Context: an optimization exercise on an open-source flow, tuned for small area. The choices shown serve that exercise and are no tape-out recipe.
At most, simulation tests tie the RTL to the original design; equivalence was not proved.
Not every run is shown, and edits may drop behaviour that the tests do not exercise.
Only the layout flow was run in runs 9 and 10; the RTL was not checked for function there.
Power figures rest on the tool's default switching activity, not on a simulated workload.

==> design.v <==
`timescale 1ns/1ps
module apb_slave_ins (qb, h, e1, x1, e2, x2, y);
    input  qb, h, e1, x1, e2, x2;
    output y;
    assign y = ~((qb & h) | (e1 & x1) | (e2 & x2));
endmodule
module apb_slave_rd2 (q, ns, y);
    input  [1:0] q, ns;
    output       y;
    assign y = ~((q[0] | ns[0]) & (q[1] | ns[1]));
endmodule
module apb_slave_rcol (q, ns, y);
    input  [255:0] q, ns;
    output         y;
    wire   [127:0] n;
    genvar g;
    generate
        for (g = 0; g < 128; g = g + 1) begin : g_rd
            apb_slave_rd2 u_rd2 (.q(q[2*g+1:2*g]), .ns(ns[2*g+1:2*g]), .y(n[g]));
        end
    endgenerate
    assign y = |n;
endmodule
module apb_slave (clk,
                  rst,
                  p_sel,
                  p_en,
                  p_write,
                  addr,
                  rdata,
                  wdata,
                  p_ready);
    input clk,rst,p_sel,p_write,p_en;
    input       [7:0]   addr;
    input       [31:0]  wdata;
    output reg  [31:0]  rdata;
    output reg          p_ready;
    wire acc = p_sel & p_en;
    wire wr  = acc & p_write;
    wire rd  = acc & ~p_write;
    reg [1:0] ph;
    always @(posedge clk or negedge rst) begin
        if (!rst) ph <= 2'd0;
        else      ph <= ph + 2'd1;
    end
    wire dir = wr & (addr[0] ^ ph[0]);
    wire dfr = wr & ~(addr[0] ^ ph[0]);
    reg        pv;            
    reg [7:0]  pa;            
    reg [31:0] pd;            
    always @(posedge clk or negedge rst) begin
        if (!rst) pv <= 1'b0;
        else      pv <= dfr;
    end
    always @(posedge clk) begin
        pa <= addr;
        pd <= wdata;
    end
    wire [31:0] x1 = wdata ^ {32{ph[1]}};
    wire [31:0] x2 = pd    ^ {32{ph[1]}};
    wire [127:0] dec_a = 128'd1 << addr[7:1];
    wire [127:0] dec_p = 128'd1 << pa[7:1];
    wire [127:0] e1 = dec_a & {128{dir}};
    wire [127:0] e2 = dec_p & {128{pv}} & ~e1;
    wire [127:0] h  = ~(e1 | e2);
    reg  [127:0] va, vb;
    always @(posedge clk or negedge rst) begin
        if (!rst) begin
            va <= 128'd0;
            vb <= 128'd0;
        end else begin
            va <= vb | e1 | e2;
            vb <= va;
        end
    end
    wire ina = ~(addr[0] ^ ph[0]);      
    wire [255:0] nsel;
    wire [255:0] cq [0:31];
    genvar r, b;
    generate
        for (r = 0; r < 128; r = r + 1) begin : g_ring
            reg  [31:0] qa, qb;
            wire [31:0] na;
            for (b = 0; b < 32; b = b + 1) begin : g_bit
                apb_slave_ins u_ins (.qb(qb[b]), .h(h[r]), .e1(e1[r]), .x1(x1[b]),
                                     .e2(e2[r]), .x2(x2[b]), .y(na[b]));
                assign cq[b][2*r]   = qa[b];
                assign cq[b][2*r+1] = qb[b];
            end
            always @(posedge clk) begin
                qa <= na;
                qb <= qa;
            end
            assign nsel[2*r]   = ~(dec_a[r] &  ina & va[r]);
            assign nsel[2*r+1] = ~(dec_a[r] & ~ina & vb[r]);
        end
    endgenerate
    wire [31:0] zero;
    generate
        for (b = 0; b < 32; b = b + 1) begin : g_rcol
            apb_slave_rcol u_rcol (.q(cq[b]), .ns(nsel), .y(zero[b]));
        end
    endgenerate
    wire vsel = ~&nsel;
    wire pol  = ph[1] ^ (ph[0] & addr[0]);
    wire fwd  = pv & (pa == addr);
    wire [31:0] rval = fwd ? pd : ({32{vsel}} & ~(zero ^ {32{pol}}));
    always @(posedge clk or negedge rst) begin
        if (!rst) begin
            p_ready <= 1'b0;
            rdata   <= 32'd0;
        end else begin
            p_ready <= acc;
            if (rd) rdata <= rval;
        end
    end
endmodule
==> run.sh <==
#!/bin/bash
# synth_recipe.tcl (not shown) runs the flow's synth.tcl, then flattens the netlist and writes it again
# the make line also repeats each setting of config.mk as NAME=value (left out here)
make -C /OpenROAD-flow-scripts/flow DESIGN_CONFIG=/design/flow/config.mk WORK_HOME=/design/flow/orfs CLKGATE_MAP_FILE= SYNTH_SCRIPT=/design/flow/synth_recipe.tcl finish
==> config.mk <==
export PLATFORM = sky130hd
export DESIGN_NAME = apb_slave
export DESIGN_NICKNAME = apb_slave
export VERILOG_FILES = /design/flow/design.v
export SDC_FILE = /design/flow/constraint.sdc
export NUM_CORES = 8
export LEC_CHECK = 0
export CAP_MARGIN = 35
export CORE_MARGIN = 2
export CORE_UTILIZATION = 62
export CTS_CLUSTER_DIAMETER = 100
export CTS_CLUSTER_SIZE = 24
export MAX_ROUTING_LAYER = met5
export SLEW_MARGIN = 35
export SYNTH_HIERARCHICAL = 1
==> constraint.sdc <==
create_clock -name core_clock -period 12.0 [get_ports {clk}]
set_input_delay 2.4000 -clock core_clock [delete_from_list [all_inputs] [get_ports {clk}]]
set_output_delay 2.4000 -clock core_clock [all_outputs]
set_load 0.01 [all_outputs]
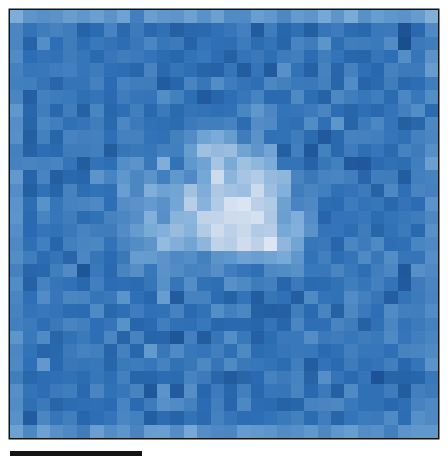
(run_1/cell_density.png)
Scale bar: 200 um. The die is cut into 32 by 32 equal tiles; white is low, dark blue is high, 0 to 100% covered.
fullest tile	88%
tiles over 75% full	23%
emptiest ninth of the die	center
mean over tiles	68%
Core Util, Final: 70.61%
Initial Util: 62.31%

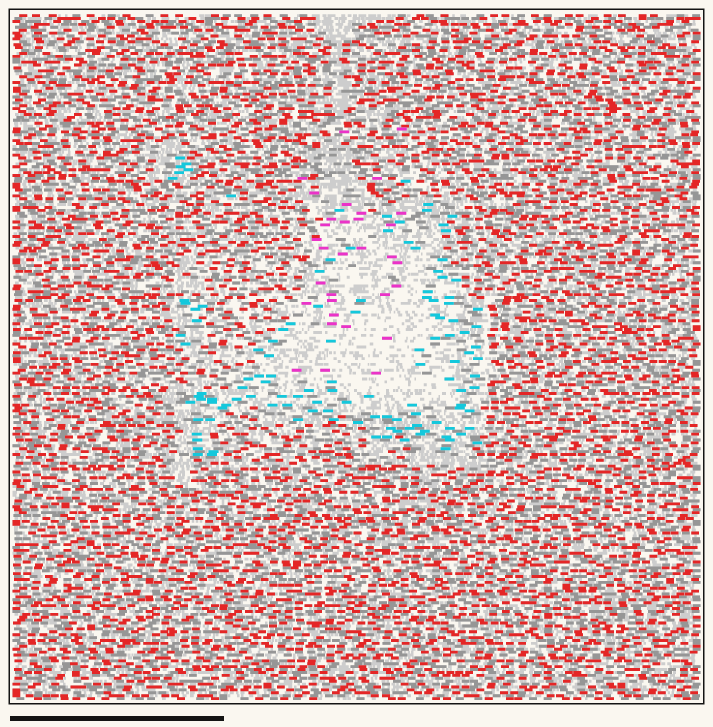
(run_1/flops_by_reg.png)
Scale bar: 200 um.
netlist name	color	placed flops
`g_ring.qa`	red	4096
`vb`	cyan	128
`rdata`	magenta	32
not colored	4268
register area: 172100 um2
Sequential Power: 29400 uW
Seq/total area: 58.97%

==> qor.yml, run 1 <==
outcome:
  outcome: "no timing/DRC/antenna violations"
finish:
  syn_to_final_growth_pct: 13.31
  multi_input_area_share_pct: 31.23
  num-nonclk-buffers: 1263
  n_all_inverters: 6
  antenna_cells: 55
  clkbuf_count: 440
  drive_gt1_share_pct: 12.20
  bufAreaShareNonClock_pct: 3.761
power_and_ir_drop:
  power_leader: "registers"
  p_switching_uw: 10850
  p_comb_share_pct: 3.8
  swShare_pct: 23.40
  total_leakage_power_uw: 0.1020
  p_comb_uw: 1780
  p_int_uw: 35510
  sequentialPowerShare_pct: 63.3
  clockPowerShare_pct: 32.8
  max-vdd-ir-drop_v: 0.0001580
  finalPower_uw: 46360
  powerClk_uw: 15200
  powerDensity_nw_per_um2: 158.8
cts:
  clk_pin_slew_ns: 0.10
  cts.htree.levels: 5
  cts_buffers: 396
  ctsHoldBuffers: 0
  cts_tree: "built"
  clock-sinks: 8524
  cts_buffer_depth: 4
  cts_setup_buffers: 0
  cts_root_buffer: "clkbuf_16"
  cts_resized: 0
  clock_latency_ns: 1.14
placed_design:
  place_inst: 26370
  dp_hpwl_um: 761300
  pre_cts_slack_ns: 2.725
  dpl_cell_area_um2: 280000
  io_buffers: 77
global_route:
  grtUsageMet3_pct: 26.70
  grt_max_degree: 129
  grt_use_met2_pct: 76.16
  overflow: 0
  grt_pass1_vias: 225100
  grt_antenna_before_repair: 92
  grt_use_met1_pct: 66.37
  grt_pass1_wl_um: 1718000
synth:
  ys_warn_count: 7
  synth_mux_area_share_pct: 0.4148
  synthAdderAreaFrac_pct: 0.004857
  synthSimpleGateAreaFrac_pct: 5.684
  synthArstFlopShare_pct: 3.426
  avgSynthCellArea_um2: 12.98
  netlist_instances: 19850
  syn_area_um2: 257600
  synth.yosys.seq_area_share_pct: 66.81
  synth-compound-area-share_pct: 26.39
  synth_nets: 19890
  synth_top_family_by_area: "compound AO/OA/AOI/OAI gates"
  synthXorXnorAreaFrac_pct: 0.3604
  synth_edf_count: 0
  synth_ff_type: "dfxtp_1"
worst_setup_path:
  critPathTopFamily: "simple AND/OR/NAND/NOR gates"
  worstPathCellList: "clkdlybuf4s50_1 > ha_4 > buf_12 > nor3b_2 > nand4_1 > buf_4 > o22ai_1 > nor4_2 > nand4_1 > nor4_2 > nand2_1 > xnor2_1 > mux2i_1 > nor2_1 > a21oi_1 > a21oi_1"
  reg2reg_depth: 15
  worstSetupEndpoint: "rdata[12]$_DFFE_PN0P_"
  crit_fanout: 59
  path_buf_inv: 3
  regToRegEndpoint: "rdata[12]$_DFFE_PN0P_"
  r2r_setup_slack_ns: 4.71
  crit_type: "input pin to register"
  worstPathArrival_ns: 10.06
  max_stage_delay_ns: 1.21
  cp-end-kind: "register"
  startpoint: "addr[0]"
  worst_setup_path_start_kind: "input pin"
  crit_required_ns: 12.98
floorplan:
  io_pins: 78
  die_w_um: 648.6
  fp.dieH_um: 648.6
  dieArea_um2: 420700
routing:
  drtIter0Drc: 61440
  drtPass1Iterations: 19
  ant_nets: 0
  wl_met3_um: 227500
  avgRoutedWirePerCell_um: 46.24
  drc: 0
  drt-met1-wl_um: 388900
  route.met2.wl_um: 478500
timing:
  setup_viol: 0
  drv_slew: 0
  min_period_over_period_pct: 75.74
  max_freq_mhz: 110.0
  max_slew_margin_pct: 19.81
  min_period_ns: 9.089
  fin_skew_ns: 0.05585
  tightestPinTransition_ns: 1.203
  hold_viol_final: 0
worst_hold_path:
  hold_class: "register to register"
  worstHoldStart: "g_ring[4].qa[7]$_DFF_P_"
  holdPathEnd: "g_ring[4].qb[7]$_DFF_P_"
run:
  max_cap_violations: 0
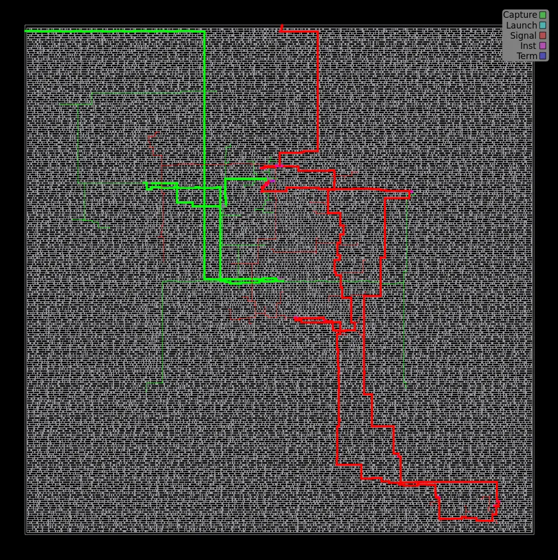
(run_1/worst_path.png)
setup TNS: 0 ns
Worst Setup Slack, final: 2.911 ns
Non-Filler Instances: 26920

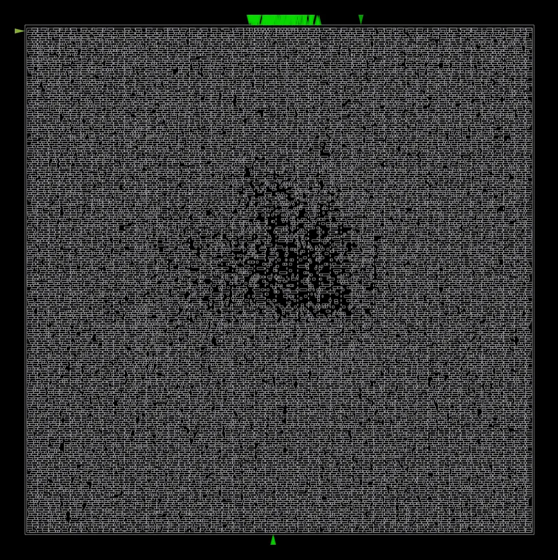
(run_1/placement.png)
Seq Cell Count: 8524
core area: 413400 um2
FILL cells: 29970
Well Taps: 5474

[run 1: cells in the mapped netlist, types with 101 or more instances]
library cell	count	area [um2]
dfxtp_1	8232	164800
o22ai_1	4108	25700
a222oi_1	4097	41010
nor4_1	1067	6675
nand4_1	342	2140
nor2_1	311	1167
dfrtp_1	292	7307
nand3_1	243	1216
nor3_1	156	780.8
a21oi_1	119	595.6
clkbuf_1	115	431.7
nand2_1	101	379.1
[run 1: cell usage in the layout, fill, tap and decap left out, types with 66 or more instances in the layout]
cell             synthesis  layout
dfxtp_1               8232    8230
nor4_1                1067     781
buf_4                   17    1060
mux2i_1                 73      71
dfrtp_1                292     291
nor3_2                   0     131
a21oi_1                119      66
nor2_1                 311     122
a222oi_1              4097    4097
o22ai_1               4108    4106
nand2b_1                71      66
nand3_2                  0      90
nor4_2                  35     289
nand3_1                243     151
or3_1                   73      72
nor2_4                   0     110
clkbuf_16                0     403
nor2_2                   0      79
clkdlybuf4s50_1          0      69
nand2_1                101      87
nand4_1                342     342
[run 1: registers in the layout, summed over array words and instances (netlist names)]
signal	count
g_ring.qa	4096
rdata	32
va	128
pv	1
vb	128
pa	8
p_ready	1
pd	32
g_ring.qb	4096
ph	2
==> run_1/layer_met3.png <==
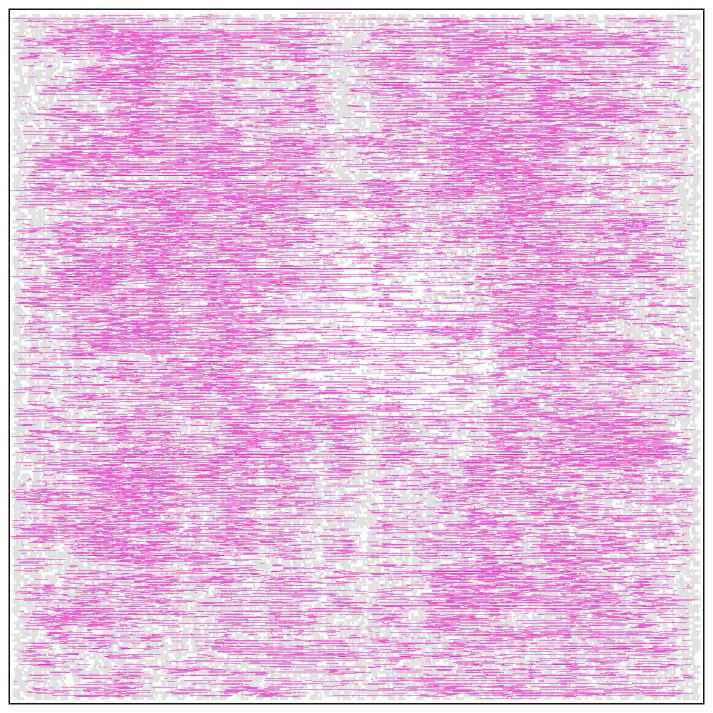

==> inputs of run 2 (changes only) <==
--- a/design.v
+++ b/design.v
@@ -63,15 +63,10 @@
     wire [127:0] e1 = dec_a & {128{dir}};
     wire [127:0] e2 = dec_p & {128{pv}} & ~e1;
-    wire [127:0] h  = ~(e1 | e2);
-    reg  [127:0] va, vb;
+    reg [1:0] cnt;
     always @(posedge clk or negedge rst) begin
-        if (!rst) begin
-            va <= 128'd0;
-            vb <= 128'd0;
-        end else begin
-            va <= vb | e1 | e2;
-            vb <= va;
-        end
+        if (!rst)         cnt <= 2'd0;
+        else if (!cnt[1]) cnt <= cnt + 2'd1;
     end
+    wire [127:0] h  = ~(e1 | e2) & {128{cnt[1]}};
     wire ina = ~(addr[0] ^ ph[0]);      
     wire [255:0] nsel;
@@ -92,6 +87,6 @@
                 qb <= qa;
             end
-            assign nsel[2*r]   = ~(dec_a[r] &  ina & va[r]);
-            assign nsel[2*r+1] = ~(dec_a[r] & ~ina & vb[r]);
+            assign nsel[2*r]   = ~(dec_a[r] &  ina);
+            assign nsel[2*r+1] = ~(dec_a[r] & ~ina);
         end
     endgenerate
@@ -102,5 +97,5 @@
         end
     endgenerate
-    wire vsel = ~&nsel;
+    wire vsel = cnt[1] | (cnt[0] & ina);
     wire pol  = ph[1] ^ (ph[0] & addr[0]);
     wire fwd  = pv & (pa == addr);
--- a/config.mk
+++ b/config.mk
@@ -8,5 +8,5 @@
 export CAP_MARGIN = 35
 export CORE_MARGIN = 2
-export CORE_UTILIZATION = 62
+export CORE_UTILIZATION = 55
 export CTS_CLUSTER_DIAMETER = 100
 export CTS_CLUSTER_SIZE = 24
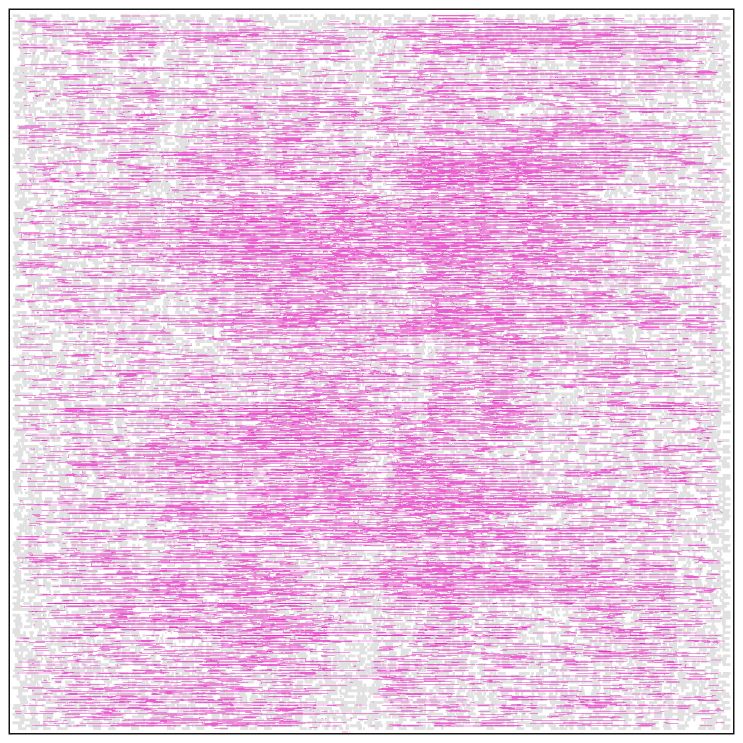
(run_2/layer_met3.png)
nets with wire on the layer	3061
wire length on this layer	212 mm
met3 usage: 23.76%
vias: 225200
routed wire length: 1210000 um

==> run 2 against run 1 <==
Effect of this change: highest routed layer unchanged; sequential cell count shrank 254; global-route usage shrank 6.1 points; hold slack gained 0.015 ns; sequential share of layout area shrank 0.45 points.
==> qor.yml, run 2 <==
outcome:
  outcome: "no timing/DRC/antenna violations"
placed_design:
  dp_hpwl_um: 712400
  io_buffers: 77
  dpl_cell_area_um2: 272200
  pre_cts_slack_ns: 2.966
  place_inst: 26260
cts:
  cts_buffer_depth: 4
  ctsHoldBuffers: 0
  clock_latency_ns: 1.08
  cts_tree: "built"
  clock-sinks: 8270
  cts_resized: 0
  cts_root_buffer: "clkbuf_16"
global_route:
  grt_antenna_before_repair: 102
  grt_pass1_vias: 210000
  grt_use_met1_pct: 62.00
  overflow: 0
  grt_use_met2_pct: 67.61
  grt_pass1_wl_um: 1656000
worst_setup_path:
  reg2reg_depth: 14
  worst_setup_path_start_kind: "input pin"
  max_stage_delay_ns: 1.11
  worstSetupEndpoint: "rdata[29]$_DFFE_PN0P_"
  cp-end-kind: "register"
  critPathTopFamily: "simple AND/OR/NAND/NOR gates"
  worstPathCellList: "clkdlybuf4s50_1 > buf_4 > inv_2 > nand2_1 > nor2_2 > buf_4 > nand2_1 > buf_4 > o22ai_1 > nor4_1 > nand4_1 > nor4_4 > buf_4 > buf_4 > nand2_1 > xnor2_1 > o221ai_2"
  worstPathArrival_ns: 9.67
  regToRegEndpoint: "rdata[24]$_DFFE_PN0P_"
  r2r_setup_slack_ns: 5.29
  crit_type: "input pin to register"
  crit_required_ns: 12.93
  path_buf_inv: 7
timing:
  fin_setup_tns_ns: 0
  drv_slew: 0
  min_period_over_period_pct: 72.82
  fin_skew_ns: 0.05079
  hold_viol_final: 0
  worst_slack_ns: 3.261
  setup_viol: 0
  max_freq_mhz: 114.4
  min_period_ns: 8.739
finish:
  bufAreaShareNonClock_pct: 4.175
  antenna_cells: 63
  drive_gt1_share_pct: 12.42
  seq_cells: 8270
  multi_input_area_share_pct: 31.00
  layout.area.seq_um2: 165800
  top_regs: "g_ring.qa: 4096 flops, g_ring.qb: 4096 flops"
  syn_to_final_growth_pct: 14.15
  utilization_pct: 63.08
  num-nonclk-buffers: 1253
  final_cells: 26770
  final_common_cell: "dfxtp_1"
  clkbuf_count: 406
power_and_ir_drop:
  p_int_uw: 34590
  powerDensity_nw_per_um2: 160.9
  p_comb_share_pct: 5.2
  sequentialPowerShare_pct: 62.4
  p_switching_uw: 10990
  clockPowerShare_pct: 32.4
  total_leakage_power_uw: 0.1030
  finalPower_uw: 45580
synth:
  syn_area_um2: 248200
  synthArstFlopShare_pct: 0.4595
  synth-compound-area-share_pct: 27.05
  netlist_instances: 19210
  synth.yosys.seq_area_share_pct: 66.79
  synth_edf_count: 0
  synth_nets: 19250
  synthXorXnorAreaFrac_pct: 0.3837
  yosysTopAreaCellShare_pct: 66.41
  avgSynthCellArea_um2: 12.92
  synth.area.top_cells: "dfxtp_1 66%, a222oi_1 17%, o22ai_1 10%, nor4_1 2.7%, nand2_1 0.83%"
  yosysTopAreaCell: "dfxtp_1"
  synth_ff_type: "dfxtp_1"
  synth_mux_area_share_pct: 0
  yosysMostFrequentCell: "dfxtp_1"
  synthSimpleGateAreaFrac_pct: 5.464
floorplan:
  fp.dieH_um: 675.7
  start_util_pct: 55.26
  tap-cell-count: 5952
  io_pins: 78
  coreArea_um2: 449100
routing:
  drc: 0
  avgRoutedWirePerCell_um: 45.19
  drtIter0Drc: 51850
  ant_nets: 0
worst_hold_path:
  worstHoldStart: "g_ring[34].qa[5]$_DFF_P_"
  hold_class: "register to register"
  holdPathEnd: "g_ring[34].qb[5]$_DFF_P_"
run:
  max_cap_violations: 0
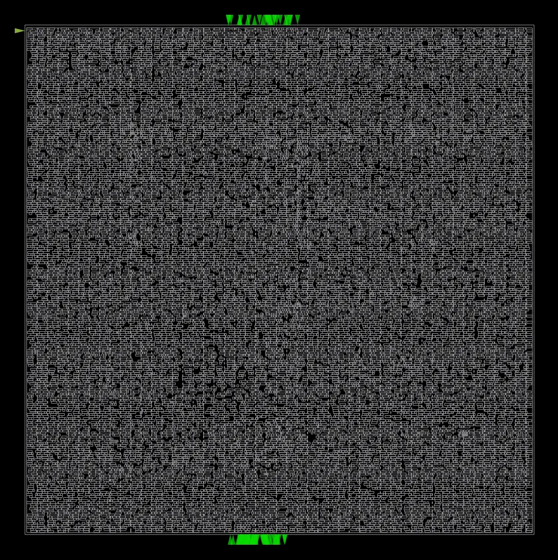
(run_2/placement.png)
FILL cells: 35880
Seq/total area: 58.52%
row count: 246

run 2: changes by cell type in the layout (fill, tap and decap cells not counted), sizes merged, moves of 25 or more:
cell | before | now
a21oi | 129 | 0
clkbuf | 441 | 407
dfrtp | 292 | 38
inv | 20 | 45
mux2i | 73 | 0
nand2 | 101 | 551
nand2b | 71 | 8
nand3 | 243 | 31
nand4 | 342 | 261
nor2 | 311 | 392
nor3 | 156 | 14
nor3b | 9 | 34
o221ai | 1 | 32
or3 | 73 | 11
run 2: layer usage:
layer,share of wire (%),vias to the layer above
met2,39,19570
met4,9.5,92
met3,18,4226
li1,-,88970
met1,34,112300
met5,0.15,-
run 2: per-module statistics from Yosys, one instance, submodules excluded:
module	times used	cell area [um2]	flops+latches	cells inside
apb_slave	1	172800	8270	9637
apb_slave_ins	4096	10.01	0	1
apb_slave_rcol	32	272.8	0	43
apb_slave_rd2	4096	6.256	0	1
run 2: power by group through the flow:
stage,clock network [uW],registers [uW],logic (uW)
floorplan,0,28900,866
global placement,0,29000,2090
detailed placement,0,29100,2140
global route,15500,28500,2280
CTS,14600,28400,2150
finish,14700,28400,2380
==> run_2/cell_density.png <==
Scale bar: 200 um. The die is cut into 34 by 34 equal tiles; white is low, dark blue is high, 0 to 100% covered.
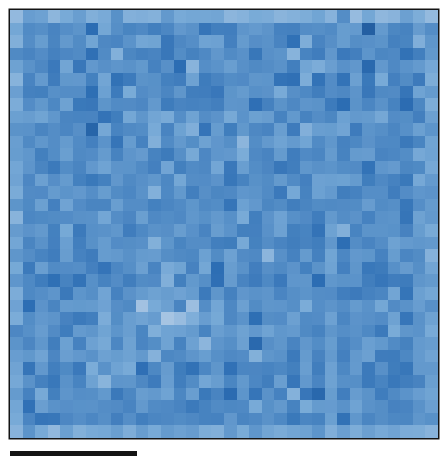

==> inputs of run 3 (changes only) <==
--- a/config.mk
+++ b/config.mk
@@ -10,5 +10,5 @@
 export CORE_UTILIZATION = 55
 export CTS_CLUSTER_DIAMETER = 100
-export CTS_CLUSTER_SIZE = 24
+export CTS_CLUSTER_SIZE = 26
 export MAX_ROUTING_LAYER = met5
 export SLEW_MARGIN = 35
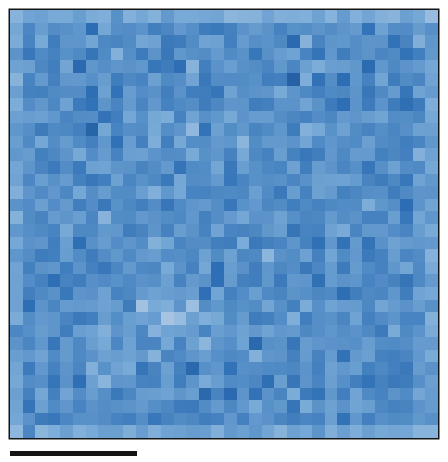
(run_3/cell_density.png)
Scale bar: 200 um. The die is cut into 34 by 34 equal tiles; white is low, dark blue is high, 0 to 100% covered.
mean over tiles	60%
fullest tile	80%
tiles over 75% full	1.1%
Core Util, Final: 62.95%
core area: 449100 um2
Initial Util: 55.26%

==> run 3 against run 2 <==
Effect of this change: final area fell by 0.20%; setup slack improved by 0.16 ns; die area did not move; clock skew rose by 0.011 ns; still clean on timing, DRC and antenna; critical path type unchanged; critical endpoint unchanged; critical path depth fell by 1; core utilization fell by 0.13 points.
==> qor.yml, run 3 <==
global_route:
  grt.total_usage_pct: 50.50
  overflow: 0
  grt_pass1_vias: 209700
  grt_pass1_wl_um: 1655000
  grt_antenna_before_repair: 98
routing:
  drtIter0Drc: 51200
  wirelength_um: 1210000
  ant_nets: 0
  vias: 224800
  avgRoutedWirePerCell_um: 45.21
  drtPass1Iterations: 17
  drc: 0
synth:
  yosysTopAreaCell: "dfxtp_1"
  yosysTopAreaCellShare_pct: 66.41
  synth.yosys.seq_area_share_pct: 66.79
  synth_top_cells_by_count: "8232 x dfxtp_1, 4096 x a222oi_1, 4096 x o22ai_1"
  netlist_instances: 19210
  synth_ff_type: "dfxtp_1"
  synth_nets: 19250
  syn_area_um2: 248200
  synth_edf_count: 0
  synth.area.top_cells: "dfxtp_1 66%, a222oi_1 17%, o22ai_1 10%, nor4_1 2.7%, nand2_1 0.83%"
  synthArstFlopShare_pct: 0.4595
  avgSynthCellArea_um2: 12.92
finish:
  fill_cells: 35930
  mostFrequentLayoutCells: "8229 x dfxtp_1, 4096 x o22ai_1, 4096 x a222oi_1"
  final_cells: 26750
  drive_gt1_share_pct: 12.30
  syn_to_final_growth_pct: 13.92
  top_regs: "g_ring.qa: 4096 flops, g_ring.qb: 4096 flops"
  final_common_cell: "dfxtp_1"
cts:
  clk_pin_slew_ns: 0.12
  cts_buffer_depth: 4
  cts_resized: 0
  cts_setup_buffers: 0
  clock_latency_ns: 1.08
  ctsHoldBuffers: 0
  cts_buffers: 356
  cts_tree: "built"
timing:
  tightestPinTransition_ns: 1.200
  fin_skew_ns: 0.06193
  fin_setup_tns_ns: 0
  min_period_over_period_pct: 71.47
  max_slew_margin_pct: 19.97
  min_period_ns: 8.577
  worst_slack_ns: 3.423
  drv_slew: 0
  hold_viol_final: 0
power_and_ir_drop:
  total_leakage_power_uw: 0.1027
  finalPower_uw: 45160
  sequentialPowerShare_pct: 63.0
  p_switching_uw: 10890
  p_comb_share_pct: 5.3
  power_leader: "registers"
  powerDensity_nw_per_um2: 159.8
  clockPowerShare_pct: 31.7
  p_int_uw: 34270
  max-vdd-ir-drop_v: 0.0001234
worst_hold_path:
  holdPathEnd: "g_ring[122].qb[30]$_DFF_P_"
  worstHoldStart: "g_ring[122].qa[30]$_DFF_P_"
  hold_class: "register to register"
placed_design:
  dpl_cell_area_um2: 272200
  dp_hpwl_um: 712400
  io_buffers: 77
  pre_cts_slack_ns: 2.966
worst_setup_path:
  max_stage_delay_ns: 1.06
  regToRegEndpoint: "rdata[24]$_DFFE_PN0P_"
  worstSetupEndpoint: "rdata[29]$_DFFE_PN0P_"
  r2r_start: "ph[0]$_DFF_PN0_"
  cp-end-kind: "register"
  crit_type: "input pin to register"
  startpoint: "addr[5]"
  worst_setup_path_start_kind: "input pin"
  reg2reg_depth: 14
  crit_required_ns: 12.94
  worstPathArrival_ns: 9.52
floorplan:
  fp-row-count: 246
  dieArea_um2: 456600
  io_pins: 78
  die_w_um: 675.7
run:
  max_cap_violations: 0
outcome:
  outcome: "no timing/DRC/antenna violations"
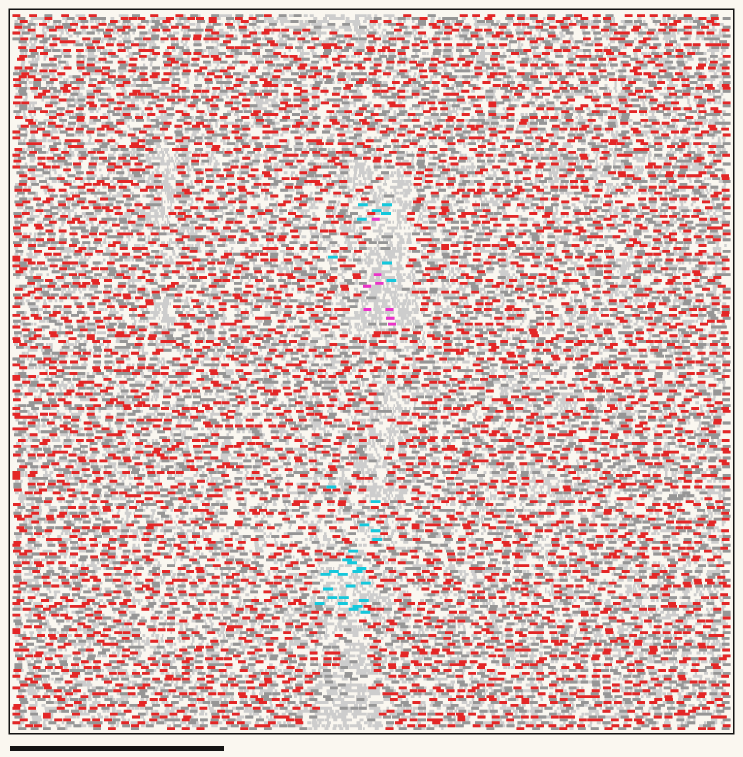
(run_3/flops_by_reg.png)
Scale bar: 200 um.
netlist name	color	placed flops
`rdata`	cyan	32
`pa`	magenta	8
`g_ring.qa`	red	4096
not colored	4134
register area: 165800 um2
Sequential Power: 28500 uW

[run 3: layout make-up]
| cell class | count | area share, % |
|---|---|---|
| well taps | 5952 | 2.634 |
| diodes | 75 | 0.06639 |
| clock buffers | 384 | 3.312 |
| flip-flops and latches | 8270 | 58.64 |
| repair buffers | 1253 | 4.203 |
| multi-input cells | 10770 | 31.06 |
| clock inverters | 11 | 0.03806 |
| inverters | 35 | 0.04647 |
[run 3: kinds of logic (layout without fill, tap and decap cells)]
family          Yosys count  count (layout)  share of synthesized area (%)
compound gates         8226            8226                          27.05
xor+xnor                107             107                         0.3837
fa+ha+maj                 1               1                       0.005041
buf+inv                 162            1683                         0.3081
flops                  8270            8270                          66.79
other cells               0              75                              0
simple gates           2439            2439                          5.464
[run 3: critical path: cells and delay by family]
kind | cells | cell delay (ns)
AND/OR/NAND/NOR | 7 | 4.10
buffers and inverters | 6 | 2.48
AO/OA/AOI/OAI | 2 | 0.27
XOR/XNOR | 1 | 0.21
[run 3: layer usage]
layer	share of wire [%]	track usage, %	vias to the layer above
li1	-	-	88960
met1	34	61.61	112200
met2	39	67.84	19380
met3	18	24.21	4154
met4	9.3	38.86	70
met5	0.11	2.052	-
==> run_3/worst_path.png <==
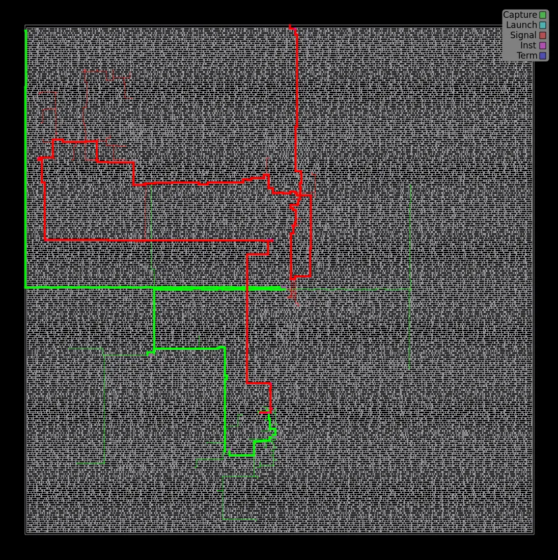

==> inputs of run 4 (changes only) <==
--- a/config.mk
+++ b/config.mk
@@ -6,5 +6,5 @@
 export NUM_CORES = 8
 export LEC_CHECK = 0
-export CAP_MARGIN = 35
+export CAP_MARGIN = 30
 export CORE_MARGIN = 2
 export CORE_UTILIZATION = 55
@@ -12,4 +12,4 @@
 export CTS_CLUSTER_SIZE = 26
 export MAX_ROUTING_LAYER = met5
-export SLEW_MARGIN = 35
+export SLEW_MARGIN = 30
 export SYNTH_HIERARCHICAL = 1
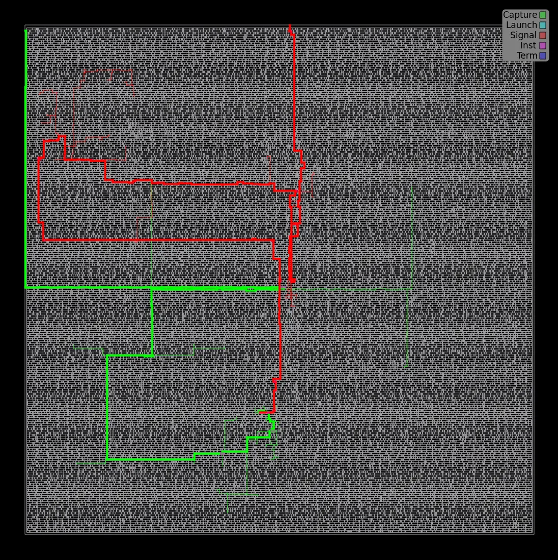
(run_4/worst_path.png)
Non-Filler Instances: 26730
Core Util, Final: 62.67%
Worst Setup Slack, final: 3.186 ns
post-layout min period: 8.814 ns

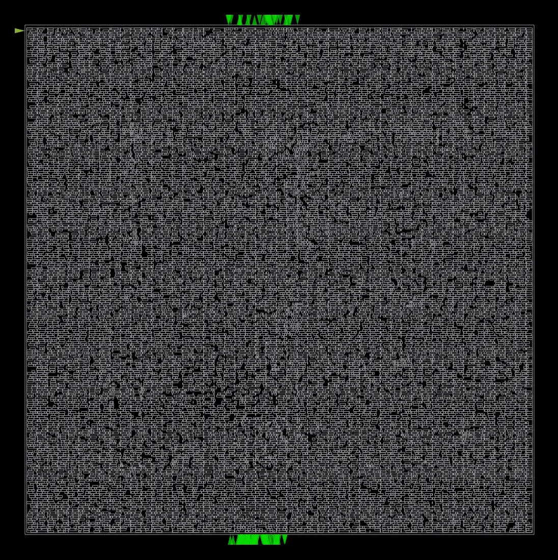
(run_4/placement.png)
Seq Cell Count: 8270
Well Taps: 5952
Seq/total area: 58.90%
FILL cells: 35970

==> run 4 against run 3 <==
Effect of this change: still clean on timing, DRC and antenna; global-route usage barely moved; area after synthesis is the same; via count about the same; combinational power about the same; clock power about the same; sequential power about the same; synthesized cell count did not move; final area shrank 0.44%; hold slack got worse by 0.0042 ns; register-to-register slack worse by 0.08 ns; critical path depth did not move; critical endpoint unchanged.
==> qor.yml, run 4 <==
power_and_ir_drop:
  total_leakage_power_uw: 0.1022
  power_leader: "registers"
  sequentialPowerShare_pct: 63.1
  finalPower_uw: 45090
  p_comb_share_pct: 5.2
  swShare_pct: 24.12
  powerDensity_nw_per_um2: 160.2
  p_switching_uw: 10880
  powerClk_uw: 14300
  seq-power_uw: 28500
  p_int_uw: 34220
  clockPowerShare_pct: 31.7
floorplan:
  start_util_pct: 55.26
  fp-row-count: 246
  die_w_um: 675.7
  dieArea_um2: 456600
  coreArea_um2: 449100
  io_pins: 78
timing:
  max_slew_margin_pct: 10.55
  tightestPinTransition_ns: 1.342
  min_period_over_period_pct: 73.45
  fin_setup_tns_ns: 0
  setup_viol: 0
  drv_slew: 0
  fin_skew_ns: 0.05748
  hold_viol_final: 0
routing:
  wirelength_um: 1208000
  drc: 0
  vias: 224700
  drtPass1Iterations: 17
finish:
  mostFrequentLayoutCells: "8230 x dfxtp_1, 4096 x o22ai_1, 4096 x a222oi_1"
  layout.area.seq_um2: 165800
  num-nonclk-buffers: 1222
  top_regs: "g_ring.qa: 4096 flops, g_ring.qb: 4096 flops"
  final_common_cell: "dfxtp_1"
  clk_share_pct: 3.342
  antenna_cells: 82
  largest_class: "registers"
  bufAreaShareNonClock_pct: 3.987
  multi_input_area_share_pct: 31.01
  drive_gt1_share_pct: 11.86
  n_all_inverters: 35
  clkbuf_count: 380
  syn_to_final_growth_pct: 13.41
  nMultiInputCombCells: 10770
global_route:
  grt_most_used_layer: "met2"
  grt.total_usage_pct: 50.49
  grt_use_met2_pct: 67.51
  grt_antenna_before_repair: 106
  grt_use_met1_pct: 62.37
  grt_pass1_wl_um: 1653000
  overflow: 0
  grtUsageMet3_pct: 23.40
synth:
  synth_top_family_by_area: "compound AO/OA/AOI/OAI gates"
  synthSimpleGateAreaFrac_pct: 5.464
  synth_top_cells_by_count: "8232 x dfxtp_1, 4096 x a222oi_1, 4096 x o22ai_1"
  yosysTopAreaCell: "dfxtp_1"
  ys_warn_count: 7
  synth_mux_area_share_pct: 0
  synth.area.top_cells: "dfxtp_1 66%, a222oi_1 17%, o22ai_1 10%, nor4_1 2.7%, nand2_1 0.83%"
  yosysTopAreaCellShare_pct: 66.41
  yosysMostFrequentCell: "dfxtp_1"
  synth_ff_type: "dfxtp_1"
  synthArstFlopShare_pct: 0.4595
  synth-compound-area-share_pct: 27.05
  netlist_instances: 19210
  syn_area_um2: 248200
  synth_edf_count: 0
placed_design:
  dpl_cell_area_um2: 270800
  pre_cts_slack_ns: 2.712
  io_buffers: 77
  place_inst: 26230
  dp_hpwl_um: 706000
worst_setup_path:
  reg2reg_depth: 15
  r2r_start: "ph[0]$_DFF_PN0_"
  worstPathArrival_ns: 9.72
  regToRegEndpoint: "rdata[29]$_DFFE_PN0P_"
  crit_type: "input pin to register"
  worst_setup_path_start_kind: "input pin"
cts:
  clock-sinks: 8270
  ctsHoldBuffers: 0
  cts.htree.levels: 5
  clock_latency_ns: 1.08
  clk_pin_slew_ns: 0.11
  cts_buffers: 356
  cts_root_buffer: "clkbuf_16"
  cts_buffer_depth: 4
  cts_setup_buffers: 0
run:
  max_cap_violations: 0
outcome:
  outcome: "no timing/DRC/antenna violations"
worst_hold_path:
  holdPathEnd: "g_ring[37].qb[2]$_DFF_P_"
  worstHoldStart: "g_ring[37].qa[2]$_DFF_P_"
run 4: critical path: stages:
cell             delay, ns
clkdlybuf4s50_1       1.04
buf_4                 0.36
inv_2                 0.11
nand2_1               0.44
nor2_2                0.32
buf_4                 0.26
nand2_1               0.66
buf_4                 0.48
o22ai_1               0.15
nor4_1                0.82
nand4_1               0.88
nor4_2                1.09
buf_4                 0.24
nand2_1               0.08
xnor2_1               0.22
o221ai_2              0.12
run 4: worst max path at each step:
stage | start | endpoint | slack (ns)
finish | addr[5] | rdata[29]$_DFFE_PN0P_ | 3.19
global route | addr[5] | rdata[29]$_DFFE_PN0P_ | 3.48
CTS | addr[5] | rdata[25]$_DFFE_PN0P_ | 3.77
detailed placement | addr[5] | rdata[25]$_DFFE_PN0P_ | 2.71
global placement | addr[5] | rdata[23]$_DFFE_PN0P_ | 2.29
floorplan | wdata[0] | g_ring[0].qa[0]$_DFF_P_ | 4.77
run 4: layer usage:
| layer | wire length (um) | share of wire (%) |
|---|---|---|
| met2 | 470400 | 39 |
| met1 | 413500 | 34 |
| met3 | 210900 | 17 |
| met4 | 112000 | 9.3 |
| met5 | 1615 | 0.13 |
==> run_4/flops_by_reg.png <==
Scale bar: 200 um.
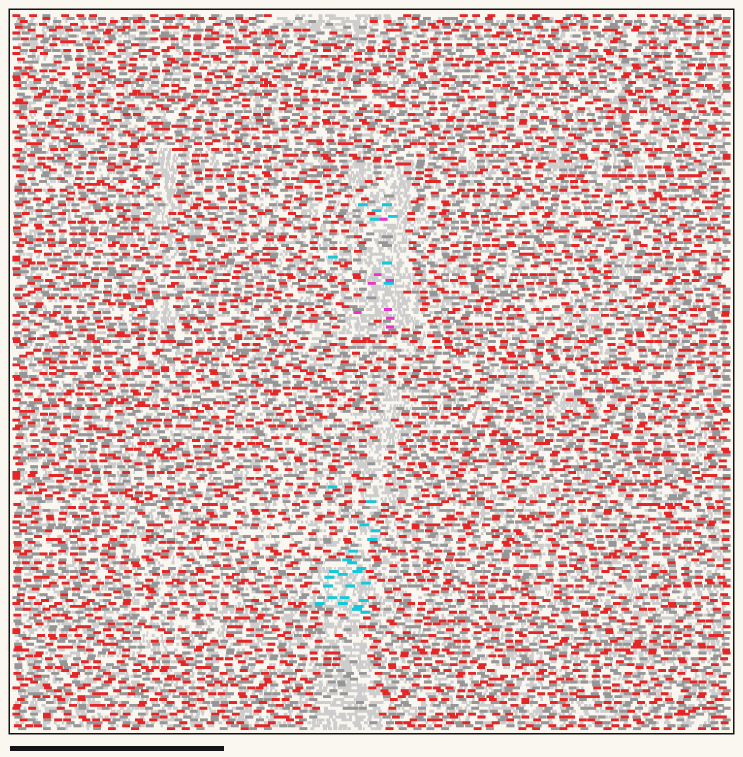

==> inputs of run 5 (changes only) <==
--- a/config.mk
+++ b/config.mk
@@ -6,5 +6,5 @@
 export NUM_CORES = 8
 export LEC_CHECK = 0
-export CAP_MARGIN = 30
+export CAP_MARGIN = 20
 export CORE_MARGIN = 2
 export CORE_UTILIZATION = 55
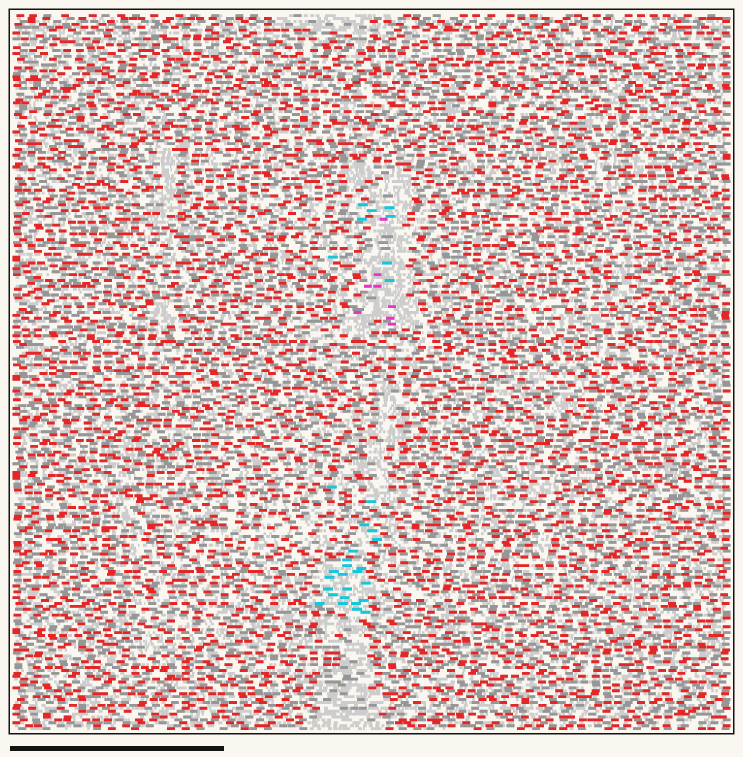
(run_5/flops_by_reg.png)
Scale bar: 200 um.
netlist name	color	placed flops
`rdata`	cyan	32
`pa`	magenta	8
`g_ring.qa`	red	4096
register area: 165800 um2
Seq/total area: 58.89%
Core Util, Final: 62.68%

==> run 5 against run 4 <==
Effect of this change: still clean; clock skew decreased by 0.019 ns; register-to-register slack got worse by 0.10 ns; count of clock-buffer cells in the layout increased by 3; total power increased by 0.22%; core utilization about the same; setup slack improved by 0.11 ns; non-clock buffer count decreased by 1; global-route usage about the same; sequential share of layout area about the same; critical path depth decreased by 3; critical endpoint is now rdata[16]$_DFFE_PN0P_.
==> qor.yml, run 5 <==
power_and_ir_drop:
  sequentialPowerShare_pct: 63.0
  powerClk_uw: 14400
  swShare_pct: 24.09
  p_int_uw: 34300
  power_leader: "registers"
  powerDensity_nw_per_um2: 160.5
  total_leakage_power_uw: 0.1022
  p_comb_uw: 2360
  p_comb_share_pct: 5.2
  max-vdd-ir-drop_v: 0.0001484
  p_switching_uw: 10890
  finalPower_uw: 45190
synth:
  ys_warn_count: 7
  synthSimpleGateAreaFrac_pct: 5.464
  synth_nets: 19250
  synth.yosys.seq_area_share_pct: 66.79
  yosysMostFrequentCell: "dfxtp_1"
  synth.area.top_cells: "dfxtp_1 66%, a222oi_1 17%, o22ai_1 10%, nor4_1 2.7%, nand2_1 0.83%"
  synthArstFlopShare_pct: 0.4595
  synth_edf_count: 0
  synth_ff_type: "dfxtp_1"
  synthXorXnorAreaFrac_pct: 0.3837
  netlist_instances: 19210
  synth_top_cells_by_count: "8232 x dfxtp_1, 4096 x a222oi_1, 4096 x o22ai_1"
  synth_mux_area_share_pct: 0
  avgSynthCellArea_um2: 12.92
  synthAdderAreaFrac_pct: 0.005042
cts:
  cts.htree.levels: 5
  cts_buffers: 356
  cts_root_buffer: "clkbuf_16"
  ctsHoldBuffers: 0
  clock-sinks: 8270
  cts_setup_buffers: 0
  cts_buffer_depth: 4
  cts_tree: "built"
routing:
  drtPass1Iterations: 15
  ant_nets: 0
  drtIter0Drc: 52340
  avgRoutedWirePerCell_um: 45.29
  drc: 0
placed_design:
  pre_cts_slack_ns: 2.713
  io_buffers: 77
  dpl_cell_area_um2: 270800
  place_inst: 26230
floorplan:
  start_util_pct: 55.26
  coreArea_um2: 449100
  die_w_um: 675.7
  io_pins: 78
  tap-cell-count: 5952
  fp-row-count: 246
timing:
  hold_viol_final: 0
  setup_viol: 0
  drv_slew: 0
  max_freq_mhz: 114.8
  tightestPinTransition_ns: 1.343
  fin_skew_ns: 0.03886
  fin_setup_tns_ns: 0
run:
  max_cap_violations: 0
worst_setup_path:
  crit_required_ns: 12.92
  cp_slowest_cell: "nor4_4"
  worstPathCellList: "clkdlybuf4s50_1 > buf_4 > nand3b_1 > nor2_1 > nand2_1 > buf_4 > o22ai_1 > nor4_1 > nand4_1 > nor4_4 > nand2_1 > xnor2_1 > o221ai_2"
  path_buf_inv: 3
  worst_setup_path_start_kind: "input pin"
  worstPathArrival_ns: 9.63
  crit_fanout: 32
  critPathTopFamily: "simple AND/OR/NAND/NOR gates"
  cp-end-kind: "register"
finish:
  clk_share_pct: 3.382
  syn_to_final_growth_pct: 13.42
  n_all_inverters: 35
  clkbuf_count: 383
  mostFrequentLayoutCells: "8230 x dfxtp_1, 4096 x o22ai_1, 4096 x a222oi_1"
  largest_class: "registers"
  nMultiInputCombCells: 10770
  bufAreaShareNonClock_pct: 3.987
  num-nonclk-buffers: 1221
  final_common_cell: "dfxtp_1"
  seq_cells: 8270
global_route:
  grt_pass1_vias: 209500
  overflow: 0
  grt_max_degree: 110
  grt_antenna_before_repair: 104
worst_hold_path:
  worstHoldStart: "g_ring[113].qa[4]$_DFF_P_"
  hold_class: "register to register"
outcome:
  outcome: "no timing/DRC/antenna violations"
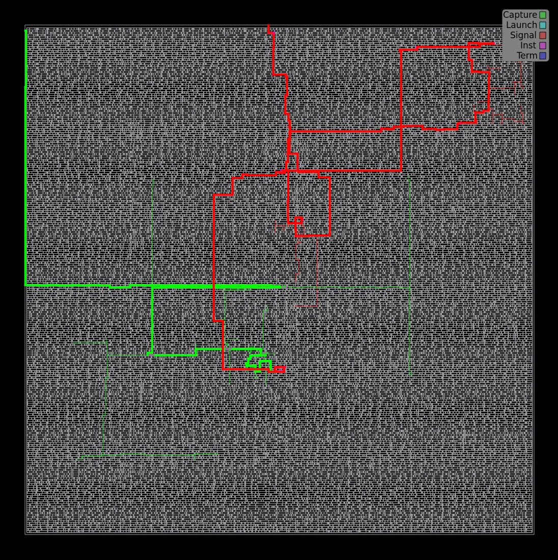
(run_5/worst_path.png)
post-layout min period: 8.708 ns
Worst Setup Slack, final: 3.292 ns

## run 5: cell types whose count changed in the layout (fill, tap and decap cells not counted), moves of 2 or more
cell | before | now
buf_4 | 1015 | 1017
nor4_4 | 65 | 63
buf_16 | 63 | 65
buf_6 | 18 | 12
buf_8 | 11 | 13
clkinv_2 | 2 | 0
diode_2 | 82 | 54
bufinv_16 | 0 | 3
clkbuf_1 | 10 | 12
## run 5: per-layer routing
metal	vias up	track usage [%]	part of all wire (%)
met4	115	39.15	9.3
met3	4097	24.46	18
met5	-	1.947	0.14
li1	88860	-	-
met1	111900	61.76	34
met2	19540	67.29	39
## run 5: worst paths after layout
path                                        endpoint  slack (ns)  cells after the start
setup / recovery               rdata[16]$_DFFE_PN0P_        3.29                     13
max in group asynchronous            ph[1]$_DFF_PN0_        9.83                      2
hold reg to reg            g_ring[113].qb[4]$_DFF_P_        0.33                      0
min in group asynchronous       rdata[6]$_DFFE_PN0P_        1.49                      2
setup reg to reg               rdata[16]$_DFFE_PN0P_        5.17                     14
hold / removal             g_ring[113].qb[4]$_DFF_P_        0.33                      0
==> run_5/placement.png <==
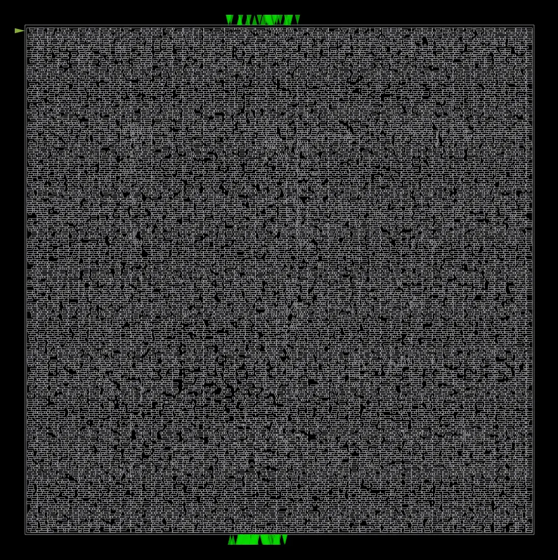

==> inputs of run 6 (changes only) <==
--- a/config.mk
+++ b/config.mk
@@ -6,5 +6,5 @@
 export NUM_CORES = 8
 export LEC_CHECK = 0
-export CAP_MARGIN = 20
+export CAP_MARGIN = 25
 export CORE_MARGIN = 2
 export CORE_UTILIZATION = 55
@@ -12,4 +12,4 @@
 export CTS_CLUSTER_SIZE = 26
 export MAX_ROUTING_LAYER = met5
-export SLEW_MARGIN = 30
+export SLEW_MARGIN = 25
 export SYNTH_HIERARCHICAL = 1
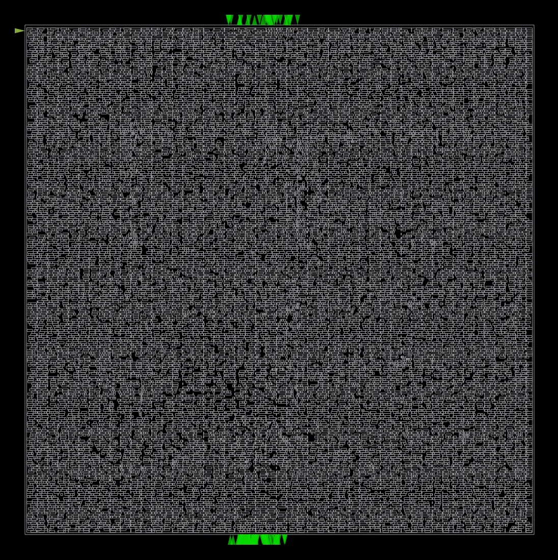
(run_6/placement.png)
Non-Filler Instances: 26680
Core Util, Final: 62.40%
FILL cells: 36100
Seq/total area: 59.15%

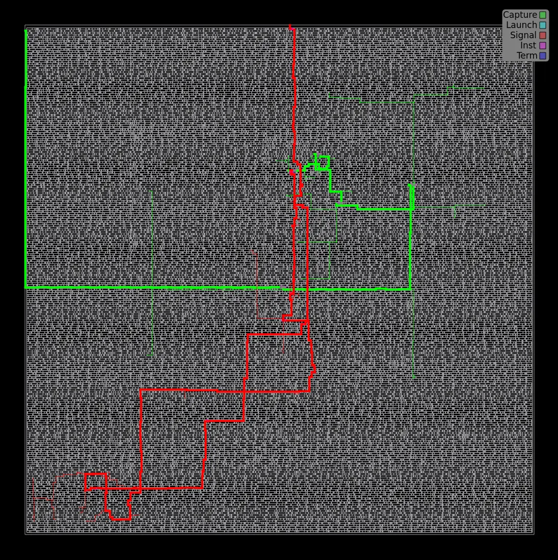
(run_6/worst_path.png)
Worst Setup Slack, final: 3.247 ns
post-layout min period: 8.753 ns

==> run 6 against run 5 <==
Effect of this change: the layout now fails its checks (slew limit); final area is 0.45% lower; core utilization is 0.28 points lower; synthesized cell count stayed put; highest routed layer unchanged.
==> qor.yml, run 6 <==
synth:
  netlist_instances: 19210
  synth_top_family_by_area: "compound AO/OA/AOI/OAI gates"
  synth-compound-area-share_pct: 27.05
  synthArstFlopShare_pct: 0.4595
  synthSimpleGateAreaFrac_pct: 5.464
  yosysTopAreaCell: "dfxtp_1"
  syn_area_um2: 248200
  synth_nets: 19250
  synthAdderAreaFrac_pct: 0.005042
  synthXorXnorAreaFrac_pct: 0.3837
  yosysTopAreaCellShare_pct: 66.41
  synth.yosys.seq_area_share_pct: 66.79
  yosysMostFrequentCell: "dfxtp_1"
  synth_ff_type: "dfxtp_1"
  synth_top_cells_by_count: "8232 x dfxtp_1, 4096 x a222oi_1, 4096 x o22ai_1"
  synth.area.top_cells: "dfxtp_1 66%, a222oi_1 17%, o22ai_1 10%, nor4_1 2.7%, nand2_1 0.83%"
floorplan:
  fp-row-count: 246
  die_w_um: 675.7
  start_util_pct: 55.26
  io_pins: 78
  coreArea_um2: 449100
  dieArea_um2: 456600
  fp.dieH_um: 675.7
run:
  max_cap_violations: 0
routing:
  drtPass1Iterations: 15
  drtIter0Drc: 51010
  drt-met1-wl_um: 412200
  route.met2.wl_um: 470400
  drc: 0
  vias: 224600
  wl_met3_um: 213700
  wirelength_um: 1209000
  avgRoutedWirePerCell_um: 45.32
finish:
  mostFrequentLayoutCells: "8232 x dfxtp_1, 4096 x o22ai_1, 4096 x a222oi_1"
  syn_to_final_growth_pct: 12.91
  drive_gt1_share_pct: 11.48
worst_setup_path:
  regToRegEndpoint: "rdata[25]$_DFFE_PN0P_"
  r2r_setup_slack_ns: 5.11
  worstPathArrival_ns: 9.68
  crit_fanout: 19
  startpoint: "addr[5]"
  worstPathCellList: "clkdlybuf4s50_1 > buf_4 > inv_2 > nand4b_1 > nor2_2 > buf_4 > nand2_1 > buf_4 > o22ai_1 > nor4_2 > nand4_1 > nor4_2 > buf_4 > nand2_1 > xnor2_1 > o221ai_2"
  crit_type: "input pin to register"
  worstSetupPathDepth: 16
  reg2reg_depth: 15
  worstSetupEndpoint: "rdata[25]$_DFFE_PN0P_"
  max_stage_delay_ns: 1.01
  worst_setup_path_start_kind: "input pin"
  critPathTopFamily: "simple AND/OR/NAND/NOR gates"
  r2r_start: "ph[0]$_DFF_PN0_"
  cp_slowest_cell: "clkdlybuf4s50_1"
global_route:
  grt_max_degree: 113
  grt_antenna_before_repair: 99
  grt_most_used_layer: "met2"
  overflow: 0
  grt_use_met1_pct: 62.11
  grt.total_usage_pct: 50.46
  grtUsageMet3_pct: 24.07
  grt_pass1_wl_um: 1652000
  grt_use_met2_pct: 67.42
cts:
  cts_buffers: 356
  cts_tree: "built"
  cts_resized: 0
  cts_buffer_depth: 4
  ctsHoldBuffers: 0
  clk_pin_slew_ns: 0.11
  cts.htree.levels: 5
  cts_root_buffer: "clkbuf_16"
  clock-sinks: 8270
power_and_ir_drop:
  sequentialPowerShare_pct: 63.1
  clockPowerShare_pct: 31.7
  p_comb_uw: 2360
  finalPower_uw: 45110
  swShare_pct: 24.09
  power_leader: "registers"
  powerDensity_nw_per_um2: 161.0
  p_int_uw: 34240
  seq-power_uw: 28500
  p_switching_uw: 10870
  powerClk_uw: 14300
timing:
  max_freq_mhz: 114.2
  max_slew_margin_pct: -25.86
  min_period_over_period_pct: 72.94
  setup_viol: 0
  drv_slew: 48
  hold_viol_final: 0
  fin_skew_ns: 0.06023
  fin_setup_tns_ns: 0
  tightestPinTransition_ns: 1.888
outcome:
  outcome: "failed layout checks"
  violations: "slew limit"
worst_hold_path:
  holdPathEnd: "g_ring[60].qb[5]$_DFF_P_"
  hold_class: "register to register"
  worstHoldStart: "g_ring[60].qa[5]$_DFF_P_"
  min_path_cells: 0
placed_design:
  pre_cts_slack_ns: 2.742
  dp_hpwl_um: 701800
  io_buffers: 77
  place_inst: 26200
-- run 6: cell counts after synthesis --
No cell type changed its count.
-- run 6: cell type report --
cell class | count | area (um2) | area share [%]
clock buffers | 380 | 9296 | 3.318
inverters | 35 | 131.4 | 0.04688
well taps | 5952 | 7447 | 2.658
flip-flops and latches | 8270 | 165800 | 59.15
multi-input cells | 10770 | 86810 | 30.98
repair buffers | 1191 | 10460 | 3.733
diodes | 63 | 157.7 | 0.05626
clock inverters | 11 | 150.1 | 0.05358
-- run 6: worst reg2reg max path, cell delays in order, from the launching register on --
cell and delay, ns:
dfrtp_1 0.43, ha_1 0.28, buf_4 0.22, nand4b_1 0.71, nor2_2 0.04, buf_4 0.27, nand2_1 0.74, buf_4 0.46
o22ai_1 0.17, nor4_2 1.00, nand4_1 0.82, nor4_2 0.97, buf_4 0.25, nand2_1 0.07, xnor2_1 0.22, o221ai_2 0.12
-- run 6: per-module statistics from Yosys, one instance, submodules excluded --
module          copies in the design  flops+latches  cell area, um2  cells inside
apb_slave_rd2                   4096              0           6.256             1
apb_slave                          1           8270          172800          9637
apb_slave_ins                   4096              0           10.01             1
apb_slave_rcol                    32              0           272.8            43
==> run_6/flops_by_reg.png <==
Scale bar: 200 um.
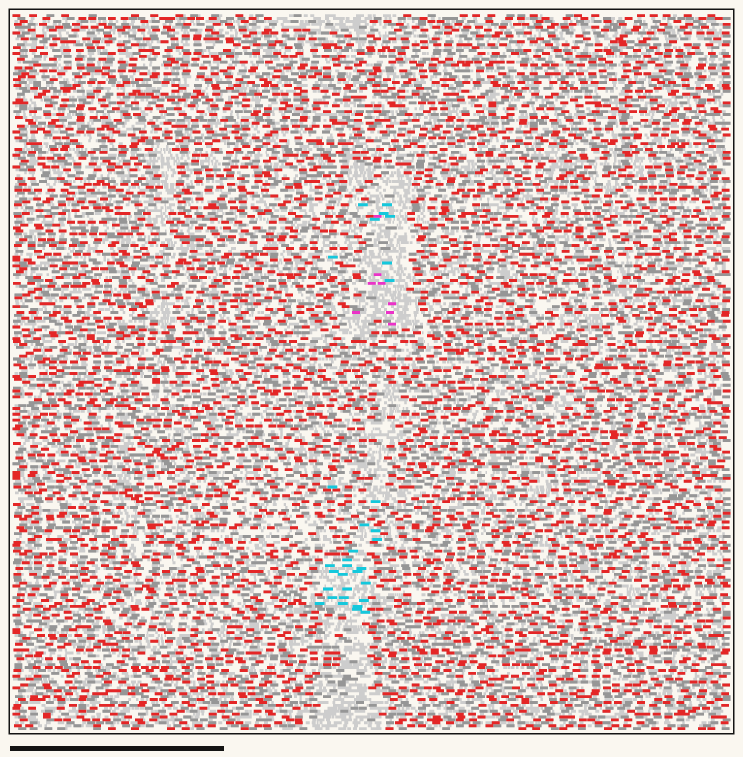

==> inputs of run 7 (changes only) <==
--- a/design.v
+++ b/design.v
@@ -5,20 +5,21 @@
     assign y = ~((qb & h) | (e1 & x1) | (e2 & x2));
 endmodule
-module apb_slave_rd2 (q, ns, y);
-    input  [1:0] q, ns;
+module apb_slave_rd3 (q, s, y);
+    input  [2:0] q, s;
     output       y;
-    assign y = ~((q[0] | ns[0]) & (q[1] | ns[1]));
+    assign y = ~|(q & s);
 endmodule
-module apb_slave_rcol (q, ns, y);
-    input  [255:0] q, ns;
+module apb_slave_rcol (q, s, y);
+    input  [255:0] q, s;
     output         y;
-    wire   [127:0] n;
+    wire   [85:0]  n;
     genvar g;
     generate
-        for (g = 0; g < 128; g = g + 1) begin : g_rd
-            apb_slave_rd2 u_rd2 (.q(q[2*g+1:2*g]), .ns(ns[2*g+1:2*g]), .y(n[g]));
+        for (g = 0; g < 85; g = g + 1) begin : g_rd
+            apb_slave_rd3 u_rd3 (.q(q[3*g+2:3*g]), .s(s[3*g+2:3*g]), .y(n[g]));
         end
     endgenerate
-    assign y = |n;
+    assign n[85] = ~(q[255] & s[255]);
+    assign y = ~&n;
 endmodule
 module apb_slave (clk,
@@ -70,5 +71,5 @@
     wire [127:0] h  = ~(e1 | e2) & {128{cnt[1]}};
     wire ina = ~(addr[0] ^ ph[0]);      
-    wire [255:0] nsel;
+    wire [255:0] rsel;
     wire [255:0] cq [0:31];
     genvar r, b;
@@ -87,12 +88,12 @@
                 qb <= qa;
             end
-            assign nsel[2*r]   = ~(dec_a[r] &  ina);
-            assign nsel[2*r+1] = ~(dec_a[r] & ~ina);
+            assign rsel[2*r]   = dec_a[r] &  ina;
+            assign rsel[2*r+1] = dec_a[r] & ~ina;
         end
     endgenerate
-    wire [31:0] zero;
+    wire [31:0] tree;
     generate
         for (b = 0; b < 32; b = b + 1) begin : g_rcol
-            apb_slave_rcol u_rcol (.q(cq[b]), .ns(nsel), .y(zero[b]));
+            apb_slave_rcol u_rcol (.q(cq[b]), .s(rsel), .y(tree[b]));
         end
     endgenerate
@@ -100,5 +101,5 @@
     wire pol  = ph[1] ^ (ph[0] & addr[0]);
     wire fwd  = pv & (pa == addr);
-    wire [31:0] rval = fwd ? pd : ({32{vsel}} & ~(zero ^ {32{pol}}));
+    wire [31:0] rval = fwd ? pd : ({32{vsel}} & (tree ^ {32{pol}}));
     always @(posedge clk or negedge rst) begin
         if (!rst) begin
--- a/config.mk
+++ b/config.mk
@@ -6,10 +6,11 @@
 export NUM_CORES = 8
 export LEC_CHECK = 0
-export CAP_MARGIN = 25
+export CAP_MARGIN = 30
+export CELL_PAD_IN_SITES_DETAIL_PLACEMENT = 0
 export CORE_MARGIN = 2
-export CORE_UTILIZATION = 55
+export CORE_UTILIZATION = 40
 export CTS_CLUSTER_DIAMETER = 100
 export CTS_CLUSTER_SIZE = 26
 export MAX_ROUTING_LAYER = met5
-export SLEW_MARGIN = 25
+export SLEW_MARGIN = 30
 export SYNTH_HIERARCHICAL = 1
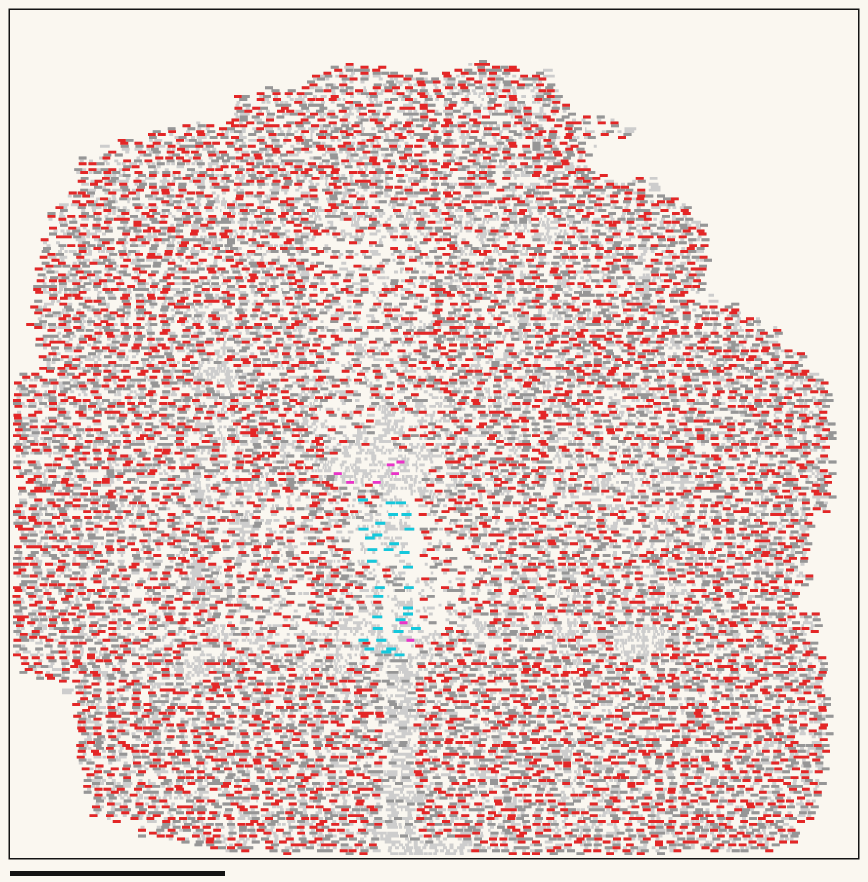
(run_7/flops_by_reg.png)
Scale bar: 200 um.
netlist name	color	placed flops
`pa`	magenta	8
`rdata`	cyan	32
`g_ring.qa`	red	4096
not colored	4134
Sequential Power: 28600 uW
Core Util, Final: 45.72%
Seq/total area: 58.98%

==> run 7 against run 6 <==
Effect of this change: the run now finishes clean; sequential share of layout area decreased by 0.18 points; via count decreased by 0.88%; fmax increased by 5.3%; final area increased by 0.30%; critical endpoint is now rdata[19]$_DFFE_PN0P_; largest power group unchanged.
==> qor.yml, run 7 <==
worst_hold_path:
  hold_class: "register to register"
  worstHoldStart: "g_ring[85].qa[27]$_DFF_P_"
  holdPathEnd: "g_ring[85].qb[27]$_DFF_P_"
timing:
  min_period_over_period_pct: 69.25
  worst_slack_ns: 3.690
  fin_setup_tns_ns: 0
  max_freq_mhz: 120.3
  fin_skew_ns: 0.1559
  max_slew_margin_pct: 10.77
  hold_viol_final: 0
  setup_viol: 0
  drv_slew: 0
  tightestPinTransition_ns: 1.338
floorplan:
  fp-row-count: 288
  die_w_um: 789.1
  fp.dieH_um: 789.1
  start_util_pct: 40.11
  dieArea_um2: 622700
cts:
  ctsHoldBuffers: 0
  cts_buffer_depth: 4
  cts_resized: 0
  cts_buffers: 360
  cts_tree: "built"
  cts_root_buffer: "clkbuf_16"
  clk_pin_slew_ns: 0.12
synth:
  yosysTopAreaCell: "dfxtp_1"
  ys_warn_count: 7
  yosysTopAreaCellShare_pct: 66.84
  synth.yosys.seq_area_share_pct: 67.23
  syn_area_um2: 246600
  synth_top_cells_by_count: "8232 x dfxtp_1, 6816 x a222oi_1, 675 x nand4_1"
  yosysMostFrequentCell: "dfxtp_1"
  synthArstFlopShare_pct: 0.4595
power_and_ir_drop:
  max-vdd-ir-drop_v: 0.0001239
  power_leader: "registers"
  sequentialPowerShare_pct: 63.0
  p_int_uw: 34220
  swShare_pct: 24.61
  clockPowerShare_pct: 32.1
  powerDensity_nw_per_um2: 161.5
  p_switching_uw: 11170
  p_comb_share_pct: 4.9
worst_setup_path:
  regToRegEndpoint: "rdata[19]$_DFFE_PN0P_"
  crit_fanout: 32
  path_buf_inv: 5
  cp_common_cell: "buf_4"
  worstPathCellList: "clkdlybuf4s50_1 > buf_4 > nor2_1 > buf_4 > nand2_4 > buf_4 > nor2_4 > buf_4 > a222oi_1 > nand4_1 > or4_1 > nor4_2 > nand4_1 > xnor2_1 > o221ai_1"
  max_stage_delay_ns: 1.09
  crit_required_ns: 12.99
  r2r_start: "ph[0]$_DFF_PN0_"
  cp_slowest_cell: "nor4_2"
routing:
  avgRoutedWirePerCell_um: 47.68
  ant_nets: 0
  drtIter0Drc: 72610
finish:
  syn_to_final_growth_pct: 13.99
  final_cells: 26950
  drive_gt1_share_pct: 12.34
  final_common_cell: "dfxtp_1"
  top_regs: "g_ring.qa: 4096 flops, g_ring.qb: 4096 flops"
placed_design:
  io_buffers: 77
  dp_hpwl_um: 780000
  place_inst: 26420
  pre_cts_slack_ns: 3.064
global_route:
  grt_antenna_before_repair: 100
  grt_pass1_wl_um: 1728000
  grt_max_degree: 105
  overflow: 0
outcome:
  outcome: "no timing/DRC/antenna violations"
run:
  max_cap_violations: 0
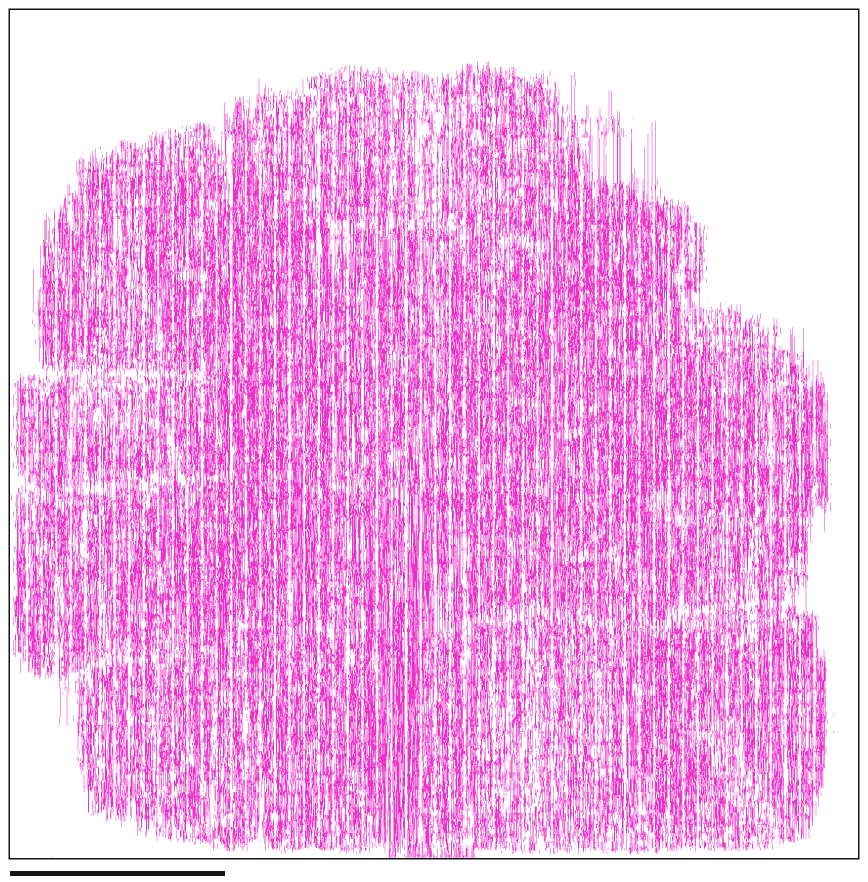
(run_7/layer_met2.png)
Scale bar: 200 um.
nets with wire on the layer	17747
main direction	vertical
wire length on this layer	494 mm
routed wire length: 1285000 um
vias: 222600

[run 7: cell count changes after synthesis, moves of 32 or more]
cell       delta
o22ai_1    -4096
a222oi_1   +2720
nor4_1      -960
nand4_1     +416
nor2_1      +235
nand2_1     -199
or4_1        +64
a2111oi_2    +32
and4_1       +32
[run 7: cells by family (layout without fill, tap and decap cells)]
family	after synthesis	in the layout	synth area share, %
xor gates and xnor gates	107	107	0.3801
AOI/OAI and AO/OA	6882	6882	27.99
other	0	74	0
and+or+nand+nor	1946	1946	4.130
DFF	8270	8270	67.23
buffers and inverters	155	1554	0.2730
adders and majority gates	1	1	0.005074
[run 7: final cells by class]
cell class	instances	area [um2]
inverter	34	128.9
multi-input combinational	8936	85120
tap	8120	10160
clock buffer	371	9144
timing repair buffer	1115	9918
antenna	74	185.2
clock inverter	34	641.9
sequential	8270	165800
fill	55200	333700
[run 7: per-layer routing]
metal | vias up | routed length (um) | GRT usage (%)
met2 | 21770 | 493600 | 51.79
met3 | 3665 | 235800 | 17.61
met5 | - | 1453 | 1.045
met1 | 112200 | 442300 | 49.30
li1 | 84820 | - | -
met4 | 68 | 111900 | 25.86
==> run_7/cell_density.png <==
Scale bar: 200 um. The die is cut into 39 by 39 equal tiles; white is low, dark blue is high, 0 to 100% covered.
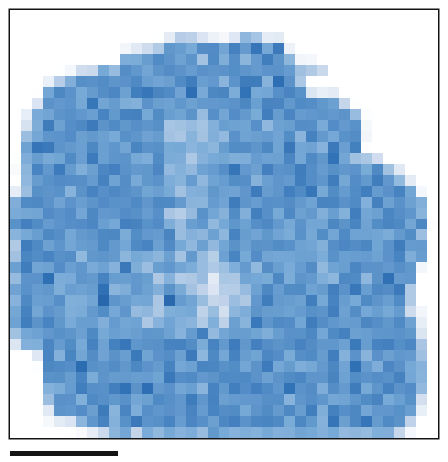

==> inputs of run 8 (changes only) <==
--- a/config.mk
+++ b/config.mk
@@ -7,9 +7,8 @@
 export LEC_CHECK = 0
 export CAP_MARGIN = 30
-export CELL_PAD_IN_SITES_DETAIL_PLACEMENT = 0
 export CORE_MARGIN = 2
 export CORE_UTILIZATION = 40
 export CTS_CLUSTER_DIAMETER = 100
-export CTS_CLUSTER_SIZE = 26
+export CTS_CLUSTER_SIZE = 24
 export MAX_ROUTING_LAYER = met5
 export SLEW_MARGIN = 30
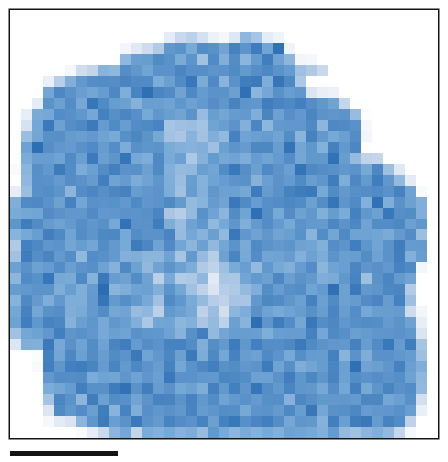
(run_8/cell_density.png)
Scale bar: 200 um. The die is cut into 39 by 39 equal tiles; white is low, dark blue is high, 0 to 100% covered.
tiles over 75% full	0.10%
fullest tile	76%
nearly empty tiles	20%
emptiest ninth of the die	upper right
core area: 614800 um2
Initial Util: 40.11%
Core Util, Final: 45.84%

==> run 8 against run 7 <==
Effect of this change: still clean on timing, DRC and antenna; final cell count about the same; count of clock-buffer cells in the layout up 27; total power increased by 0.91%; clock skew increased by 0.0056 ns; setup slack lost 0.025 ns; final area rose by 0.27%; non-clock buffer count up 9; critical endpoint unchanged.
==> qor.yml, run 8 <==
outcome:
  outcome: "no timing/DRC/antenna violations"
finish:
  final_common_cell: "dfxtp_1"
  final_cells: 26970
  mostFrequentLayoutCells: "8232 x dfxtp_1, 6816 x a222oi_1, 877 x buf_4"
synth:
  yosysTopAreaCellShare_pct: 66.84
  syn_area_um2: 246600
  netlist_instances: 17360
  synth_mux_area_share_pct: 0
  synthArstFlopShare_pct: 0.4595
  synth_ff_type: "dfxtp_1"
  synth_top_family_by_area: "compound AO/OA/AOI/OAI gates"
  yosysTopAreaCell: "dfxtp_1"
  synth_edf_count: 0
routing:
  avgRoutedWirePerCell_um: 47.68
  drtPass1Iterations: 28
  drc: 0
global_route:
  overflow: 0
worst_setup_path:
  worstPathArrival_ns: 9.31
  regToRegEndpoint: "rdata[19]$_DFFE_PN0P_"
  worstPathCellList: "clkdlybuf4s50_1 > buf_4 > nor2_1 > buf_4 > nand2_4 > buf_4 > nor2_4 > buf_4 > a222oi_1 > nand4_1 > or4_1 > nor4_2 > nand4_1 > xnor2_1 > o221ai_1"
  r2r_setup_slack_ns: 5.61
  startpoint: "addr[6]"
  crit_fanout: 32
  path_buf_inv: 5
  critPathTopFamily: "simple AND/OR/NAND/NOR gates"
placed_design:
  dpl_cell_area_um2: 270200
  place_inst: 26420
power_and_ir_drop:
  seq-power_uw: 28600
  total_leakage_power_uw: 0.1003
  swShare_pct: 24.51
  power_leader: "registers"
  sequentialPowerShare_pct: 62.4
  powerClk_uw: 15000
cts:
  ctsHoldBuffers: 0
  clock-sinks: 8270
  cts_setup_buffers: 0
  cts_resized: 0
timing:
  min_period_over_period_pct: 69.46
  min_period_ns: 8.335
worst_hold_path:
  holdPathEnd: "g_ring[78].qb[2]$_DFF_P_"
floorplan:
  io_pins: 78
  fp.dieH_um: 789.1
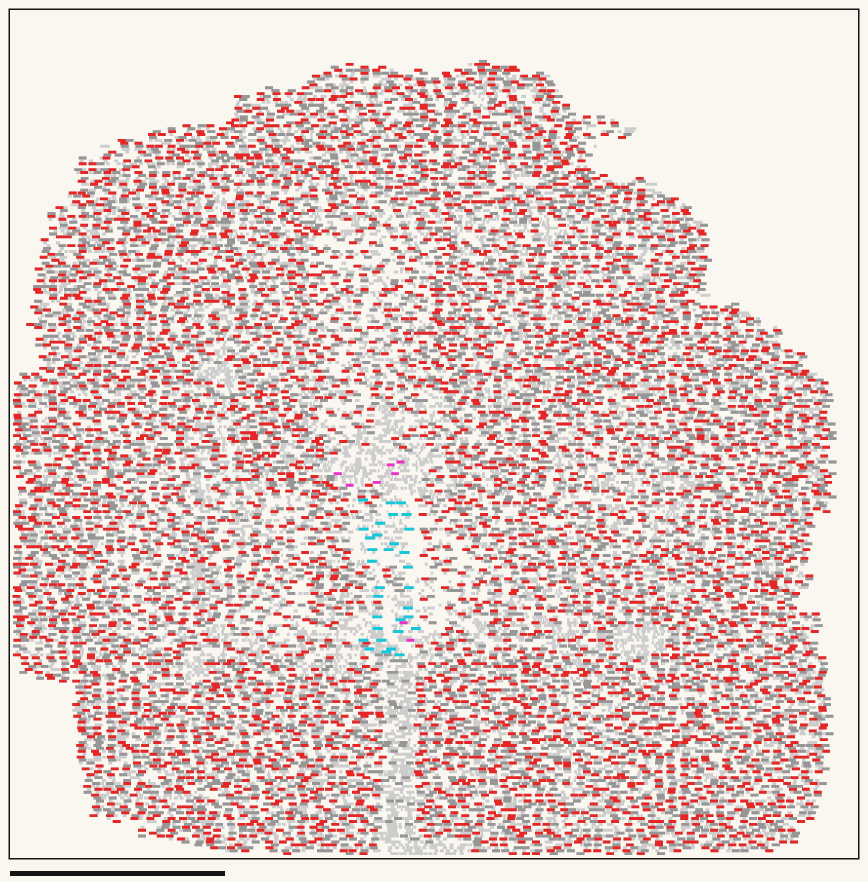
(run_8/flops_by_reg.png)
Scale bar: 200 um.
netlist name	color	placed flops
`pa`	magenta	8
`g_ring.qa`	red	4096
`rdata`	cyan	32
not colored	4134
register area: 165800 um2
Seq/total area: 58.82%

run 8: metal layers:
layer | share of wire [%] | routed length [um] | track usage (%)
met2 | 38 | 491700 | 51.76
met5 | 0.084 | 1086 | 0.8468
met4 | 8.8 | 113700 | 25.98
met1 | 34 | 443400 | 49.15
met3 | 18 | 235800 | 18.01
run 8: how the worst max path moves through the flow:
stage,depth (start not counted),endpoint,slack [ns]
2_1_floorplan,2,g_ring[0].qa[0]$_DFF_P_,4.77
3_3_place_gp,14,rdata[24]$_DFFE_PN0P_,2.78
3_5_place_dp,15,rdata[19]$_DFFE_PN0P_,3.06
4_1_cts,15,rdata[19]$_DFFE_PN0P_,4.23
5_1_grt,16,rdata[8]$_DFFE_PN0P_,3.86
6_report,15,rdata[19]$_DFFE_PN0P_,3.67
run 8: layout make-up:
cell class              instances  area [um2]
diodes                         56       140.1
clock buffers                 398        9821
clock inverters                29       551.8
fillers                     55060      332900
inverters                      34       128.9
multi-input cells            8936       85110
flip-flops and latches       8270      165800
well taps                    8120       10160
repair buffers               1124       10140
==> run_8/layer_met2.png <==
Scale bar: 200 um.
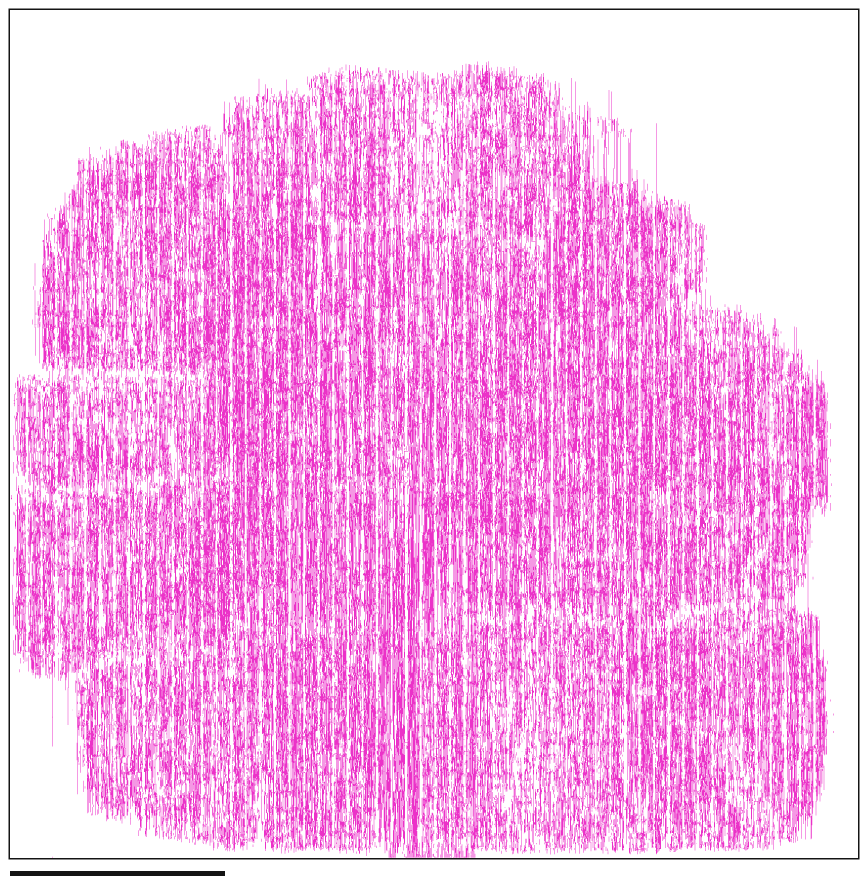

==> inputs of run 9 (changes only) <==
==> design.v (replaced) <==
`timescale 1ns/1ps
module apb_slave_hold (q, h, e, d, y);
    input  q, h, e, d;
    output y;
    assign y = (q & h) | (e & d);
endmodule
module apb_slave_rd3 (q, s, y);
    input  [2:0] q, s;
    output       y;
    assign y = ~|(q & s);
endmodule
module apb_slave_rcol (q, s, y);
    input  [255:0] q, s;
    output         y;
    wire   [85:0]  n;
    genvar g;
    generate
        for (g = 0; g < 85; g = g + 1) begin : g_rd
            apb_slave_rd3 u_rd3 (.q(q[3*g+2:3*g]), .s(s[3*g+2:3*g]), .y(n[g]));
        end
    endgenerate
    assign n[85] = ~(q[255] & s[255]);
    assign y = ~&n;
endmodule
module apb_slave (clk,
                  rst,
                  p_sel,
                  p_en,
                  p_write,
                  addr,
                  rdata,
                  wdata,
                  p_ready);
    input clk,rst,p_sel,p_write,p_en;
    input       [7:0]   addr;
    input       [31:0]  wdata;
    output reg  [31:0]  rdata;
    output reg          p_ready;
    wire acc = p_sel & p_en;
    wire wr  = acc & p_write;
    wire rd  = acc & ~p_write;
    reg  [255:0] valid;
    wire [15:0] lo  = 16'd1 << addr[3:0];
    wire [15:0] hi  = 16'd1 << addr[7:4];
    wire [15:0] wlo = lo & {16{wr}};
    wire [255:0] we, hold, rsel;
    genvar w, b;
    generate
        for (w = 0; w < 256; w = w + 1) begin : g_dec
            assign we[w]   = hi[w/16] & wlo[w%16];
            assign hold[w] = ~we[w];
            assign rsel[w] = hi[w/16] & lo[w%16] & valid[w];
        end
    endgenerate
    always @(posedge clk or negedge rst) begin
        if (!rst) valid <= 256'd0;
        else      valid <= valid | we;
    end
    wire [255:0] col [0:31];
    generate
        for (w = 0; w < 256; w = w + 1) begin : g_word
            reg  [31:0] q;
            wire [31:0] nxt;
            for (b = 0; b < 32; b = b + 1) begin : g_bit
                apb_slave_hold u_hold (.q(q[b]), .h(hold[w]), .e(we[w]),
                                       .d(wdata[b]), .y(nxt[b]));
                assign col[b][w] = q[b];
            end
            always @(posedge clk)
                q <= nxt;
        end
    endgenerate
    wire [31:0] rword;
    generate
        for (b = 0; b < 32; b = b + 1) begin : g_rcol
            apb_slave_rcol u_rcol (.q(col[b]), .s(rsel), .y(rword[b]));
        end
    endgenerate
    always @(posedge clk or negedge rst) begin
        if (!rst) begin
            p_ready <= 1'b0;
            rdata   <= 32'd0;
        end else begin
            p_ready <= acc;
            if (rd) rdata <= rword;
        end
    end
endmodule
==> config.mk (replaced) <==
export PLATFORM = sky130hd
export DESIGN_NAME = apb_slave
export DESIGN_NICKNAME = apb_slave
export VERILOG_FILES = /design/flow/design.v
export SDC_FILE = /design/flow/constraint.sdc
export NUM_CORES = 8
export LEC_CHECK = 0
export CAP_MARGIN = 20
export CORE_MARGIN = 2
export CORE_UTILIZATION = 60
export MAX_ROUTING_LAYER = met4
export SLEW_MARGIN = 20
export SYNTH_HIERARCHICAL = 1
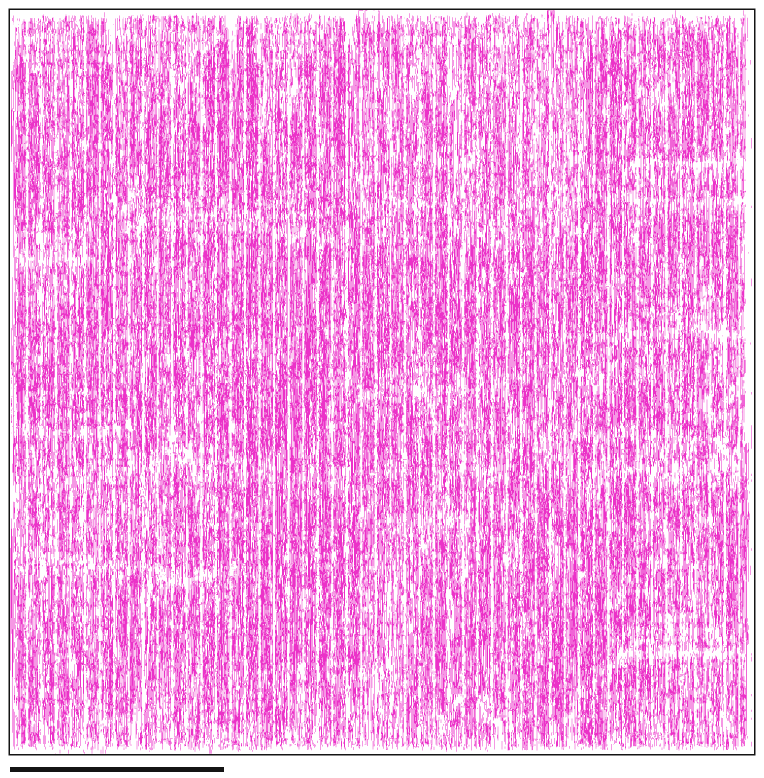
(run_9/layer_met2.png)
Scale bar: 200 um.
wire length on this layer	474 mm
longest straight run	205 um
routed wire length: 1171000 um
vias: 243600
met2 Usage GRT: 63.67%

==> run 9 against run 8 <==
Effect of this change: setup slack gained 1.2 ns; highest routed layer is now met4; sequential share of layout area down 7.0 points; critical path type unchanged; register-to-register slack gained 1.7 ns; total power up 24%; die area is 23% lower.
==> qor.yml, run 9 <==
outcome:
  outcome: "no timing/DRC/antenna violations"
global_route:
  grt_most_used_layer: "met2"
  grtUsageMet3_pct: 16.08
  grt_max_degree: 149
cts:
  clock-sinks: 8481
  cts_resized: 0
  clk_pin_slew_ns: 0.06
  cts_buffers: 803
  cts_setup_buffers: 0
synth:
  ys_warn_count: 7
  synthArstFlopShare_pct: 3.408
  synth_ff_type: "dfxtp_1"
  synthXorXnorAreaFrac_pct: 0
  synth.yosys.seq_area_share_pct: 59.84
  netlist_instances: 21770
  synth_nets: 21820
  synth_top_family_by_area: "compound AO/OA/AOI/OAI gates"
  synth_mux_area_share_pct: 0.1259
  synthSimpleGateAreaFrac_pct: 3.868
  yosysTopAreaCellShare_pct: 57.31
  synth_top_cells_by_count: "8192 x a22o_1, 8192 x dfxtp_1, 2720 x a222oi_1"
  synth_edf_count: 0
  synth.area.top_cells: "dfxtp_1 57%, a22o_1 25%, a222oi_1 9.5%, dfrtp_1 2.5%, nand4_1 1.5%"
  yosysTopAreaCell: "dfxtp_1"
timing:
  max_slew_margin_pct: 7.418
  fin_skew_ns: 0.03256
  min_period_over_period_pct: 59.84
  hold_viol_final: 0
  drv_slew: 0
  setup_viol: 0
worst_setup_path:
  critPathTopFamily: "simple AND/OR/NAND/NOR gates"
  regToRegEndpoint: "rdata[17]$_DFFE_PN0P_"
  reg2reg_depth: 8
  crit_required_ns: 13.03
  worst_setup_path_start_kind: "input pin"
  r2r_start: "valid[192]$_DFF_PN0_"
  max_stage_delay_ns: 1.10
  worstSetupEndpoint: "rdata[17]$_DFFE_PN0P_"
  worstSetupPathDepth: 11
  worstPathArrival_ns: 8.21
worst_hold_path:
  min_path_cells: 1
  hold_class: "register to register"
finish:
  bufAreaShareNonClock_pct: 2.270
  nMultiInputCombCells: 12960
  num-nonclk-buffers: 928
  drive_gt1_share_pct: 13.31
  layout.area.seq_um2: 171200
  n_all_inverters: 0
  fill_cells: 34550
  multi_input_area_share_pct: 35.21
  multi_input_comb_area_um2: 116300
power_and_ir_drop:
  swShare_pct: 22.14
  clockPowerShare_pct: 46.4
  p_switching_uw: 12560
  powerDensity_nw_per_um2: 171.7
  sequentialPowerShare_pct: 50.9
  p_int_uw: 44170
  max-vdd-ir-drop_v: 0.0001733
  total_leakage_power_uw: 0.1259
  finalPower_uw: 56720
routing:
  topRoutingLayerUsed: "met4"
  drt-met1-wl_um: 434900
placed_design:
  dp_hpwl_um: 675200
floorplan:
  dieArea_um2: 482400
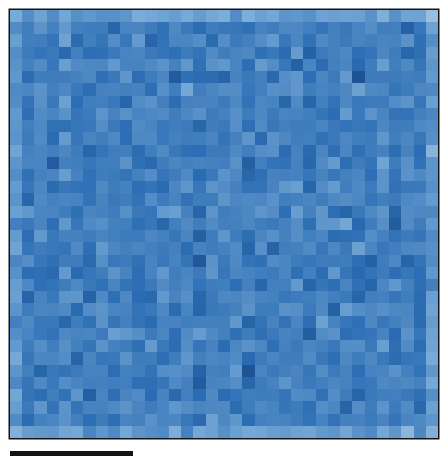
(run_9/cell_density.png)
Scale bar: 200 um. The die is cut into 35 by 35 equal tiles; white is low, dark blue is high, 0 to 100% covered.
mean over tiles	67%
fullest tile	86%
tiles over 75% full	11%
Initial Util: 60.26%
core area: 474800 um2

[run 9: changes by cell type after synthesis, moves of 62 or more]
cell / before / now
a222oi_1: 6816 / 2720
a22o_1: 0 / 8192
a31o_2: 1 / 256
and3_1: 1 / 257
buf_4: 4 / 66
clkbuf_1: 53 / 119
dfrtp_1: 38 / 289
nand2_1: 351 / 32
nand3_1: 11 / 257
nor2_1: 587 / 0
nor3_1: 28 / 188
nor3_2: 2 / 68
xor2_1: 71 / 0
[run 9: power groups by stage]
stage / clock network, uW / registers [uW] / logic [uW]
2_1_floorplan: 0 / 29400 / 562
3_3_place_gp: 0 / 29500 / 1440
3_5_place_dp: 0 / 29500 / 1470
4_1_cts: 26300 / 28900 / 1470
5_1_grt: 27400 / 28900 / 1560
6_report: 26300 / 28900 / 1540
[run 9: logic make-up (layout without fill, tap and decap cells)]
group           count (synthesis)  after routing
mux                            32             32
flops                        8481           8481
compound gates              11200          11200
other cells                     0             66
buf+inv                       326           2413
simple gates                 1732           1732
[run 9: per-module statistics from Yosys (local to each module, per instance)]
module          times used  cells inside
apb_slave                1          9931
apb_slave_hold        8192             1
apb_slave_rcol          32            29
apb_slave_rd3         2720             1
==> run_9/flops_by_reg.png <==
Scale bar: 200 um.
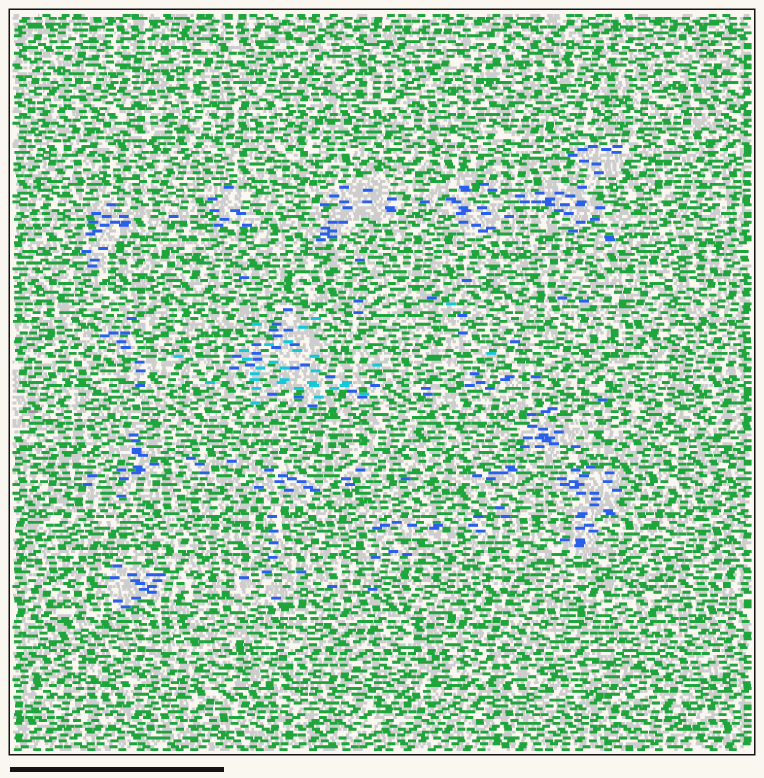

==> inputs of run 10 (changes only) <==
==> design.v (replaced) <==
`timescale 1ns/1ps
module apb_slave (clk,
                  rst,
                  p_sel,
                  p_en,
                  p_write,
                  addr,
                  rdata,
                  wdata,
                  p_ready);
    input clk,rst,p_sel,p_write,p_en;
    input       [8-1:0]   addr;
    input       [32-1:0]   wdata;
    output reg  [32-1:0]   rdata;
    output reg                  p_ready;
    reg [32-1:0] ram [0:2**8-1];
    integer i;
    always @ (posedge clk or negedge rst)
    begin
        if(!rst) 
        begin
            p_ready <= 0;
            rdata <= 0;
            for(i=0;i<2**8;i=i+1)    ram[i] <= 0;
        end
        else if (p_sel && p_en) 
        begin
            if(p_write) ram[addr] <= wdata;
            else        rdata <= ram[addr];
            p_ready <= 1;
        end
        else    p_ready <= 0;
    end
endmodule
==> config.mk (replaced) <==
export PLATFORM = sky130hd
export DESIGN_NAME = apb_slave
export DESIGN_NICKNAME = apb_slave
export VERILOG_FILES = /design/flow/design.v
export SDC_FILE = /design/flow/constraint.sdc
export NUM_CORES = 8
export LEC_CHECK = 0
export CAP_MARGIN = 35
export CORE_AREA = 2.3 2.72 847.7 845.92
export DIE_AREA = 0 0 850 850
export MAX_ROUTING_LAYER = met4
export SLEW_MARGIN = 35
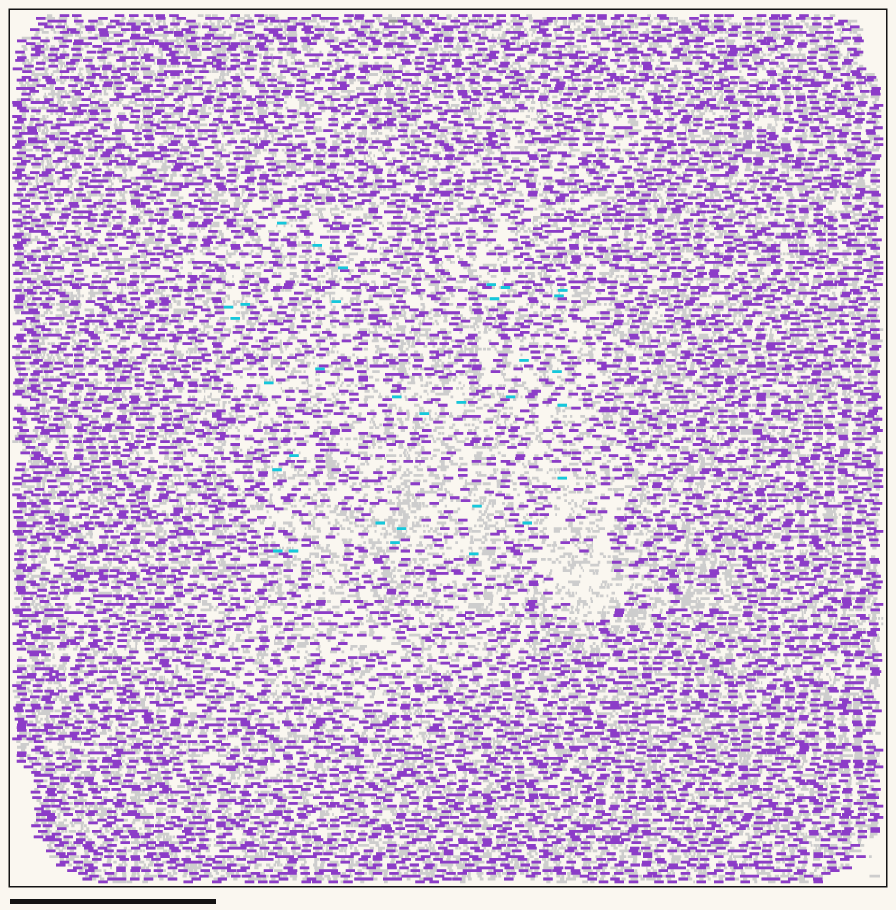
(run_10/flops_by_reg.png)
Scale bar: 200 um.
netlist name	color	placed flops	where
`ram`	purple	8192	all over the die
`rdata`	cyan	32	center
Core Util, Final: 57.79%
Seq/total area: 49.98%
register area: 205800 um2

==> run 10 against run 9 <==
Effect of this change: first-iteration DRC count up 26%; fmax down 21%; critical path depth up 3; setup slack worse by 1.9 ns; critical path type unchanged; final area up 25%; count of clock-buffer cells in the layout up 96.
==> qor.yml, run 10 <==
cts:
  clock-sinks: 8225
  cts_setup_buffers: 0
  cts.htree.levels: 6
  cts_buffer_depth: 4
  ctsHoldBuffers: 0
  cts_root_buffer: "clkbuf_16"
worst_setup_path:
  r2r_setup_slack_ns: 7.04
  cp_common_cell: "buf_4"
  worstPathArrival_ns: 10.26
  r2r_start: "ram[142][13]$_DFFE_PN0P_"
  max_stage_delay_ns: 0.90
  worstSetupPathDepth: 14
placed_design:
  dpl_cell_area_um2: 379300
  io_buffers: 77
  dp_hpwl_um: 1432000
routing:
  ant_nets: 0
  topRoutingLayerUsed: "met4"
  avgRoutedWirePerCell_um: 58.41
  wl_met3_um: 381400
synth:
  synth-compound-area-share_pct: 10.36
  synth_top_cells_by_count: "8225 x dfrtp_1, 8078 x mux2_2, 3086 x a22oi_1"
  synth_nets: 26380
  netlist_instances: 26330
  synthXorXnorAreaFrac_pct: 0
  syn_area_um2: 357900
  yosysMostFrequentCell: "dfrtp_1"
  synthArstFlopShare_pct: 100.0
  synth_ff_type: "dfrtp_1"
  synth.area.top_cells: "dfrtp_1 58%, mux2_2 25%, a22oi_1 6.5%, clkbuf_1 1.7%, a22o_1 1.1%"
finish:
  mostFrequentLayoutCells: "8224 x dfrtp_1, 8078 x mux2_2, 3086 x a22oi_1"
  final_common_cell: "dfrtp_1"
global_route:
  grtUsageMet3_pct: 37.73
  grt.total_usage_pct: 60.20
  grt_most_used_layer: "met2"
timing:
  worst_slack_ns: 2.898
  tightestPinTransition_ns: 1.256
  max_freq_mhz: 109.9
  min_period_over_period_pct: 75.85
  fin_setup_tns_ns: 0
  drv_slew: 0
power_and_ir_drop:
  p_switching_uw: 14900
  p_int_uw: 44610
  clockPowerShare_pct: 47.2
  p_comb_share_pct: 4.8
  swShare_pct: 25.04
  sequentialPowerShare_pct: 48.0
  p_comb_uw: 2850
worst_hold_path:
  hold_class: "register to register"
  holdPathEnd: "ram[73][28]$_DFFE_PN0P_"
floorplan:
  dieArea_um2: 722500
  io_pins: 78
outcome:
  outcome: "no timing/DRC/antenna violations"
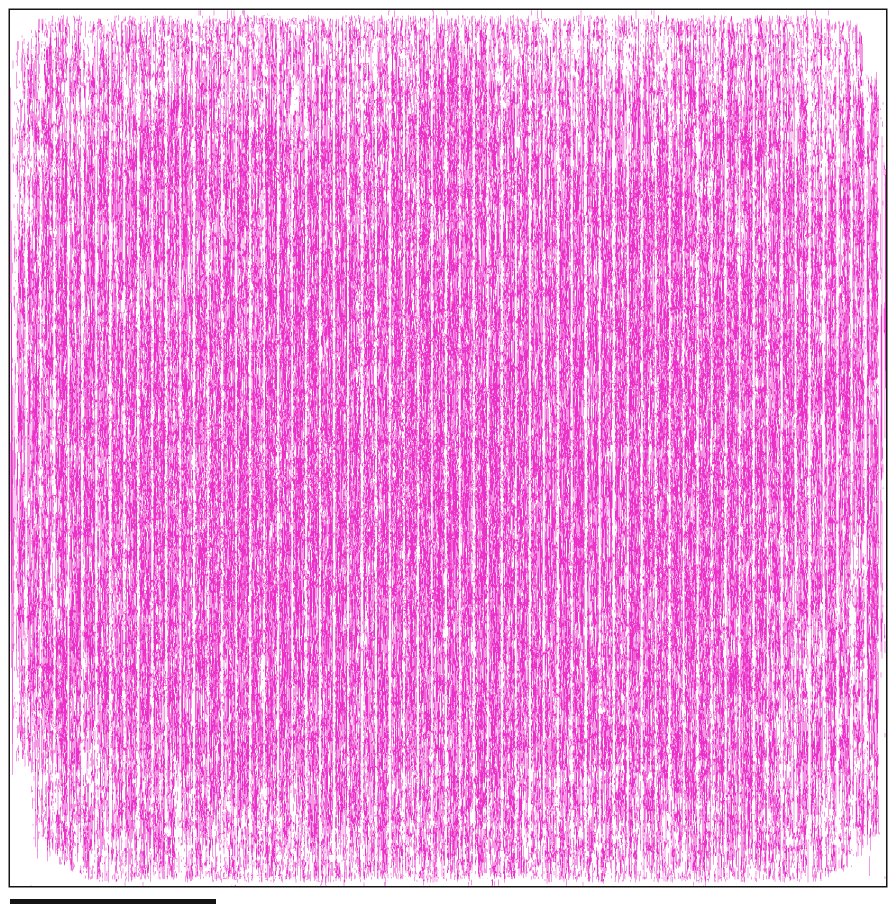
(run_10/layer_met2.png)
Scale bar: 200 um.
longest straight run	378 um
nets with wire on the layer	24676
share of all routed wire	37%
met2 Usage GRT: 72.27%
vias: 293100
routed wire length: 2169000 um

## run 10: cell types whose count changed in the layout (fill, tap and decap cells not counted), sizes merged, moves of 2597 or more
cell    change
mux2     +8160
dfrtp    +7936
dfxtp    -8192
a22o     -7741
a222oi   -2597
a22oi    +3086
## run 10: final cells by class
| type | instances | area, um2 |
|---|---|---|
| fill | 57570 | 300700 |
| sequential | 8225 | 205800 |
| multi-input combinational | 15340 | 145900 |
| clock buffer | 1326 | 25970 |
| timing repair buffer | 1709 | 17280 |
| tap | 9516 | 11910 |
| clock inverter | 268 | 3025 |
| antenna | 737 | 1844 |
| inverter | 3 | 11.26 |
## run 10: worst max path at each step
stage                  from                 endpoint  slack (ns)
CTS                 addr[7]    rdata[13]$_DFFE_PN0P_        3.90
global placement    addr[0]     rdata[4]$_DFFE_PN0P_        0.93
global route        addr[0]    rdata[13]$_DFFE_PN0P_        3.62
finish              addr[0]    rdata[13]$_DFFE_PN0P_        2.90
floorplan           addr[1]  ram[36][10]$_DFFE_PN0P_        6.81
detailed placement  addr[7]    rdata[13]$_DFFE_PN0P_        2.65

==> afterwards: timing with drivers on the ports <==
How much do the figures lean on ideal ports? The routed layouts below were timed once more, with nothing changed but the port constraints. Step 1, drivers: a clkbuf_16 drives clk and a buf_2 each remaining input, both assumed. Step 2 also shifts input and output timing later by t, the mid clock arrival at the registers, as if the neighbouring blocks saw the same clock. Three values: ideal ports, drivers, drivers and shift; two values: the first two.
| run | shift t [ns] | setup WS [ns] | clock arrival spread, ns | worst data-port slew with drivers (ns) | pins driven straight from the clock port |
|---|---|---|---|---|---|
| run 1 | 1.253 | 2.911 / 3.024 / 1.770 | 0.063 / 0.063 | 0.19 | 1 |
| run 2 | 1.188 | 3.261 / 3.366 / 2.178 | 0.054 / 0.054 | 0.06 | 1 |
| run 3 | 1.179 | 3.423 / 3.528 / 2.349 | 0.062 / 0.062 | 0.06 | 1 |
| run 4 | 1.179 | 3.186 / 3.290 / 2.111 | 0.059 / 0.058 | 0.06 | 1 |
| run 5 | 1.183 | 3.292 / 3.395 / 2.212 | 0.046 / 0.045 | 0.05 | 1 |
| run 6 | 1.185 | 3.247 / 3.358 / 2.173 | 0.060 / 0.061 | 0.05 | 1 |
| run 7 | 1.240 | 3.690 / 3.814 / 2.574 | 0.158 / 0.158 | 0.47 | 1 |
| run 8 | 1.225 | 3.665 / 3.789 / 2.564 | 0.162 / 0.162 | 0.50 | 1 |
| run 9 | 1.280 | 4.820 / 4.911 / 3.632 | 0.043 / 0.043 | 0.14 | 1 |
| run 10 | 1.459 | 2.898 / 3.028 / 1.569 | 0.094 / 0.094 | 0.09 | 1 |
The setup slack of run 10, which loses most, moves by +0.130 ns with the drivers and by -1.329 ns with both steps.
